This design comes from an exercise in tuning for a short achievable clock period and few clock cycles on the open sky130 flow, not from production work. RTL that was checked went through simulation tests only; none was proved equivalent to the original. Some runs may be left out. An edit can pass the tests and still lose a function that they never use. The RTL of run 2 was laid out without a check of its function. Power is estimated from default activity; no workload was simulated.

Run 1, register map, names as in the netlist:
Other sequential cells in the stronger gray, the rest of the logic in the fainter gray.
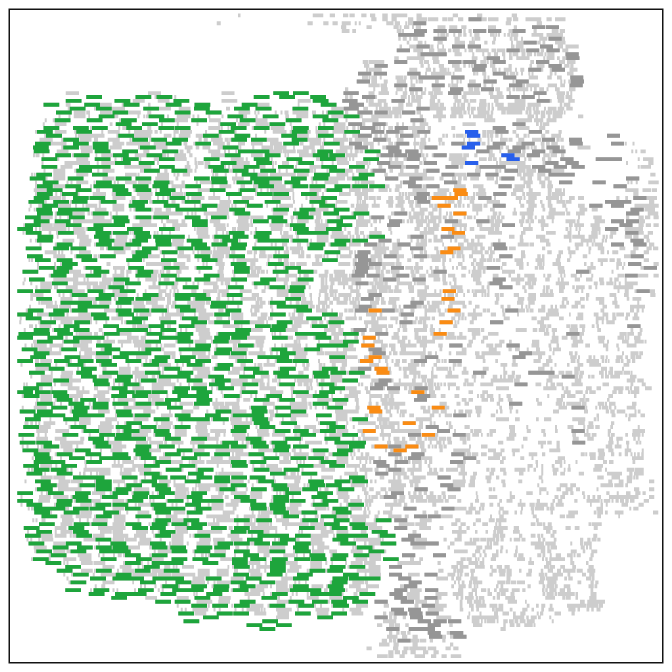
Run 1, clock network drawn from the DEF:
Bar = 100 µm.
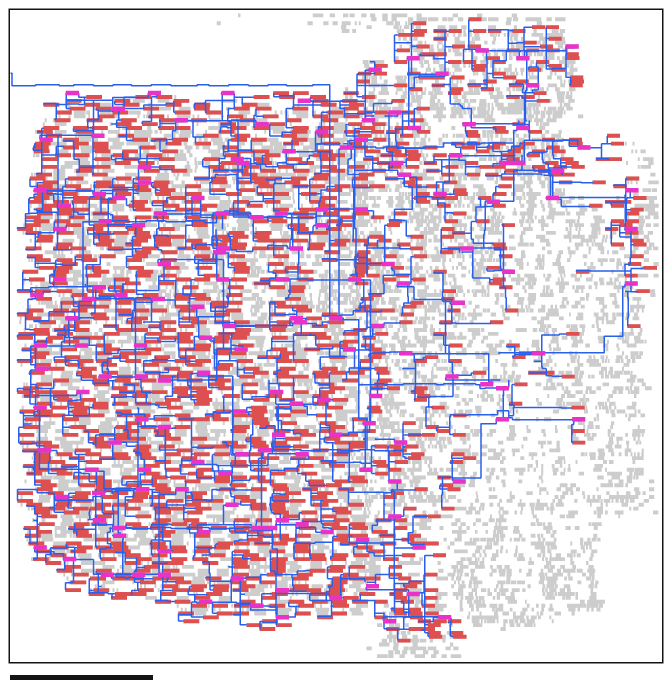
Run 1, close-up of the layout:
Window x 213 to 243, y 122 to 152 µm. Cells in gray, sequential cells in the stronger gray; small squares are vias.
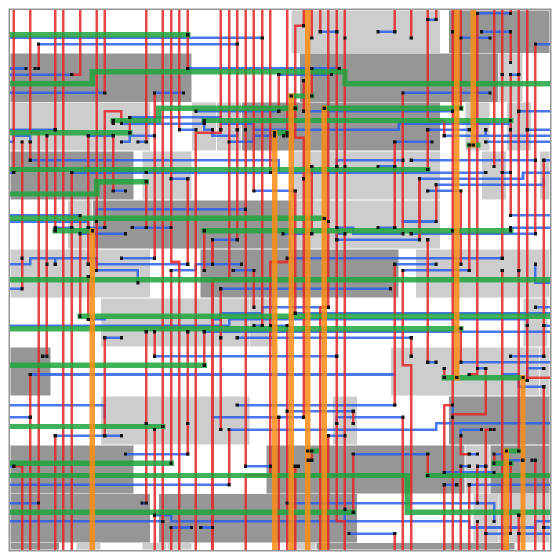
Run 1, the routed nets:
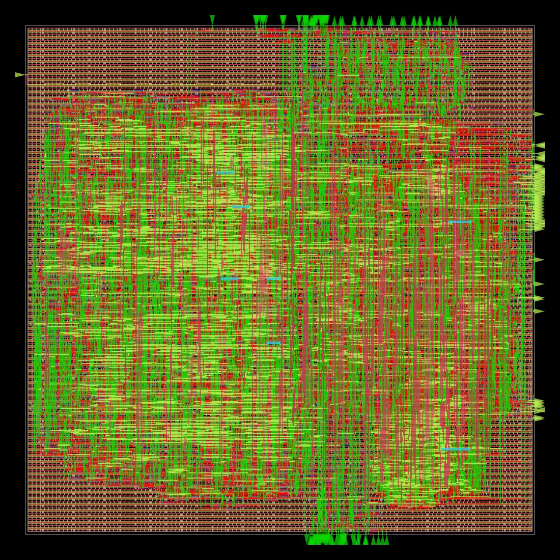
==> flow/design.v <==
module program_counter(
    input clk,
    input rst,
    input enable,
    input [31:0] pc_in,
    output reg [31:0] pc_out
);
    always @(posedge clk or posedge rst) begin
        if (rst)
            pc_out <= 0;
        else if (enable)
            pc_out <= pc_in;
    end
endmodule
module pc_adder(
    input [31:0] pc_in,       
    output reg [31:0] pc_next 
);
    always @(*) begin
        pc_next = pc_in + 4;  
    end
endmodule
module Register_File(clk, rst, RegWrite,Rs1,Rs2, Rd,Write_data,read_data1, read_data2);
input clk, rst, RegWrite;
input [4:0] Rs1,Rs2, Rd;
input [31:0] Write_data;
output [31:0] read_data1, read_data2;
reg [31:0] Registers [31:0];
integer k;
always @(posedge clk) begin
if (rst) 
begin
      for (k = 0; k < 32; k = k + 1) begin
        Registers[k] = 32'b00;
      end
    end
    else if (RegWrite && Rd != 5'd0) begin
      Registers[Rd] = Write_data;
    end
  end
  assign read_data1 = (RegWrite && Rd != 5'd0 && Rd == Rs1) ? Write_data : Registers[Rs1];
  assign read_data2 = (RegWrite && Rd != 5'd0 && Rd == Rs2) ? Write_data : Registers[Rs2];
endmodule
module main_control_unit(
    input [6:0] opcode,          
    output reg RegWrite,         
    output reg MemRead,          
    output reg MemWrite,         
    output reg MemToReg,        
    output reg ALUSrc,                      
    output reg Branch,                        
    output reg [1:0] ALUOp       
);
    always @(*) begin
        case (opcode)
            7'b0110011:   
            begin  {ALUSrc, MemToReg, RegWrite, MemRead, MemWrite, Branch, ALUOp} <= {1'b0, 1'b0, 1'b1, 1'b0, 1'b0, 1'b0, 2'b10};end
            7'b0010011:    
            begin {ALUSrc, MemToReg, RegWrite, MemRead, MemWrite, Branch, ALUOp} <= {1'b1, 1'b0, 1'b1, 1'b0, 1'b0, 1'b0, 2'b01};end
            7'b0000011:    
            begin {ALUSrc, MemToReg, RegWrite, MemRead, MemWrite, Branch, ALUOp} <= {1'b1, 1'b1, 1'b1, 1'b1, 1'b0, 1'b0, 2'b00};end
            7'b0100011:    
            begin {ALUSrc, MemToReg, RegWrite, MemRead, MemWrite, Branch, ALUOp} <= {1'b1, 1'b0, 1'b0, 1'b0, 1'b1, 1'b0, 2'b00};end
            7'b1100011:    
            begin {ALUSrc, MemToReg, RegWrite, MemRead, MemWrite, Branch, ALUOp} <= {1'b0, 1'b0, 1'b0, 1'b0, 1'b0, 1'b1, 2'b11};end  
            7'b1101111:    
            begin  {ALUSrc, MemToReg, RegWrite, MemRead, MemWrite, Branch, ALUOp} <= {1'b0, 1'b0, 1'b1, 1'b0, 1'b0, 1'b0, 2'b10};end
            7'b0110111:    
            begin {ALUSrc, MemToReg, RegWrite, MemRead, MemWrite, Branch, ALUOp} <= {1'b0, 1'b0, 1'b1, 1'b0, 1'b0, 1'b0, 2'b10};end
            default: 
            begin {ALUSrc, MemToReg, RegWrite, MemRead, MemWrite, Branch, ALUOp} <= {1'b0, 1'b0, 1'b0, 1'b0, 1'b0, 1'b0, 2'b00};end  
        endcase
    end
endmodule
module immediate_generator(
    input [31:0] instruction,    
    output reg [31:0] imm_out   
);
    always @(*) begin
        case (instruction[6:0]) 
			7'b0010011: imm_out = {{20{instruction[31]}}, instruction[31:20]};  
            7'b0000011: imm_out = {{20{instruction[31]}}, instruction[31:20]};  
            7'b0100011: imm_out = {{20{instruction[31]}}, instruction[31:25], instruction[11:7]};  
            7'b1100011: imm_out = {{20{instruction[31]}}, instruction[7], instruction[30:25], instruction[11:8], 1'b0};  
            7'b0110111: imm_out = {instruction[31:12], 12'b0};  
			7'b0010111: imm_out = {instruction[31:12], 12'b0};  
            7'b1101111: imm_out = {{11{instruction[31]}}, instruction[19:12], instruction[20], instruction[30:21], 1'b0};  
            default: imm_out = 32'b0;  
        endcase
    end
endmodule
module ALU(
    input [31:0] A,             
    input [31:0] B,            
    input [3:0] ALUcontrol_In,          
    output reg [31:0] Result,   
    output reg Zero             
);
    always @(A or B or ALUcontrol_In) begin
        case (ALUcontrol_In)
            4'b0000: Result = A + B;           		 
            4'b0001: Result = A - B;           		 
            4'b0010: Result = A & B;           		 
            4'b0011: Result = A | B;           		 
            4'b0100: Result = A ^ B;           		 
            4'b0101: Result = A << B[4:0];     		 
            4'b0110: Result = A >> B[4:0];     		 
            4'b0111: Result = $signed(A) >>> B[4:0];     
            4'b1000: Result =($signed(A) < $signed(B)) ? 32'b1 : 32'b0;  
            default: Result = 32'b0;          		
        endcase
        case (ALUcontrol_In)
            4'b1000: Zero = (Result == 32'b1) ? 1 : 0;  
            default: Zero = (Result == 32'b0) ? 1 : 0;          		
        endcase
    end
endmodule
module ALU_Control(        
    input [2:0] funct3,         
    input [6:0]funct7,        
    input [1:0] ALUOp,          
    output reg [3:0] ALUcontrol_Out 
);
always @(*) begin
  casex ({ALUOp, funct7, funct3})
  12'b01_xxxxxxx_000 : ALUcontrol_Out <= 4'b0000;     
  12'b01_xxxxxxx_010 : ALUcontrol_Out <= 4'b1000;     
  12'b01_xxxxxxx_111 : ALUcontrol_Out <= 4'b0010;     
  12'b01_xxxxxxx_110 : ALUcontrol_Out <= 4'b0011;     
  12'b01_xxxxxxx_100 : ALUcontrol_Out <= 4'b0100;     
  12'b01_0000000_001 : ALUcontrol_Out <= 4'b0101;     
  12'b01_0000000_101 : ALUcontrol_Out <= 4'b0110;     
  12'b01_0100000_101 : ALUcontrol_Out <= 4'b0111;     
  12'b10_0000000_000 : ALUcontrol_Out <= 4'b0000;     
  12'b10_0100000_000 : ALUcontrol_Out <= 4'b0001;     
  12'b10_0000000_111 : ALUcontrol_Out <= 4'b0010;     
  12'b10_0000000_110 : ALUcontrol_Out <= 4'b0011;     
  12'b10_0000000_100 : ALUcontrol_Out <= 4'b0100;     
  12'b10_0000000_001 : ALUcontrol_Out <= 4'b0101;     
  12'b10_0000000_101 : ALUcontrol_Out <= 4'b0110;     
  12'b10_0100000_101 : ALUcontrol_Out <= 4'b0111;     
  12'b10_0000000_010 : ALUcontrol_Out <= 4'b1000;     
  12'b00_xxxxxxx_xxx : ALUcontrol_Out <= 4'b0000;     
  12'b11_0000000_000 : ALUcontrol_Out <= 4'b0001;     
  12'b11_0000000_100 : ALUcontrol_Out <= 4'b1000;     
  default: ALUcontrol_Out <= 4'b0000;
endcase
end
endmodule
module AND_logic (
    input branch,   
    input zero,
	input [1:0] ALUOp,
    output and_out   
);
    assign and_out = branch & zero;
endmodule
module Mux1 (
    input [31:0] A1,   
    input [31:0] B1,   
    input select1,          
    output [31:0] Mux1_out      
);
    assign Mux1_out = (select1) ? B1 : A1;  
endmodule
module Mux2 (
    input [31:0] A2,   
    input [31:0] B2,   
    input select2,          
    output [31:0] Mux2_out      
);
    assign Mux2_out = (select2) ? B2 : A2;  
endmodule
module Mux3 (
    input [31:0] A3,   
    input [31:0] B3,   
    input select3,          
    output [31:0] Mux3_out      
);
    assign Mux3_out = (select3) ? B3 : A3;  
endmodule
module Branch_Adder(
    input [31:0] PC,                    
    input [31:0] offset,                 
    output reg [31:0] branch_target     
);
    always @(*) begin
        branch_target <= PC + offset;  
    end
endmodule
module if_id (
    input clk,
    input rst,
    input enable,
	input flush,
    input [31:0] pc_in,
    input [31:0] instruction_in,
    output reg [31:0] pc_out,
    output reg [31:0] instruction_out
);
    always @(posedge clk or posedge rst) begin
        if (rst) begin
            pc_out <= 0;
            instruction_out <= 0;
        end else if (flush) begin
            pc_out <= 0;
            instruction_out <= 0;
        end else if (enable) begin
            pc_out <= pc_in;
            instruction_out <= instruction_in;
        end
    end
endmodule
module id_ex (
    input clk,
    input rst,
    input flush,
    input [31:0] pc_in, rs1_val_in, rs2_val_in, imm_in,
    input [4:0] rd_in, rs1_in, rs2_in,
    input [2:0] funct3_in,
    input [6:0] funct7_in,
    input RegWrite_in, MemRead_in, MemWrite_in, MemToReg_in, ALUSrc_in, Branch_in,
    input [1:0] ALUOp_in,
    output reg [31:0] pc_out, rs1_val_out, rs2_val_out, imm_out,
    output reg [4:0] rd_out, rs1_out, rs2_out,
    output reg [2:0] funct3_out,
    output reg [6:0] funct7_out,
    output reg RegWrite_out, MemRead_out, MemWrite_out, MemToReg_out, ALUSrc_out, Branch_out,
    output reg [1:0] ALUOp_out
);
    always @(posedge clk or posedge rst) begin
        if (rst) begin
            pc_out <= 0;
            rs1_val_out <= 0;
            rs2_val_out <= 0;
            imm_out <= 0;
            rd_out <= 0;
            rs1_out <= 0;
            rs2_out <= 0;
            funct3_out <= 0;
            funct7_out <= 0;
            RegWrite_out <= 0;
            MemRead_out <= 0;
            MemWrite_out <= 0;
            MemToReg_out <= 0;
            ALUSrc_out <= 0;
            Branch_out <= 0;
            ALUOp_out <= 0;
        end else if (flush) begin
            pc_out <= 0;
            rs1_val_out <= 0;
            rs2_val_out <= 0;
            imm_out <= 0;
            rd_out <= 0;
            rs1_out <= 0;
            rs2_out <= 0;
            funct3_out <= 0;
            funct7_out <= 0;
            RegWrite_out <= 0;
            MemRead_out <= 0;
            MemWrite_out <= 0;
            MemToReg_out <= 0;
            ALUSrc_out <= 0;
            Branch_out <= 0;
            ALUOp_out <= 0;
        end else begin
            pc_out <= pc_in;
            rs1_val_out <= rs1_val_in;
            rs2_val_out <= rs2_val_in;
            imm_out <= imm_in;
            rd_out <= rd_in;
            rs1_out <= rs1_in;
            rs2_out <= rs2_in;
            funct3_out <= funct3_in;
            funct7_out <= funct7_in;
            RegWrite_out <= RegWrite_in;
            MemRead_out <= MemRead_in;
            MemWrite_out <= MemWrite_in;
            MemToReg_out <= MemToReg_in;
            ALUSrc_out <= ALUSrc_in;
            Branch_out <= Branch_in;
            ALUOp_out <= ALUOp_in;
        end
    end
endmodule
module ex_mem (
    input clk,
    input rst,
    input [31:0] alu_result_in,
    input [31:0] rs2_val_in,
    input [4:0] rd_in,
    input [31:0] branch_target_in,
    input zero_in,
    input MemRead_in,
    input MemWrite_in,
    input MemToReg_in,
    input RegWrite_in,
    input Branch_in,
    output reg [31:0] alu_result_out,
    output reg [31:0] rs2_val_out,
    output reg [4:0] rd_out,
    output reg [31:0] branch_target_out,
    output reg zero_out,
    output reg MemRead_out,
    output reg MemWrite_out,
    output reg MemToReg_out,
    output reg RegWrite_out,
    output reg Branch_out
);
always @(posedge clk or posedge rst) begin
    if (rst) begin
        alu_result_out <= 0;
        rs2_val_out <= 0;
        rd_out <= 0;
        branch_target_out <= 0;
        zero_out <= 0;
        MemRead_out <= 0;
        MemWrite_out <= 0;
        MemToReg_out <= 0;
        RegWrite_out <= 0;
        Branch_out <= 0;
    end else begin
        alu_result_out <= alu_result_in;
        rs2_val_out <= rs2_val_in;
        rd_out <= rd_in;
        branch_target_out <= branch_target_in;
        zero_out <= zero_in;
        MemRead_out <= MemRead_in;
        MemWrite_out <= MemWrite_in;
        MemToReg_out <= MemToReg_in;
        RegWrite_out <= RegWrite_in;
        Branch_out <= Branch_in;
    end
end
endmodule
module mem_wb (
    input clk,
    input rst,
    input [31:0] alu_result_in,
    input [31:0] read_data_in,
    input [4:0] rd_in,
    input MemToReg_in,
    input RegWrite_in,
    output reg [31:0] alu_result_out,
    output reg [31:0] read_data_out,
    output reg [4:0] rd_out,
    output reg MemToReg_out,
    output reg RegWrite_out
);
always @(posedge clk or posedge rst) begin
    if (rst) begin
        alu_result_out <= 0;
        read_data_out <= 0;
        rd_out <= 0;
        MemToReg_out <= 0;
        RegWrite_out <= 0;
    end else begin
        alu_result_out <= alu_result_in;
        read_data_out <= read_data_in;
        rd_out <= rd_in;
        MemToReg_out <= MemToReg_in;
        RegWrite_out <= RegWrite_in;
    end
end
endmodule
module forwarding_unit (
    input  [4:0] id_ex_rs1,
    input  [4:0] id_ex_rs2,
    input  [4:0] ex_mem_rd,
    input        ex_mem_regwrite,
    input  [4:0] mem_wb_rd,
    input        mem_wb_regwrite,
    output reg [1:0] forward_a,
    output reg [1:0] forward_b
);
    always @(*) begin
        forward_a = 2'b00;
        forward_b = 2'b00;
        if (ex_mem_regwrite && (ex_mem_rd != 0) && (ex_mem_rd == id_ex_rs1))
            forward_a = 2'b10;
        else if (mem_wb_regwrite && (mem_wb_rd != 0) && (mem_wb_rd == id_ex_rs1))
            forward_a = 2'b01;
        if (ex_mem_regwrite && (ex_mem_rd != 0) && (ex_mem_rd == id_ex_rs2))
            forward_b = 2'b10;
        else if (mem_wb_regwrite && (mem_wb_rd != 0) && (mem_wb_rd == id_ex_rs2))
            forward_b = 2'b01;
    end
endmodule
module hazard_detection_unit (
    input  [4:0] id_ex_rd,
    input        id_ex_memread,
    input  [4:0] if_id_rs1,
    input  [4:0] if_id_rs2,
    output       stall_next
);
    assign stall_next = id_ex_memread &&
                        ((id_ex_rd != 0) && ((id_ex_rd == if_id_rs1) || (id_ex_rd == if_id_rs2)));
endmodule
module RISCV_Top(
    input         clk,
    input         rst,
    output [31:0] imem_addr,
    input  [31:0] imem_rdata,
    output [31:0] dmem_addr,
    output [31:0] dmem_wdata,
    output        dmem_we,
    output        dmem_re,
    input  [31:0] dmem_rdata
);
wire [31:0] pc_current, pc_next, pc_input, instr, imm;
wire [31:0] rs1_val, rs2_val, alu_in2, alu_result;
wire [31:0] branch_target, mem_read_data, wb_data;
wire [1:0] ALUOp;
wire [3:0] alu_ctrl;
wire [31:0] alu_input_1, alu_input_2;
wire [31:0] pc_ifid, instr_ifid;
wire [31:0] pc_idex, imm_idex, rs1_val_idex, rs2_val_idex;
wire [4:0] rd_idex, rs1_idex, rs2_idex;
wire [2:0] funct3_idex;
wire [6:0] funct7_idex;
wire RegWrite_idex, MemRead_idex, MemWrite_idex, MemToReg_idex, ALUSrc_idex, Branch_idex;
wire [1:0] ALUOp_idex;
wire [31:0] alu_result_exmem, rs2_val_exmem, branch_target_exmem;
wire [4:0] rd_exmem;
wire zero_exmem;
wire RegWrite_exmem, MemRead_exmem, MemWrite_exmem, MemToReg_exmem, Branch_exmem;
wire [31:0] alu_result_memwb, mem_read_data_memwb;
wire [4:0] rd_memwb;
wire RegWrite_memwb, MemToReg_memwb;
wire stall, load_use_stall, branch_load_stall, branch_taken;
wire RegWrite, MemRead, MemWrite, MemToReg, ALUSrc, Branch, zero;
wire [31:0] rs2_fwd;
wire [1:0] forward_a, forward_b;
wire [31:0] branch_rs1_val, branch_rs2_val;
program_counter PC(.clk(clk), .rst(rst), .enable(~stall), .pc_in(pc_input), .pc_out(pc_current));
pc_adder PC_ADD(.pc_in(pc_current), .pc_next(pc_next));
assign imem_addr = pc_current;
assign instr = imem_rdata;
if_id IF_ID(.clk(clk), .rst(rst), .enable(~stall), .flush(branch_taken), .pc_in(pc_current), .instruction_in(instr), .pc_out(pc_ifid), .instruction_out(instr_ifid));
Register_File RF(.clk(clk), .rst(rst), .RegWrite(RegWrite_memwb),
                 .Rs1(instr_ifid[19:15]), .Rs2(instr_ifid[24:20]), .Rd(rd_memwb),
                 .Write_data(wb_data), .read_data1(rs1_val), .read_data2(rs2_val));
immediate_generator IMM_GEN(.instruction(instr_ifid), .imm_out(imm));
main_control_unit CTRL(.opcode(instr_ifid[6:0]), .RegWrite(RegWrite), .MemRead(MemRead), .MemWrite(MemWrite),
                       .MemToReg(MemToReg), .ALUSrc(ALUSrc), .Branch(Branch), .ALUOp(ALUOp));
id_ex ID_EX(.clk(clk), .rst(rst), .flush(stall || branch_taken),
            .pc_in(pc_ifid), .rs1_val_in(rs1_val), .rs2_val_in(rs2_val), .imm_in(imm),
            .rd_in(instr_ifid[11:7]), .funct3_in(instr_ifid[14:12]), .funct7_in(instr_ifid[31:25]),
            .rs1_in(instr_ifid[19:15]), .rs2_in(instr_ifid[24:20]),
            .RegWrite_in(RegWrite), .MemRead_in(MemRead), .MemWrite_in(MemWrite),
            .MemToReg_in(MemToReg), .ALUSrc_in(ALUSrc), .Branch_in(Branch), .ALUOp_in(ALUOp),
            .pc_out(pc_idex), .rs1_val_out(rs1_val_idex), .rs2_val_out(rs2_val_idex),
            .imm_out(imm_idex), .rd_out(rd_idex), .funct3_out(funct3_idex), .funct7_out(funct7_idex),
            .rs1_out(rs1_idex), .rs2_out(rs2_idex),
            .RegWrite_out(RegWrite_idex), .MemRead_out(MemRead_idex), .MemWrite_out(MemWrite_idex),
            .MemToReg_out(MemToReg_idex), .ALUSrc_out(ALUSrc_idex), .Branch_out(Branch_idex), .ALUOp_out(ALUOp_idex));
ALU_Control ALU_CTRL(.funct3(funct3_idex), .funct7(funct7_idex), .ALUOp(ALUOp_idex), .ALUcontrol_Out(alu_ctrl));
Mux1 ALU_SRC_MUX(
  .A1(rs2_val_idex),
  .B1(imm_idex),
  .select1(ALUSrc_idex),
  .Mux1_out(alu_in2)
);
ALU ALU(.A(alu_input_1), .B(alu_input_2), .ALUcontrol_In(alu_ctrl), .Result(alu_result), .Zero(zero));
Branch_Adder BRANCH_ADD(.PC(pc_ifid), .offset(imm), .branch_target(branch_target));
ex_mem EX_MEM(.clk(clk), .rst(rst),
              .alu_result_in(alu_result), .rs2_val_in(rs2_fwd), .rd_in(rd_idex),
              .branch_target_in(branch_target), .zero_in(zero),
              .MemRead_in(MemRead_idex), .MemWrite_in(MemWrite_idex),
              .MemToReg_in(MemToReg_idex), .RegWrite_in(RegWrite_idex), .Branch_in(Branch_idex),
              .alu_result_out(alu_result_exmem), .rs2_val_out(rs2_val_exmem), .rd_out(rd_exmem),
              .branch_target_out(branch_target_exmem), .zero_out(zero_exmem),
              .MemRead_out(MemRead_exmem), .MemWrite_out(MemWrite_exmem),
              .MemToReg_out(MemToReg_exmem), .RegWrite_out(RegWrite_exmem), .Branch_out(Branch_exmem));
assign dmem_addr  = alu_result_exmem;
assign dmem_wdata = rs2_val_exmem;
assign dmem_we    = MemWrite_exmem;
assign dmem_re    = MemRead_exmem;
assign mem_read_data = MemRead_exmem ? dmem_rdata : 32'b0;
mem_wb MEM_WB(.clk(clk), .rst(rst),
              .alu_result_in(alu_result_exmem), .read_data_in(mem_read_data),
              .rd_in(rd_exmem), .RegWrite_in(RegWrite_exmem), .MemToReg_in(MemToReg_exmem),
              .alu_result_out(alu_result_memwb), .read_data_out(mem_read_data_memwb),
              .rd_out(rd_memwb), .RegWrite_out(RegWrite_memwb), .MemToReg_out(MemToReg_memwb));
Mux3 WB_MUX(.A3(alu_result_memwb), .B3(mem_read_data_memwb), .select3(MemToReg_memwb), .Mux3_out(wb_data));
forwarding_unit FU (
    .id_ex_rs1(rs1_idex),
    .id_ex_rs2(rs2_idex),
    .ex_mem_rd(rd_exmem),
    .ex_mem_regwrite(RegWrite_exmem),
    .mem_wb_rd(rd_memwb),
    .mem_wb_regwrite(RegWrite_memwb),
    .forward_a(forward_a),
    .forward_b(forward_b)
);
assign alu_input_1 = (forward_a == 2'b00) ? rs1_val_idex :
                     (forward_a == 2'b10) ? alu_result_exmem :
                     (forward_a == 2'b01) ? wb_data :
                     rs1_val_idex;
assign rs2_fwd     = (forward_b == 2'b10) ? alu_result_exmem :
                     (forward_b == 2'b01) ? wb_data :
                     rs2_val_idex;
assign alu_input_2 = (ALUSrc_idex == 1'b1) ? alu_in2 : rs2_fwd;
hazard_detection_unit HDU (
    .id_ex_rd(rd_idex),
    .id_ex_memread(MemRead_idex),
    .if_id_rs1(instr_ifid[19:15]),
    .if_id_rs2(instr_ifid[24:20]),
    .stall_next(load_use_stall)
);
assign branch_load_stall = Branch && MemRead_exmem && (rd_exmem != 0) &&
                           ((rd_exmem == instr_ifid[19:15]) || (rd_exmem == instr_ifid[24:20]));
assign stall = load_use_stall || branch_load_stall;
assign branch_rs1_val =
    (RegWrite_idex && rd_idex != 0 && rd_idex == instr_ifid[19:15]) ? alu_result :
    (RegWrite_exmem && rd_exmem != 0 && rd_exmem == instr_ifid[19:15]) ? alu_result_exmem :
    (RegWrite_memwb && rd_memwb != 0 && rd_memwb == instr_ifid[19:15]) ? wb_data :
    rs1_val;
assign branch_rs2_val =
    (RegWrite_idex && rd_idex != 0 && rd_idex == instr_ifid[24:20]) ? alu_result :
    (RegWrite_exmem && rd_exmem != 0 && rd_exmem == instr_ifid[24:20]) ? alu_result_exmem :
    (RegWrite_memwb && rd_memwb != 0 && rd_memwb == instr_ifid[24:20]) ? wb_data :
    rs2_val;
assign branch_taken = Branch && !stall && (branch_rs1_val == branch_rs2_val);
Mux2 NEXT_PC_MUX(.A2(pc_next), .B2(branch_target), .select2(branch_taken), .Mux2_out(pc_input));
endmodule
==> flow/run.sh <==
#!/bin/bash
# synth_recipe.tcl (not shown) runs the flow's synth.tcl, then flattens the netlist and writes it again
# the make line also repeats each setting of config.mk as NAME=value (left out here)
make -C /OpenROAD-flow-scripts/flow DESIGN_CONFIG=/design/flow/config.mk WORK_HOME=/design/flow/orfs CLKGATE_MAP_FILE= SYNTH_SCRIPT=/design/flow/synth_recipe.tcl finish
==> flow/config.mk <==
export PLATFORM = sky130hd
export DESIGN_NAME = RISCV_Top
export DESIGN_NICKNAME = RISCV_Top
export VERILOG_FILES = /design/flow/design.v
export SDC_FILE = /design/flow/constraint.sdc
export NUM_CORES = 4
export LEC_CHECK = 0
export CAP_MARGIN = 20
export CORE_MARGIN = 2
export CORE_UTILIZATION = 40
export PLACE_DENSITY = 0.6
export SLEW_MARGIN = 20
==> flow/constraint.sdc <==
create_clock -name core_clock -period 10.0 [get_ports {clk}]
set_input_delay 2.0000 -clock core_clock [delete_from_list [all_inputs] [get_ports {clk}]]
set_output_delay 2.0000 -clock core_clock [all_outputs]
set_load 0.01 [all_outputs]
==> impl_metrics.env, run 1 <==
export IMPL_status="complete, no violations"
export IMPL_holdCritStartpoint="ID_EX.MemRead_out$_DFF_PP0_"
export IMPL_core_um2=204000
export IMPL_setup_viol=0
export IMPL_final_area_um2=92600
export IMPL_clock_sinks=1390
export IMPL_fp_dieH_um=457
export IMPL_fin_crit_ns=9.03
export IMPL_ys_types=114
export IMPL_layout_commonest_cell="nor2_1"
export IMPL_cts_clk_slew_worst_paths_ns=0.06
export IMPL_hpwl_mm=238
export IMPL_final_cell_mix="1286 x nor2_1, 1024 x edfxtp_1, 591 x nand2_1"
export IMPL_rows=166
export IMPL_cts_tree="built"
export IMPL_power_mw=17.5
export IMPL_drc_errors=0
export IMPL_yosys_most_used_dff="edfxtp_1"
export IMPL_synth_mux_area_share_pct=19.4
export IMPL_critPathSlowestCell="a211oi_2"
export IMPL_area_delta_synth_final_pct=13.0
export IMPL_netlist_area_um2=82000
export IMPL_fp_dieW_um=457
export IMPL_grt_pass1_vias=64100
export IMPL_synth_compound_area_share_pct=10.2
export IMPL_multi_input_area_share_pct=42.8
export IMPL_yosysTopAreaCell="edfxtp_1"
export IMPL_ys_seq_area_share_pct=48.7
export IMPL_grtUsageTotal_pct=33.2
export IMPL_via_per_inst=6.57
export IMPL_postLayoutCoreUtil_pct=45.4
export IMPL_finalCritPeriodShare_pct=90.3
export IMPL_yosysWarnings=13
export IMPL_min_path_type="reg -> reg"
export IMPL_layout_setup_ws_ns=0.965
export IMPL_cts_root_buf="clkbuf_16"
export IMPL_rr_endpoint="PC.pc_out[14]$_DFFE_PP0N_"
export IMPL_multiInputGateArea_um2=39600
export IMPL_synth_simple_area_share_pct=14.2
export IMPL_yosysMostFrequentCell="nor2_1"
export IMPL_maxCapViolations=0
export IMPL_firstDrtPassIters=8
export IMPL_numCtsBuffers=158
export IMPL_start_util_pct=40.1
export IMPL_critPathLaunchType="register"
export IMPL_syn_area_per_cell_um2=11.5
export IMPL_yosys_area_share_xor_xnor_pct=1.38
export IMPL_cts_resized=0
export IMPL_largest_reg_flops=1024
export IMPL_cp_required_ns=10.74
export IMPL_io_buffer_count=163
export IMPL_rsz0062_at_grt="false"
export IMPL_comb_power_share_pct=26.4
export IMPL_ff2ff_setup_slack_ns=0.97
export IMPL_io_pins=164
export IMPL_async_flop_share_pct=26.3
export IMPL_n_antenna_cell=6
export IMPL_grt_pass1_wl_mm=493
export IMPL_max_stage_delay_ns=0.69
export IMPL_setup_tns_final_ns=0
export IMPL_hold_buffers=0
export IMPL_synthAdderAreaFrac_pct=2.04
export IMPL_drive_gt1_share_pct=18.9
export IMPL_seq_share_pct=43.1
export IMPL_critPathTopFamily="compound AO/OA/AOI/OAI gates"
export IMPL_hold_viol=0
export IMPL_cp_max_fo=60
export IMPL_crit_buf_inv=5
export IMPL_ir_drop_v=0.000210
export IMPL_tightest_slew_ns=1.29
export IMPL_clockBufferCount=203
export IMPL_placed_cells=9695
export IMPL_instances_no_fill=9998
export IMPL_p_leak_nw=35.5
export IMPL_max_freq_ghz=0.111
export IMPL_n_all_inverters=162
export IMPL_cp_data_arrival_time_ns=9.78
export IMPL_hold_end="EX_MEM.MemRead_out$_DFF_PP0_"
export IMPL_htree_levels=4
export IMPL_p_switching_mw=6.24
export IMPL_post_drt_wl_per_cell_um=35.2
export IMPL_r2r_start="MEM_WB.rd_out[2]$_DFF_PP0_"
export IMPL_ys_seq_elements=1390
Testbench counts for the RTL of run 1, summed over its fixed seeds: cycles 14,179.
Back to the opening pictures, 'register map, names as in the netlist':
Orange stands for ID_EX.rs2_val_out, flops 32. Blue stands for ID_EX.funct7_out, flops 7. Green stands for RF.Registers, flops 1024.
Seq. pwr: 7.02 mW
FF+latch area: 39900 µm²

Back to the opening pictures, 'clock network drawn from the DEF':
Red stands for flip-flops, count 1390. Blue stands for clock wires, length 19200 µm. Magenta stands for cells driving clock nets, count 158.
There are 159 routed clock nets.
final worst clock skew: 0.0695 ns
worst-skew pair later-pin latency: 0.83 ns
P_clk: 5.83 mW
power share of the clock group: 33.4%

Back to the opening pictures, 'close-up of the layout':
Blue stands for met1. Red stands for met2. Orange stands for met4. Green stands for met3.
Most frequent: edfxtp_1 (12), mux4_2 (9), nor2_1 (9). Netlist names of flops here include RF.Registers (12). 34 logic cells have their middle in the window. Sequential cells in the window: 12.

Back to the opening pictures, 'the routed nets':
Top Layer Used: met5
Routed WL: 352 mm
routed wl met2: 159 mm
WL met1: 125 mm

==> run 1: how the worst max path moves through the flow <==
stage | from | end | slack, ns | cells after the start
after floorplan | EX_MEM.rd_out[1]$_DFF_PP0_ | PC.pc_out[15]$_DFFE_PP0N_ | 2.50 | 30
after global placement | MEM_WB.rd_out[4]$_DFF_PP0_ | PC.pc_out[14]$_DFFE_PP0N_ | 1.26 | 28
after detailed placement | MEM_WB.MemToReg_out$_DFF_PP0_ | PC.pc_out[14]$_DFFE_PP0N_ | 1.16 | 26
after CTS | EX_MEM.rd_out[1]$_DFF_PP0_ | PC.pc_out[14]$_DFFE_PP0N_ | 1.13 | 24
after global routing | MEM_WB.rd_out[2]$_DFF_PP0_ | PC.pc_out[14]$_DFFE_PP0N_ | 0.25 | 28
final | MEM_WB.rd_out[2]$_DFF_PP0_ | PC.pc_out[14]$_DFFE_PP0N_ | 0.97 | 29
==> run 1: layer usage <==
layer	up-vias	global-route usage [%]	part of all wire (%)
li1	26800	-	-
met1	33100	41.5	35
met2	4701	51.4	45
met3	1104	8.58	12
met4	14	21.0	7.7
met5	-	0	0.029
Run 1, signal metal coverage by tile:
The die is cut into 23 by 23 equal tiles; dark blue is low, red is high, scaled to the fullest tile. Values are wire area over tile area, all layers added.
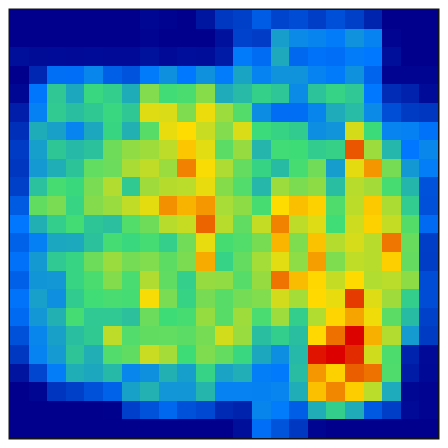

## Run 2: files that changed since run 1, shown whole
==> flow/design.v <==
module RISCV_Top(
    input         clk,
    input         rst,
    output [31:0] imem_addr,
    input  [31:0] imem_rdata,
    output [31:0] dmem_addr,
    output [31:0] dmem_wdata,
    output        dmem_we,
    output        dmem_re,
    input  [31:0] dmem_rdata
);
reg  [9:0]  pc;
reg         fd_v;
reg  [31:0] fd_i;
reg  [9:0]  fd_pc;
reg         de_v;
reg         de_wen, de_ld, de_st, de_br;
reg  [4:0]  de_rd;
reg  [31:0] de_a, de_b, de_sd;
reg         de_a_m, de_b_m;           
reg         de_sd_m_alu, de_sd_m_ld;  
reg  [9:0]  de_tgt;
reg         de_op_add, de_op_sub, de_op_and, de_op_or, de_op_xor;
reg         de_op_sll, de_op_srl, de_op_sra, de_op_slt;
reg         em_wen, em_ld, em_st;
reg  [4:0]  em_rd;
reg  [31:0] em_res, em_wd;
reg         mw_wen;
reg  [4:0]  mw_rd;
reg  [31:0] mw_val;
reg  [31:0] rf [1:31];
wire        stall;
wire        redirect;
assign imem_addr = {20'd0, pc, 2'b00};
wire [31:0] fi     = imem_rdata;
wire        f_jump = fi[6] && (fi[19:15] == fi[24:20]);
wire [9:0]  f_off  = {fi[7], fi[30:25], fi[11:9]};
always @(posedge clk or posedge rst) begin
    if (rst)
        pc <= 10'd0;
    else if (redirect)
        pc <= de_tgt;
    else if (!stall)
        pc <= f_jump ? pc + f_off : pc + 10'd1;
end
always @(posedge clk or posedge rst) begin
    if (rst)
        fd_v <= 1'b0;
    else if (redirect)
        fd_v <= 1'b0;
    else if (!stall)
        fd_v <= 1'b1;
end
always @(posedge clk) begin
    if (!stall) begin
        fd_i  <= fi;
        fd_pc <= pc;
    end
end
wire [6:0] op  = fd_i[6:0];
wire [2:0] f3  = fd_i[14:12];
wire [4:0] rs1 = fd_i[19:15];
wire [4:0] rs2 = fd_i[24:20];
wire [4:0] rd  = fd_i[11:7];
wire d_br  = op[6];                           
wire d_r   = !op[6] &&  op[5] &&  op[4];      
wire d_i   = !op[6] && !op[5] &&  op[4];      
wire d_ld  = !op[6] && !op[5] && !op[4];      
wire d_st  = !op[6] &&  op[5] && !op[4];      
wire d_cbr = d_br && (rs1 != rs2);            
wire d_alu = d_r || d_i;
wire d_wen  = fd_v && (d_alu || d_ld) && (rd != 5'd0);
wire use1   = d_alu || d_ld || d_st || d_cbr;
wire use2   = d_r || d_cbr;
wire [31:0] imm_i = {{20{fd_i[31]}}, fd_i[31:20]};
wire [31:0] imm_s = {{20{fd_i[31]}}, fd_i[31:25], fd_i[11:7]};
wire [9:0]  d_off = {fd_i[7], fd_i[30:25], fd_i[11:9]};
wire [31:0] m_val = em_ld ? dmem_rdata : em_res;
wire [31:0] rf1 = (rs1 == 5'd0) ? 32'd0 : rf[rs1];
wire [31:0] rf2 = (rs2 == 5'd0) ? 32'd0 : rf[rs2];
wire e_hit1 = de_wen && (de_rd == rs1);
wire e_hit2 = de_wen && (de_rd == rs2);
wire m_hit1 = em_wen && (em_rd == rs1);
wire m_hit2 = em_wen && (em_rd == rs2);
wire w_hit1 = mw_wen && (mw_rd == rs1);
wire w_hit2 = mw_wen && (mw_rd == rs2);
wire [31:0] v1 = m_hit1 ? m_val : w_hit1 ? mw_val : rf1;
wire [31:0] v2 = m_hit2 ? m_val : w_hit2 ? mw_val : rf2;
assign stall = fd_v && de_ld && ((use1 && e_hit1) || (use2 && e_hit2));
always @(posedge clk or posedge rst) begin
    if (rst) begin
        de_v   <= 1'b0;
        de_wen <= 1'b0;
        de_ld  <= 1'b0;
        de_st  <= 1'b0;
        de_br  <= 1'b0;
    end else if (redirect || stall || !fd_v) begin
        de_v   <= 1'b0;
        de_wen <= 1'b0;
        de_ld  <= 1'b0;
        de_st  <= 1'b0;
        de_br  <= 1'b0;
    end else begin
        de_v   <= 1'b1;
        de_wen <= d_wen;
        de_ld  <= d_ld;
        de_st  <= d_st;
        de_br  <= d_cbr;
    end
end
always @(posedge clk) begin
    de_rd   <= rd;
    de_a    <= v1;
    de_b    <= d_r || d_br ? v2 : (d_st ? imm_s : imm_i);
    de_sd   <= v2;
    de_a_m  <= e_hit1;
    de_b_m  <= e_hit2 && (d_r || d_br);
    de_sd_m_alu <= e_hit2 && !de_ld;
    de_sd_m_ld  <= e_hit2 && de_ld;
    de_tgt  <= fd_pc + d_off;
    de_op_add <= !d_alu || (f3 == 3'b000 && !(d_r && fd_i[30]));
    de_op_sub <= d_br || (d_r && f3 == 3'b000 && fd_i[30]);
    de_op_sll <= d_alu && f3 == 3'b001;
    de_op_slt <= d_alu && f3 == 3'b010;
    de_op_xor <= d_alu && f3 == 3'b100;
    de_op_srl <= d_alu && f3 == 3'b101 && !fd_i[30];
    de_op_sra <= d_alu && f3 == 3'b101 &&  fd_i[30];
    de_op_or  <= d_alu && f3 == 3'b110;
    de_op_and <= d_alu && f3 == 3'b111;
end
wire [31:0] A = de_a_m ? em_res : de_a;
wire [31:0] B = de_b_m ? em_res : de_b;
wire        do_sub = de_op_sub || de_op_slt;
wire [31:0] sum    = A + (B ^ {32{do_sub}}) + {31'd0, do_sub};
wire        lt     = (A[31] ^ B[31]) ? A[31] : sum[31];
wire [4:0]  sh     = B[4:0];
wire [31:0] sra_r  = $signed(A) >>> sh;
wire [31:0] res =
    ({32{de_op_add | de_op_sub}} & sum) |
    ({32{de_op_and}} & (A & B)) |
    ({32{de_op_or }} & (A | B)) |
    ({32{de_op_xor}} & (A ^ B)) |
    ({32{de_op_sll}} & (A << sh)) |
    ({32{de_op_srl}} & (A >> sh)) |
    ({32{de_op_sra}} & sra_r) |
    {31'd0, de_op_slt & lt};
assign redirect = de_br && (A == B);
wire [31:0] sd = de_sd_m_ld ? dmem_rdata : de_sd_m_alu ? em_res : de_sd;
always @(posedge clk or posedge rst) begin
    if (rst) begin
        em_wen <= 1'b0;
        em_ld  <= 1'b0;
        em_st  <= 1'b0;
    end else begin
        em_wen <= de_wen;
        em_ld  <= de_ld;
        em_st  <= de_st;
    end
end
always @(posedge clk) begin
    em_rd  <= de_rd;
    em_res <= res;
    em_wd  <= sd;
end
assign dmem_addr  = em_res;
assign dmem_wdata = em_wd;
assign dmem_we    = em_st;
assign dmem_re    = em_ld;
always @(posedge clk or posedge rst) begin
    if (rst)
        mw_wen <= 1'b0;
    else
        mw_wen <= em_wen;
end
always @(posedge clk) begin
    mw_rd  <= em_rd;
    mw_val <= m_val;
end
integer k;
always @(posedge clk or posedge rst) begin
    if (rst) begin
        for (k = 1; k < 32; k = k + 1)
            rf[k] <= 32'd0;
    end else if (mw_wen) begin
        rf[mw_rd] <= mw_val;
    end
end
endmodule
==> flow/config.mk <==
export PLATFORM = sky130hd
export DESIGN_NAME = RISCV_Top
export DESIGN_NICKNAME = RISCV_Top
export VERILOG_FILES = /design/flow/design.v
export SDC_FILE = /design/flow/constraint.sdc
export NUM_CORES = 4
export LEC_CHECK = 0
export ABC_CLOCK_PERIOD_IN_PS = 2500
export CAP_MARGIN = 20
export CORE_MARGIN = 2
export CORE_UTILIZATION = 40
export PLACE_DENSITY = 0.6
export SETUP_SLACK_MARGIN = 5
export SLEW_MARGIN = 20
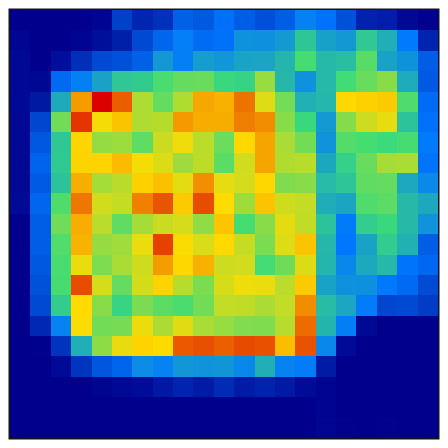
Run 2: signal metal coverage by tile
The die is cut into 21 by 21 equal tiles; dark blue is low, red is high, scaled to the fullest tile. Values are wire area over tile area, all layers added.
22% of the tiles are nearly empty. The densest ninth of the die: center. 42% of the tiles are over half the peak. The fullest tile reaches 0.88.

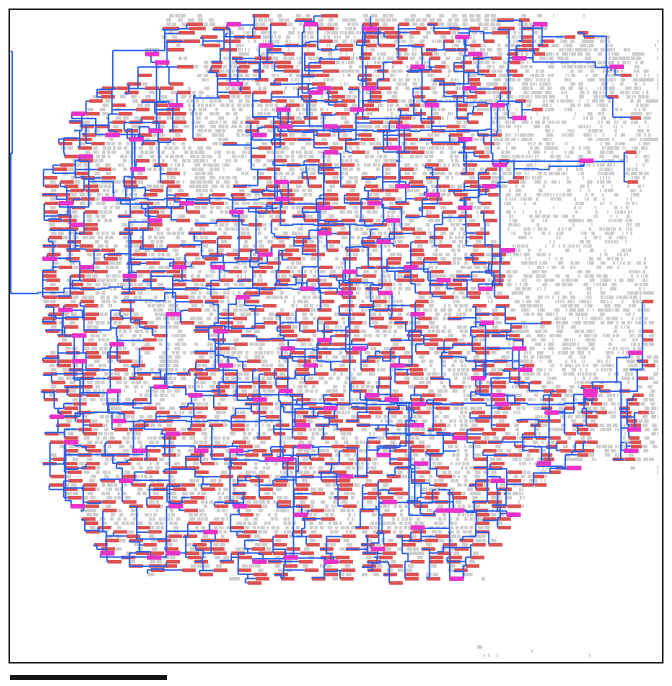
Run 2: clock network drawn from the DEF
Bar = 100 µm.
Red stands for flip-flops, count 1279. Blue stands for clock wires, length 17000 µm. Magenta stands for cells driving clock nets, count 142.
Position of the flops: spread over the die. There are 143 routed clock nets.

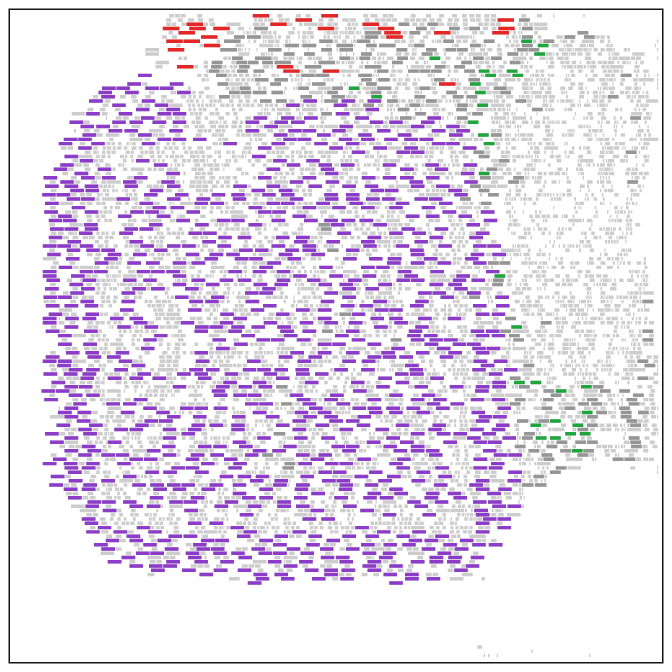
Run 2: register map, names as in the netlist
Other sequential cells in the stronger gray, the rest of the logic in the fainter gray.
Purple stands for rf, flops 992. Green stands for de_b, flops 32. Red stands for fd_i, flops 28.
Another 227 sequential cells are not colored.
sequential share of cell area: 40.4%
FF+latch area: 31100 µm²

==> run 2 against run 1 <==
Still clean. Die area is 17% lower. Maximum frequency up 80%. Non-clock buffer count shrank 133. Global-route usage rose by 2.4 points. Combinational power up about 20%. Largest power group unchanged.
==> impl_metrics.env, run 2 <==
export IMPL_cts_root_buf="clkbuf_16"
export IMPL_grt_use_met1_pct=44.9
export IMPL_multi_input_area_share_pct=44.9
export IMPL_fp_dieW_um=416
export IMPL_p_seq_mw=8.94
export IMPL_htree_levels=4
export IMPL_io_buffer_count=137
export IMPL_yosys_area_share_xor_xnor_pct=1.63
export IMPL_finalCritPeriodShare_pct=50.2
export IMPL_synthAdderAreaFrac_pct=2.17
export IMPL_hold_end="em_st$_DFF_PP0_"
export IMPL_status="complete, no violations"
export IMPL_busiest_layer="met2"
export IMPL_n_all_inverters=176
export IMPL_cp_depth=10
export IMPL_route_met3_wl_mm=45.4
export IMPL_crit_buf_inv=2
export IMPL_final_area_um2=76900
export IMPL_numCtsBuffers=142
export IMPL_ir_drop_v=0.000171
export IMPL_multiInputGateArea_um2=34500
export IMPL_tightest_slew_ns=1.22
export IMPL_p_switching_mw=7.50
export IMPL_async_flop_share_pct=79.0
export IMPL_core_um2=169000
export IMPL_largest_reg_flops=992
export IMPL_ys_seq_elements=1279
export IMPL_r2r_start="fd_i[24]$_DFFE_PN_"
export IMPL_grtUsageTotal_pct=35.7
export IMPL_fp_dieH_um=416
export IMPL_p_leak_nw=33.2
export IMPL_skew_ns=0.0426
export IMPL_holdCritStartpoint="de_st$_DFF_PP0_"
export IMPL_yosys_most_used_dff="dfrtp_1"
export IMPL_ys_seq_area_share_pct=45.8
export IMPL_gr_usage_met3_pct=13.6
export IMPL_hold_buffers=0
export IMPL_comb_power_share_pct=27.5
export IMPL_start_util_pct=40.1
export IMPL_setup_tns_final_ns=0
export IMPL_crit_end="de_b[23]$_DFF_P_"
export IMPL_netlist_area_um2=67800
export IMPL_p_clk_share_pct=28.1
==> run 2: changes by cell type in the layout (fill, tap and decap cells not counted), sizes merged, moves of 94 or more <==
cell | before | now
nor2 | 1296 | 243
edfxtp | 1024 | 38
mux2 | 58 | 1010
dfrtp | 366 | 1011
mux4 | 589 | 0
a22oi | 38 | 580
nand2 | 629 | 249
dfxtp | 0 | 230
a221oi | 25 | 154
a22o | 9 | 132
o21ai | 300 | 179
nand3 | 216 | 99
buf | 280 | 170
and2 | 117 | 23
==> run 2: metrics by stage <==
stage / hold slack, ns / utilization (%) / worst slack [ns] / cells / total power, mW
after floorplan: 0.331 / - / -5.93 / 6201 / 11.8
final: 0.349 / 45.5 / 4.98 / 8419 / 20.1
after CTS: 0.348 / 45.4 / 4.95 / 8406 / 19.8
after detailed placement: 0.335 / 42.4 / 4.30 / 8142 / 14.2
after global routing: 0.360 / 45.5 / 4.93 / 8409 / 20.8
after global placement: 0.337 / 42.4 / 4.28 / 8141 / 14.0
==> run 2: timing repair <==
action / in CTS / in global routing
setup endpoints to repair: 12 / 15
gates resized for setup: 5 / 10
setup buffers: 0 / 1
gates cloned: 0 / 2
Run 2, the routed nets:
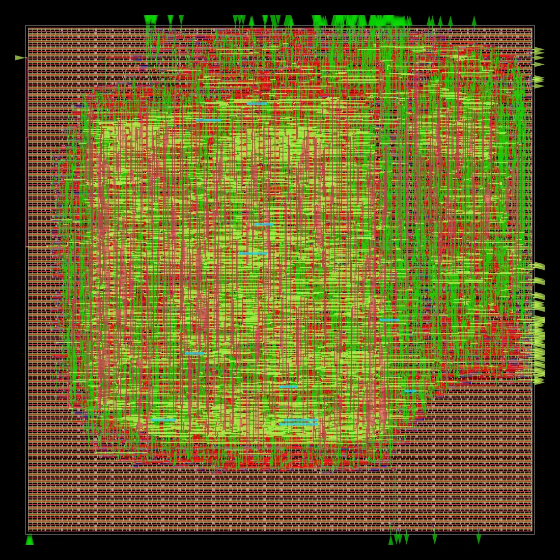

## Run 3: files that changed since run 2, shown whole
removed: flow/run.sh
==> flow/design.v <==
module RISCV_Top(
    input         clk,
    input         rst,
    output [31:0] imem_addr,
    input  [31:0] imem_rdata,
    output [31:0] dmem_addr,
    output [31:0] dmem_wdata,
    output        dmem_we,
    output        dmem_re,
    input  [31:0] dmem_rdata
);
reg  [9:0]  pc;
reg         fd_v;
reg  [31:0] fd_i;
reg  [9:0]  fd_pc;
reg         de_v;
reg         de_wen, de_ld, de_st, de_br;
reg  [4:0]  de_rd;
reg  [31:0] de_a, de_b, de_sd;
reg         de_a_m, de_b_m;           
reg         de_sd_m_alu, de_sd_m_ld;  
reg  [9:0]  de_tgt;
reg         de_op_and, de_op_or, de_op_xor;
reg         de_op_sll, de_op_srl, de_op_sra, de_op_slt;
reg         de_op_as, de_inv;
reg  [31:0] de_bx;
reg         em_wen, em_ld, em_st;
reg  [4:0]  em_rd;
reg  [31:0] em_res, em_wd, em_addr;
reg         mw_wen;
reg  [4:0]  mw_rd;
reg  [31:0] mw_val;
reg  [31:0] rf [1:31];
wire        stall;
wire        redirect;
function [9:0] add10;
    input [9:0] a, b;
    reg   [9:0] g, p, g1, p1, g2, p2, g3, p3, g4;
    integer j;
    begin
        g = a & b;
        p = a ^ b;
        for (j = 0; j < 10; j = j + 1) begin
            g1[j] = (j >= 1) ? g[j] | (p[j] & g[j-1]) : g[j];
            p1[j] = (j >= 1) ? p[j] & p[j-1] : p[j];
        end
        for (j = 0; j < 10; j = j + 1) begin
            g2[j] = (j >= 2) ? g1[j] | (p1[j] & g1[j-2]) : g1[j];
            p2[j] = (j >= 2) ? p1[j] & p1[j-2] : p1[j];
        end
        for (j = 0; j < 10; j = j + 1) begin
            g3[j] = (j >= 4) ? g2[j] | (p2[j] & g2[j-4]) : g2[j];
            p3[j] = (j >= 4) ? p2[j] & p2[j-4] : p2[j];
        end
        for (j = 0; j < 10; j = j + 1)
            g4[j] = (j >= 8) ? g3[j] | (p3[j] & g3[j-8]) : g3[j];
        add10 = p ^ {g4[8:0], 1'b0};
    end
endfunction
wire [31:0] fi     = imem_rdata;
wire        f_jump = fi[6] && (fi[19:15] == fi[24:20]);
wire [9:0]  f_off  = {fi[7], fi[30:25], fi[11:9]};
wire [9:0]  f_tgt  = add10(pc, f_off);
wire [9:0]  pc_inc = pc + 10'd1;
wire [9:0]  pc_nxt = redirect ? de_tgt : stall ? pc : f_jump ? f_tgt : pc_inc;
reg  [9:0]  pc_o;
assign imem_addr = {20'd0, pc_o, 2'b00};
always @(posedge clk or posedge rst) begin
    if (rst)
        pc <= 10'd0;
    else
        pc <= pc_nxt;
end
always @(posedge clk) begin
    if (rst)
        pc_o <= 10'd0;
    else
        pc_o <= pc_nxt;
end
always @(posedge clk or posedge rst) begin
    if (rst)
        fd_v <= 1'b0;
    else if (redirect)
        fd_v <= 1'b0;
    else if (!stall)
        fd_v <= 1'b1;
end
always @(posedge clk) begin
    if (!stall) begin
        fd_i  <= fi;
        fd_pc <= pc;
    end
end
wire [6:0] op  = fd_i[6:0];
wire [2:0] f3  = fd_i[14:12];
wire [4:0] rs1 = fd_i[19:15];
wire [4:0] rs2 = fd_i[24:20];
wire [4:0] rd  = fd_i[11:7];
wire d_br  = op[6];                           
wire d_r   = !op[6] &&  op[5] &&  op[4];      
wire d_i   = !op[6] && !op[5] &&  op[4];      
wire d_ld  = !op[6] && !op[5] && !op[4];      
wire d_st  = !op[6] &&  op[5] && !op[4];      
wire d_cbr = d_br && (rs1 != rs2);            
wire d_alu = d_r || d_i;
wire d_wen  = fd_v && (d_alu || d_ld) && (rd != 5'd0);
wire use1   = d_alu || d_ld || d_st || d_cbr;
wire use2   = d_r || d_cbr;
wire [31:0] imm_i = {{20{fd_i[31]}}, fd_i[31:20]};
wire [31:0] imm_s = {{20{fd_i[31]}}, fd_i[31:25], fd_i[11:7]};
wire [9:0]  d_off = {fd_i[7], fd_i[30:25], fd_i[11:9]};
wire [31:0] d_b   = (d_r || d_br) ? v2 : (d_st ? imm_s : imm_i);
wire        d_inv = (d_r && f3 == 3'b000 && fd_i[30]) || (d_alu && f3 == 3'b010);
wire [31:0] m_val = em_ld ? dmem_rdata : em_res;
wire [31:0] rf1 = (rs1 == 5'd0) ? 32'd0 : rf[rs1];
wire [31:0] rf2 = (rs2 == 5'd0) ? 32'd0 : rf[rs2];
wire e_hit1 = de_wen && (de_rd == rs1);
wire e_hit2 = de_wen && (de_rd == rs2);
wire m_hit1 = em_wen && (em_rd == rs1);
wire m_hit2 = em_wen && (em_rd == rs2);
wire w_hit1 = mw_wen && (mw_rd == rs1);
wire w_hit2 = mw_wen && (mw_rd == rs2);
wire [31:0] v1 = m_hit1 ? m_val : w_hit1 ? mw_val : rf1;
wire [31:0] v2 = m_hit2 ? m_val : w_hit2 ? mw_val : rf2;
assign stall = fd_v && de_ld && ((use1 && e_hit1) || (use2 && e_hit2));
always @(posedge clk or posedge rst) begin
    if (rst) begin
        de_v   <= 1'b0;
        de_wen <= 1'b0;
        de_ld  <= 1'b0;
        de_st  <= 1'b0;
        de_br  <= 1'b0;
    end else if (redirect || stall || !fd_v) begin
        de_v   <= 1'b0;
        de_wen <= 1'b0;
        de_ld  <= 1'b0;
        de_st  <= 1'b0;
        de_br  <= 1'b0;
    end else begin
        de_v   <= 1'b1;
        de_wen <= d_wen;
        de_ld  <= d_ld;
        de_st  <= d_st;
        de_br  <= d_cbr;
    end
end
always @(posedge clk) begin
    de_rd   <= rd;
    de_a    <= v1;
    de_b    <= d_b;
    de_sd   <= v2;
    de_a_m  <= e_hit1;
    de_b_m  <= e_hit2 && (d_r || d_br);
    de_sd_m_alu <= e_hit2 && !de_ld;
    de_sd_m_ld  <= e_hit2 && de_ld;
    de_tgt  <= fd_pc + d_off;
    de_op_as  <= !d_alu || f3 == 3'b000;
    de_inv    <= d_inv;
    de_bx     <= d_b ^ {32{d_inv}};
    de_op_sll <= d_alu && f3 == 3'b001;
    de_op_slt <= d_alu && f3 == 3'b010;
    de_op_xor <= d_alu && f3 == 3'b100;
    de_op_srl <= d_alu && f3 == 3'b101 && !fd_i[30];
    de_op_sra <= d_alu && f3 == 3'b101 &&  fd_i[30];
    de_op_or  <= d_alu && f3 == 3'b110;
    de_op_and <= d_alu && f3 == 3'b111;
end
wire [31:0] A  = de_a_m ? em_res : de_a;
wire [31:0] B  = de_b_m ? em_res : de_b;
wire [31:0] Bx = de_b_m ? (em_res ^ {32{de_inv}}) : de_bx;
wire [31:0] sum    = A + Bx + {31'd0, de_inv};
wire        lt     = (A[31] ^ B[31]) ? A[31] : sum[31];
wire [4:0]  sh     = B[4:0];
wire [31:0] sra_r  = $signed(A) >>> sh;
wire [31:0] other =
    ({32{de_op_and}} & (A & B)) |
    ({32{de_op_or }} & (A | B)) |
    ({32{de_op_xor}} & (A ^ B)) |
    ({32{de_op_sll}} & (A << sh)) |
    ({32{de_op_srl}} & (A >> sh)) |
    ({32{de_op_sra}} & sra_r);
wire [31:0] res = ({32{de_op_as}} & sum) | other | {31'd0, de_op_slt & lt};
assign redirect = de_br && (A == B);
wire [31:0] sd = de_sd_m_ld ? dmem_rdata : de_sd_m_alu ? em_res : de_sd;
always @(posedge clk or posedge rst) begin
    if (rst) begin
        em_wen <= 1'b0;
        em_ld  <= 1'b0;
        em_st  <= 1'b0;
    end else begin
        em_wen <= de_wen;
        em_ld  <= de_ld;
        em_st  <= de_st;
    end
end
always @(posedge clk) begin
    em_rd  <= de_rd;
    em_res <= res;
    if (de_ld || de_st)
        em_addr <= sum;
    em_wd  <= sd;
end
assign dmem_addr  = em_addr;
assign dmem_wdata = em_wd;
assign dmem_we    = em_st;
assign dmem_re    = em_ld;
always @(posedge clk or posedge rst) begin
    if (rst)
        mw_wen <= 1'b0;
    else
        mw_wen <= em_wen;
end
always @(posedge clk) begin
    mw_rd  <= em_rd;
    mw_val <= m_val;
end
integer k;
always @(posedge clk or posedge rst) begin
    if (rst) begin
        for (k = 1; k < 32; k = k + 1)
            rf[k] <= 32'd0;
    end else if (mw_wen) begin
        rf[mw_rd] <= mw_val;
    end
end
endmodule
==> flow/flow/run.sh <==
#!/bin/bash
set -euo pipefail
MARGIN=${MARGIN:-7}
bash standard.sh synth > synth.log 2>&1
bash standard.sh SETUP_SLACK_MARGIN=$MARGIN finish > layout.log 2>&1
==> flow/standard.sh <==
#!/bin/bash
# synth_recipe.tcl (not shown) runs the flow's synth.tcl, then flattens the netlist and writes it again
# the make line also repeats each setting of config.mk as NAME=value (left out here)
make -C /OpenROAD-flow-scripts/flow DESIGN_CONFIG=/design/flow/config.mk WORK_HOME=/design/flow/orfs CLKGATE_MAP_FILE= SYNTH_SCRIPT=/design/flow/synth_recipe.tcl "${@:-finish}"
==> flow/config.mk <==
export PLATFORM = sky130hd
export DESIGN_NAME = RISCV_Top
export DESIGN_NICKNAME = RISCV_Top
export VERILOG_FILES = /design/flow/design.v
export SDC_FILE = /design/flow/constraint.sdc
export NUM_CORES = 4
export LEC_CHECK = 0
export ABC_CLOCK_PERIOD_IN_PS = 2500
export CAP_MARGIN = 20
export CORE_MARGIN = 2
export CORE_UTILIZATION = 40
export PLACE_DENSITY = 0.6
export SLEW_MARGIN = 20
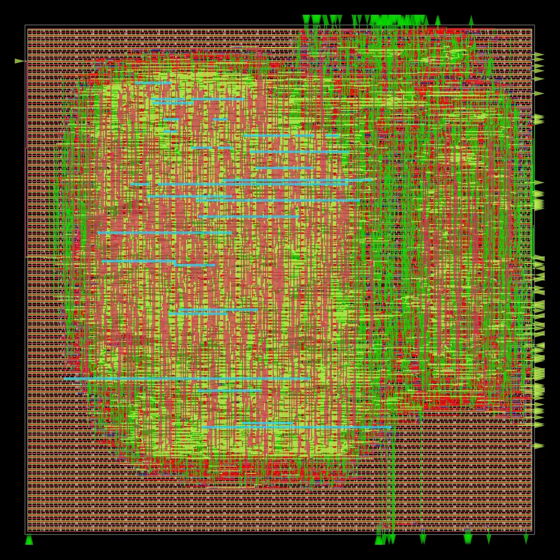
Run 3: the routed nets
GR Util All Layers: 40.9%
WL/cell: 40.2 µm

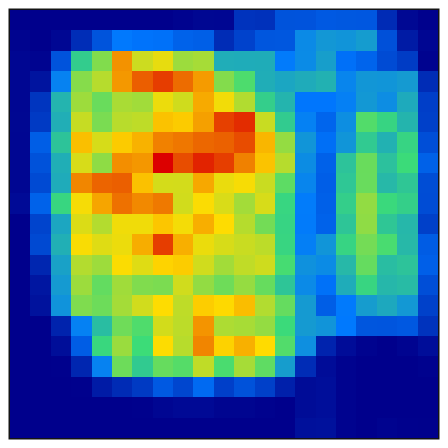
Run 3: signal metal coverage by tile
The die is cut into 21 by 21 equal tiles; dark blue is low, red is high, scaled to the fullest tile. Values are wire area over tile area, all layers added.
The densest ninth of the die: center. 36% of the tiles are over half the peak. 21% of the tiles are nearly empty.

==> run 3 against run 2 <==
Global-route usage increased by 5.2 points. Flip-flop and latch count increased by 74. Setup slack improved by 1.2 ns. Critical path depth increased by 4. Critical path type unchanged.
==> impl_metrics.env, run 3 <==
export IMPL_start_util_pct=40.3
export IMPL_clock_sinks=1353
export IMPL_cp_data_arrival_time_ns=4.47
export IMPL_max_freq_ghz=0.263
export IMPL_top_layer_used="met5"
export IMPL_clockBufferCount=218
export IMPL_final_cell_mix="1024 x mux2_2, 1010 x dfrtp_1, 554 x a22oi_1"
export IMPL_tightest_slew_ns=1.32
export IMPL_hold_buffers=0
export IMPL_insertion_delay_ns=0.84
export IMPL_drive_gt1_share_pct=40.6
export IMPL_synth_compound_area_share_pct=15.6
export IMPL_yosysTopAreaCell="dfrtp_1"
export IMPL_rows=155
export IMPL_cts_setup_buffers=436
export IMPL_finalCritPeriodShare_pct=38.0
export IMPL_firstDrtPassIters=15
export IMPL_holdCritStartpoint="de_st$_DFF_PP0_"
export IMPL_synth_mux_area_share_pct=19.6
export IMPL_maxCapViolations=0
export IMPL_critPathTopFamily="simple AND/OR/NAND/NOR gates"
export IMPL_hold_end="em_st$_DFF_PP0_"
export IMPL_yosysWarnings=2
export IMPL_skew_ns=0.0488
export IMPL_multiInputGateArea_um2=41100
export IMPL_instances_no_fill=9792
export IMPL_grt_pass1_vias=66000
export IMPL_rr_endpoint="de_bx[4]$_DFF_P_"
export IMPL_route_met3_wl_mm=67.2
export IMPL_critPathLaunchType="register"
export IMPL_area_delta_synth_final_pct=31.4
export IMPL_cts_clk_slew_worst_paths_ns=0.06
export IMPL_yosysMostFrequentCell="mux2_2"
export IMPL_htree_levels=4
export IMPL_setup_viol=0
export IMPL_wl_mm=393
export IMPL_yosys_most_used_dff="dfrtp_1"
export IMPL_n_all_inverters=128
export IMPL_crit_buf_inv=6
export IMPL_layout_commonest_cell="mux2_2"
export IMPL_ys_seq_elements=1353
export IMPL_cp_max_fo=5
export IMPL_ys_seq_area_share_pct=45.7
export IMPL_clk_share_pct=5.31
export IMPL_cp_depth=14
export IMPL_multi_input_area_share_pct=43.6
export IMPL_placed_cells=8839
export IMPL_synthAdderAreaFrac_pct=2.10
export IMPL_cts_resized=1330
export IMPL_r2r_start="fd_i[20]$_DFFE_PN_"
export IMPL_fin_crit_ns=3.80
export IMPL_numCtsBuffers=150
export IMPL_seq_share_pct=34.9
export IMPL_ys_types=101
export IMPL_cts_tree="built"
export IMPL_fp_dieH_um=428
export IMPL_wl_met1_mm=131
export IMPL_p_leak_nw=41.2
export IMPL_rsz0062_at_grt="true"
export IMPL_io_pins=164
export IMPL_async_flop_share_pct=74.7
export IMPL_cp_required_ns=10.67
export IMPL_fp_dieW_um=428
export IMPL_cts_root_buf="clkbuf_16"
export IMPL_max_stage_delay_ns=0.62
export IMPL_synth_simple_area_share_pct=10.7
export IMPL_status="complete, no violations"
export IMPL_ff2ff_setup_slack_ns=6.20
export IMPL_critPathSlowestCell="nand4_1"
export IMPL_ir_drop_v=0.000186
export IMPL_syn_area_per_cell_um2=10.6
export IMPL_hold_viol=0
export IMPL_io_buffer_count=137
export IMPL_cp_startpoint="fd_i[20]$_DFFE_PN_"
export IMPL_via_per_inst=7.34
export IMPL_hpwl_mm=205
export IMPL_drc_errors=0
export IMPL_yosys_area_share_xor_xnor_pct=1.77
export IMPL_grt_pass1_wl_mm=523
export IMPL_largest_reg_flops=992
export IMPL_final_seq_area_um2=32900
export IMPL_core_um2=178000
export IMPL_met2WireLength_mm=149
export IMPL_postLayoutCoreUtil_pct=52.9
Testbench counts for the RTL of run 3, summed over its fixed seeds: cycles 13,195.
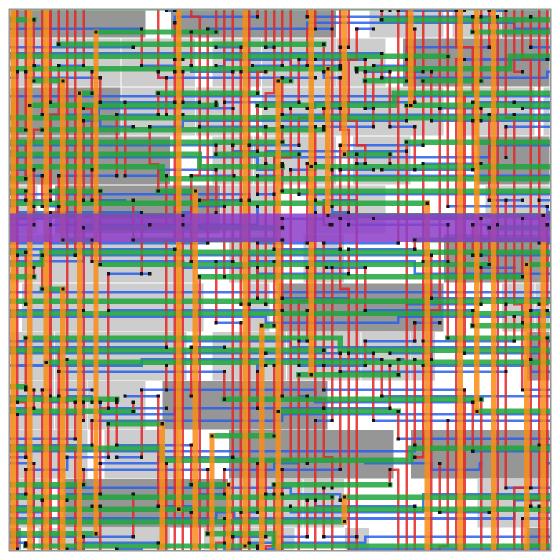
Run 3: close-up of the layout
Window x 199 to 229, y 113 to 143 µm. Cells in gray, sequential cells in the stronger gray; small squares are vias.
Orange stands for met4. Blue stands for met1. Purple stands for met5. Red stands for met2. Green stands for met3.
Sequential cells in the window: 12. Most frequent: dfrtp_1 (12), mux2_2 (9), a22oi_1 (5). 50 logic cells have their middle in the window. Netlist names of flops here include rf (12).

-- run 3: cell types whose count changed in the layout (fill, tap and decap cells not counted), sizes merged, moves of 50 or more --
cell	change
a221oi	-104
and3	+79
nand2	+75
a22o	-96
inv	-50
a21oi	+85
clkdlybuf4s50	-88
buf	+708
nand3	+256
a222oi	-53
-- run 3: kinds of logic after synthesis --
family,Yosys count
AOI/OAI and AO/OA,1600
and+or+nand+nor,1506
DFF,1353
muxes,1277
buffers and inverters,769
xor gates and xnor gates,145
adders and majority gates,118
other,1
-- run 3: stage by stage --
stage	setup TNS, ns	hold WS (ns)	setup WS [ns]	power, mW	area (µm²)
6_report	0	0.371	6.20	20.7	94400
2_1_floorplan	-6108.78	0.346	-8.12	11.1	72400
3_3_place_gp	0	0.353	4.62	13.0	76000
5_1_grt	0	0.400	6.27	21.2	94400
3_5_place_dp	0	0.360	4.57	13.1	76000
4_1_cts	0	0.375	6.43	19.7	90800
-- run 3: routing by layer --
layer,up-vias,global-route usage [%]
met1,35000,47.5
met2,7443,54.6
met3,2896,23.1
li1,26500,-
met4,57,31.4
met5,-,4.14
-- run 3: power by group --
part           switching (mW)  internal [mW]
clock                    2.46           3.34
sequential               1.58           6.91
combinational            3.58           2.82
Run 3, clock network drawn from the DEF:
Bar = 100 µm.
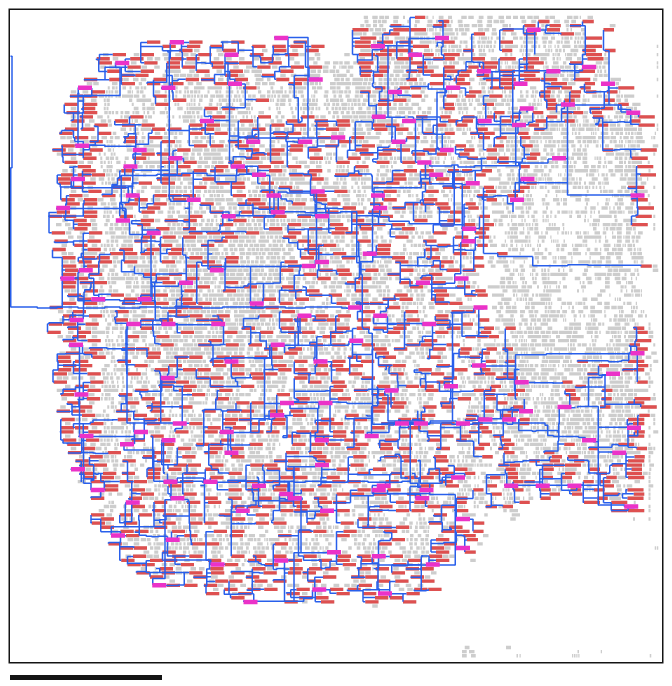

==> run 4, diff against run 3 <==
--- a/flow/design.v
+++ b/flow/design.v
@@ -17,13 +17,11 @@
 reg         de_wen, de_ld, de_st, de_br;
 reg  [4:0]  de_rd;
 reg  [31:0] de_a, de_b, de_sd;
-reg         de_a_m, de_b_m;           
-reg         de_sd_m_alu, de_sd_m_ld;  
+reg         de_sd_m_ld;               
 reg  [9:0]  de_tgt;
 reg         de_op_and, de_op_or, de_op_xor;
 reg         de_op_sll, de_op_srl, de_op_sra, de_op_slt;
 reg         de_op_as, de_inv;
-reg  [31:0] de_bx;
 reg         em_wen, em_ld, em_st;
 reg  [4:0]  em_rd;
 reg  [31:0] em_res, em_wd, em_addr;
@@ -33,6 +31,7 @@
 reg  [31:0] rf [1:31];
 wire        stall;
 wire        redirect;
+wire [31:0] res;
 function [9:0] add10;
     input [9:0] a, b;
     reg   [9:0] g, p, g1, p1, g2, p2, g3, p3, g4;
@@ -146,17 +145,13 @@
 end
 always @(posedge clk) begin
     de_rd   <= rd;
-    de_a    <= v1;
-    de_b    <= d_b;
-    de_sd   <= v2;
-    de_a_m  <= e_hit1;
-    de_b_m  <= e_hit2 && (d_r || d_br);
-    de_sd_m_alu <= e_hit2 && !de_ld;
+    de_a    <= e_hit1 ? res : v1;
+    de_b    <= (e_hit2 && (d_r || d_br)) ? res : d_b;
+    de_sd   <= e_hit2 ? res : v2;
     de_sd_m_ld  <= e_hit2 && de_ld;
     de_tgt  <= fd_pc + d_off;
     de_op_as  <= !d_alu || f3 == 3'b000;
     de_inv    <= d_inv;
-    de_bx     <= d_b ^ {32{d_inv}};
     de_op_sll <= d_alu && f3 == 3'b001;
     de_op_slt <= d_alu && f3 == 3'b010;
     de_op_xor <= d_alu && f3 == 3'b100;
@@ -165,10 +160,11 @@
     de_op_or  <= d_alu && f3 == 3'b110;
     de_op_and <= d_alu && f3 == 3'b111;
 end
-wire [31:0] A  = de_a_m ? em_res : de_a;
-wire [31:0] B  = de_b_m ? em_res : de_b;
-wire [31:0] Bx = de_b_m ? (em_res ^ {32{de_inv}}) : de_bx;
-wire [31:0] sum    = A + Bx + {31'd0, de_inv};
+wire [31:0] A  = de_a;
+wire [31:0] B  = de_b;
+wire [31:0] Bx = B ^ {32{de_inv}};
+wire [32:0] sum33  = {A, 1'b1} + {Bx, de_inv};
+wire [31:0] sum    = sum33[32:1];
 wire        lt     = (A[31] ^ B[31]) ? A[31] : sum[31];
 wire [4:0]  sh     = B[4:0];
 wire [31:0] sra_r  = $signed(A) >>> sh;
@@ -179,9 +175,9 @@
     ({32{de_op_sll}} & (A << sh)) |
     ({32{de_op_srl}} & (A >> sh)) |
     ({32{de_op_sra}} & sra_r);
-wire [31:0] res = ({32{de_op_as}} & sum) | other | {31'd0, de_op_slt & lt};
+assign res = ({32{de_op_as}} & sum) | other | {31'd0, de_op_slt & lt};
 assign redirect = de_br && (A == B);
-wire [31:0] sd = de_sd_m_ld ? dmem_rdata : de_sd_m_alu ? em_res : de_sd;
+wire [31:0] sd = de_sd_m_ld ? dmem_rdata : de_sd;
 always @(posedge clk or posedge rst) begin
     if (rst) begin
         em_wen <= 1'b0;
@@ -196,8 +192,7 @@
 always @(posedge clk) begin
     em_rd  <= de_rd;
     em_res <= res;
-    if (de_ld || de_st)
-        em_addr <= sum;
+    em_addr <= sum;
     em_wd  <= sd;
 end
 assign dmem_addr  = em_addr;
--- a/flow/config.mk
+++ b/flow/config.mk
@@ -11,3 +11,4 @@
 export CORE_UTILIZATION = 40
 export PLACE_DENSITY = 0.6
 export SLEW_MARGIN = 20
+export TNS_END_PERCENT = 10
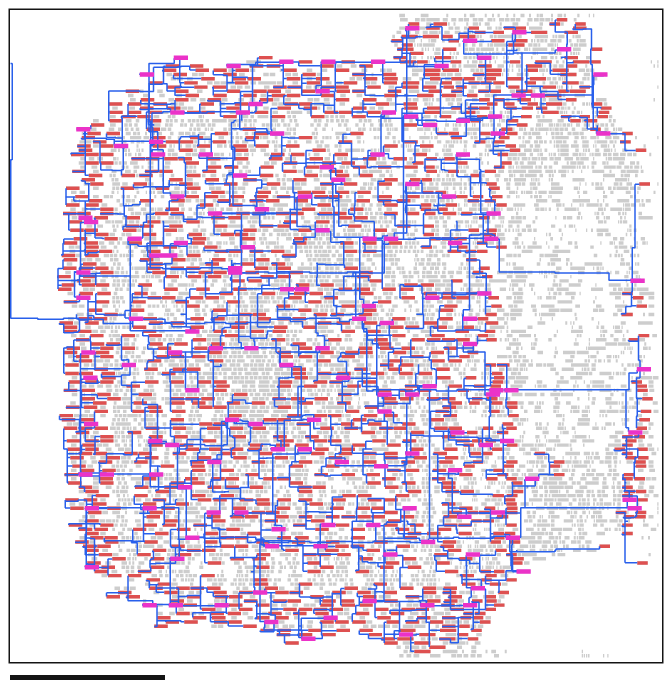
Run 4: clock network drawn from the DEF
Bar = 100 µm.
Magenta stands for cells driving clock nets, count 146. Blue stands for clock wires, length 17700 µm. Red stands for flip-flops, count 1318.
There are 147 routed clock nets.

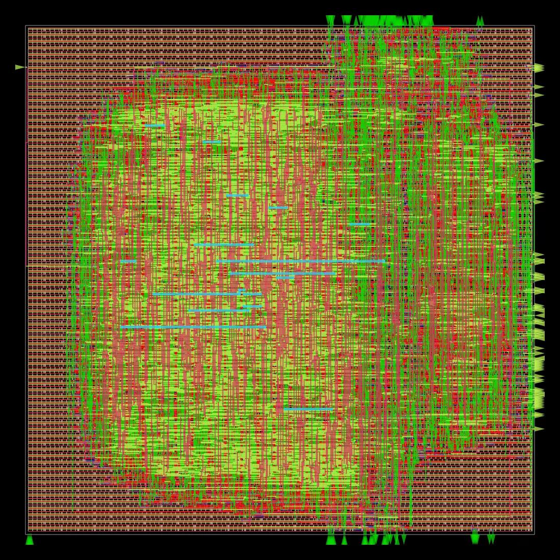
Run 4: the routed nets
WL/cell: 41.2 µm
GR Util All Layers: 40.8%

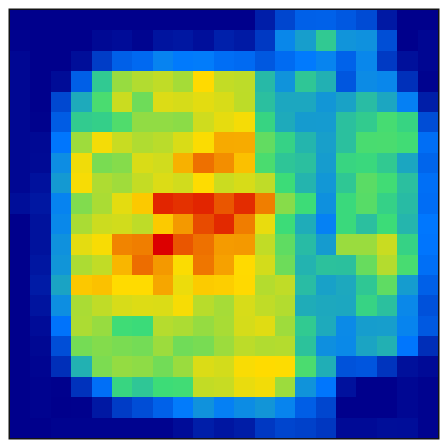
Run 4: signal metal coverage by tile
The die is cut into 21 by 21 equal tiles; dark blue is low, red is high, scaled to the fullest tile. Values are wire area over tile area, all layers added.
16% of the tiles are nearly empty. The mean over all tiles is 0.40. 39% of the tiles are over half the peak. The fullest tile reaches 1.0. The densest ninth of the die: center.
routed vias: 65900
Routed WL: 376 mm

==> run 4 against run 3 <==
Sequential power is 0.5% higher. Hold slack worse by 0.018 ns. Die area is 3.1% lower. Wire length is 4.4% lower. Core utilization is 3.3 points lower.
==> impl_metrics.env, run 4 <==
export IMPL_layout_setup_ws_ns=6.55
export IMPL_p_clk_mw=5.76
export IMPL_placed_cells=8449
export IMPL_final_cell_mix="1084 x mux2_2, 1010 x dfrtp_1, 760 x a22oi_1"
export IMPL_max_stage_delay_ns=0.47
export IMPL_comb_power_share_pct=30.1
export IMPL_ir_drop_v=0.000179
export IMPL_ys_seq_elements=1318
export IMPL_n_antenna_cell=28
export IMPL_finalCritPeriodShare_pct=34.5
export IMPL_synth_simple_area_share_pct=9.67
export IMPL_ys_seq_area_share_pct=45.7
export IMPL_cts_tree="built"
export IMPL_cts_root_buf="clkbuf_16"
export IMPL_clock_sinks=1318
export IMPL_htree_levels=4
export IMPL_synth_mux_area_share_pct=20.2
export IMPL_io_buffer_count=137
export IMPL_firstDrtPassIters=12
export IMPL_yosysTopAreaCell="dfrtp_1"
export IMPL_yosysMostFrequentCell="mux2_2"
export IMPL_min_path_type="reg -> reg"
export IMPL_tightest_slew_ns=1.24
export IMPL_skew_ns=0.0581
export IMPL_seq_share_pct=37.1
export IMPL_synth_compound_area_share_pct=16.5
export IMPL_critPathTopFamily="compound AO/OA/AOI/OAI gates"
export IMPL_drc_errors=0
export IMPL_hold_buffers=0
export IMPL_cp_max_fo=13
export IMPL_grt_pass1_wl_mm=509
export IMPL_top_power_group="registers"
export IMPL_cp_depth=12
export IMPL_netlist_area_um2=69600
export IMPL_via_per_inst=7.23
export IMPL_hpwl_mm=211
export IMPL_comb_power_mw=6.16
export IMPL_critPathLaunchType="register"
export IMPL_p_seq_mw=8.53
export IMPL_numCtsBuffers=146
export IMPL_syn_area_per_cell_um2=10.9
export IMPL_cts_clk_slew_worst_paths_ns=0.06
export IMPL_final_area_um2=86100
export IMPL_placed_cell_area_um2=73300
export IMPL_cp_required_ns=10.69
export IMPL_setup_viol=0
export IMPL_multi_input_area_share_pct=44.4
export IMPL_yosys_most_used_dff="dfrtp_1"
export IMPL_maxCapViolations=0
export IMPL_fp_dieW_um=421
export IMPL_insertion_delay_ns=0.85
export IMPL_core_um2=173000
export IMPL_max_freq_ghz=0.290
export IMPL_final_seq_area_um2=31900
export IMPL_area_delta_synth_final_pct=23.7
export IMPL_p_int_mw=13.0
export IMPL_cp_data_arrival_time_ns=4.14
export IMPL_async_flop_share_pct=76.7
export IMPL_layout_commonest_cell="mux2_2"
export IMPL_instances_no_fill=9115
export IMPL_largest_reg_flops=992
export IMPL_setup_tns_final_ns=0
export IMPL_fin_crit_ns=3.45
export IMPL_drive_gt1_share_pct=37.7
export IMPL_switching_share_pct=36.6
export IMPL_whs_ns=0.353
export IMPL_status="complete, no violations"
export IMPL_ys_types=104
export IMPL_power_mw=20.5
export IMPL_rows=153
export IMPL_hold_viol=0
export IMPL_dp_slack_ns=5.01
export IMPL_crit_buf_inv=4
export IMPL_synthAdderAreaFrac_pct=2.13
export IMPL_seqPwrFrac_pct=41.7
export IMPL_clk_share_pct=5.88
Testbench counts for the RTL of run 4, summed over its fixed seeds: cycles 13,195.
-- run 4: worst register-to-register path: cells and delay by family (launching register included) --
kind,cells,cell delay [ns]
AOI/OAI and AO/OA,3,1.04
buffers and inverters,4,0.70
DFF,1,0.38
muxes,1,0.34
and+or+nand+nor,4,0.87
-- run 4: final timing paths --
| kind | start | endpoint | slack [ns] |
|---|---|---|---|
| max | fd_i[20]$_DFFE_PN_ | de_sd[11]$_DFF_P_ | 6.55 |
| min | de_st$_DFF_PP0_ | em_st$_DFF_PP0_ | 0.35 |
| max reg2reg | fd_i[20]$_DFFE_PN_ | de_sd[11]$_DFF_P_ | 6.55 |
| min reg2reg | de_st$_DFF_PP0_ | em_st$_DFF_PP0_ | 0.35 |
| max in group asynchronous | rst | rf[25][16]$_DFFE_PP0P_ | 6.98 |
| min in group asynchronous | rst | pc[4]$_DFF_PP0_ | 1.56 |
-- run 4: per-layer routing --
metal,track usage [%],routed length (µm)
met5,2.07,679
met4,33.3,40000
met3,19.9,58200
met2,57.1,151000
met1,46.8,126000
-- run 4: repair_timing --
item | 4_1_cts | 5_1_grt
pin swaps | 254 | 28
setup buffers | 309 | 21
setup endpoints to repair | 1286 | 1355
cloned | 37 | 3
resized for setup | 1089 | 44

re-timing with driven ports:
In the flow no input, the clock included, has a driving cell. The finished layouts below were timed again as built, in two steps.
Step 1 (the two cells are an assumption about what drives the block):
set clk [get_ports {clk}]
set_driving_cell -lib_cell sky130_fd_sc_hd__clkbuf_16 $clk
set_driving_cell -lib_cell sky130_fd_sc_hd__buf_2 [delete_from_list [all_inputs] $clk]
Step 2 also shifts input and output timing later by t, the mid clock arrival at the registers, as if the neighbouring blocks saw the same clock.
Slacks: ideal ports / drivers / drivers and shift; pairs: ideal ports / drivers.
| run | shift t [ns] | slack for setup (ns) | worst register clock-pin slew, ns | worst data-port slew with drivers (ns) | pins driven straight from the clock port |
|---|---|---|---|---|---|
| run 1 | 0.881 | 0.965 / 0.965 / 0.965 | 0.06 / 0.06 | 0.08 | 1 |
| run 2 | 0.877 | 4.978 / 4.978 / 4.518 | 0.07 / 0.07 | 0.07 | 1 |
| run 3 | 0.903 | 6.204 / 6.204 / 5.794 | 0.07 / 0.07 | 0.10 | 1 |
| run 4 | 0.907 | 6.553 / 6.553 / 5.876 | 0.07 / 0.07 | 0.05 | 1 |
After both steps every run listed still meets setup and hold. For run 4, which loses most, drivers alone change the setup slack by 0.000 ns; drivers and shift together by -0.677 ns.
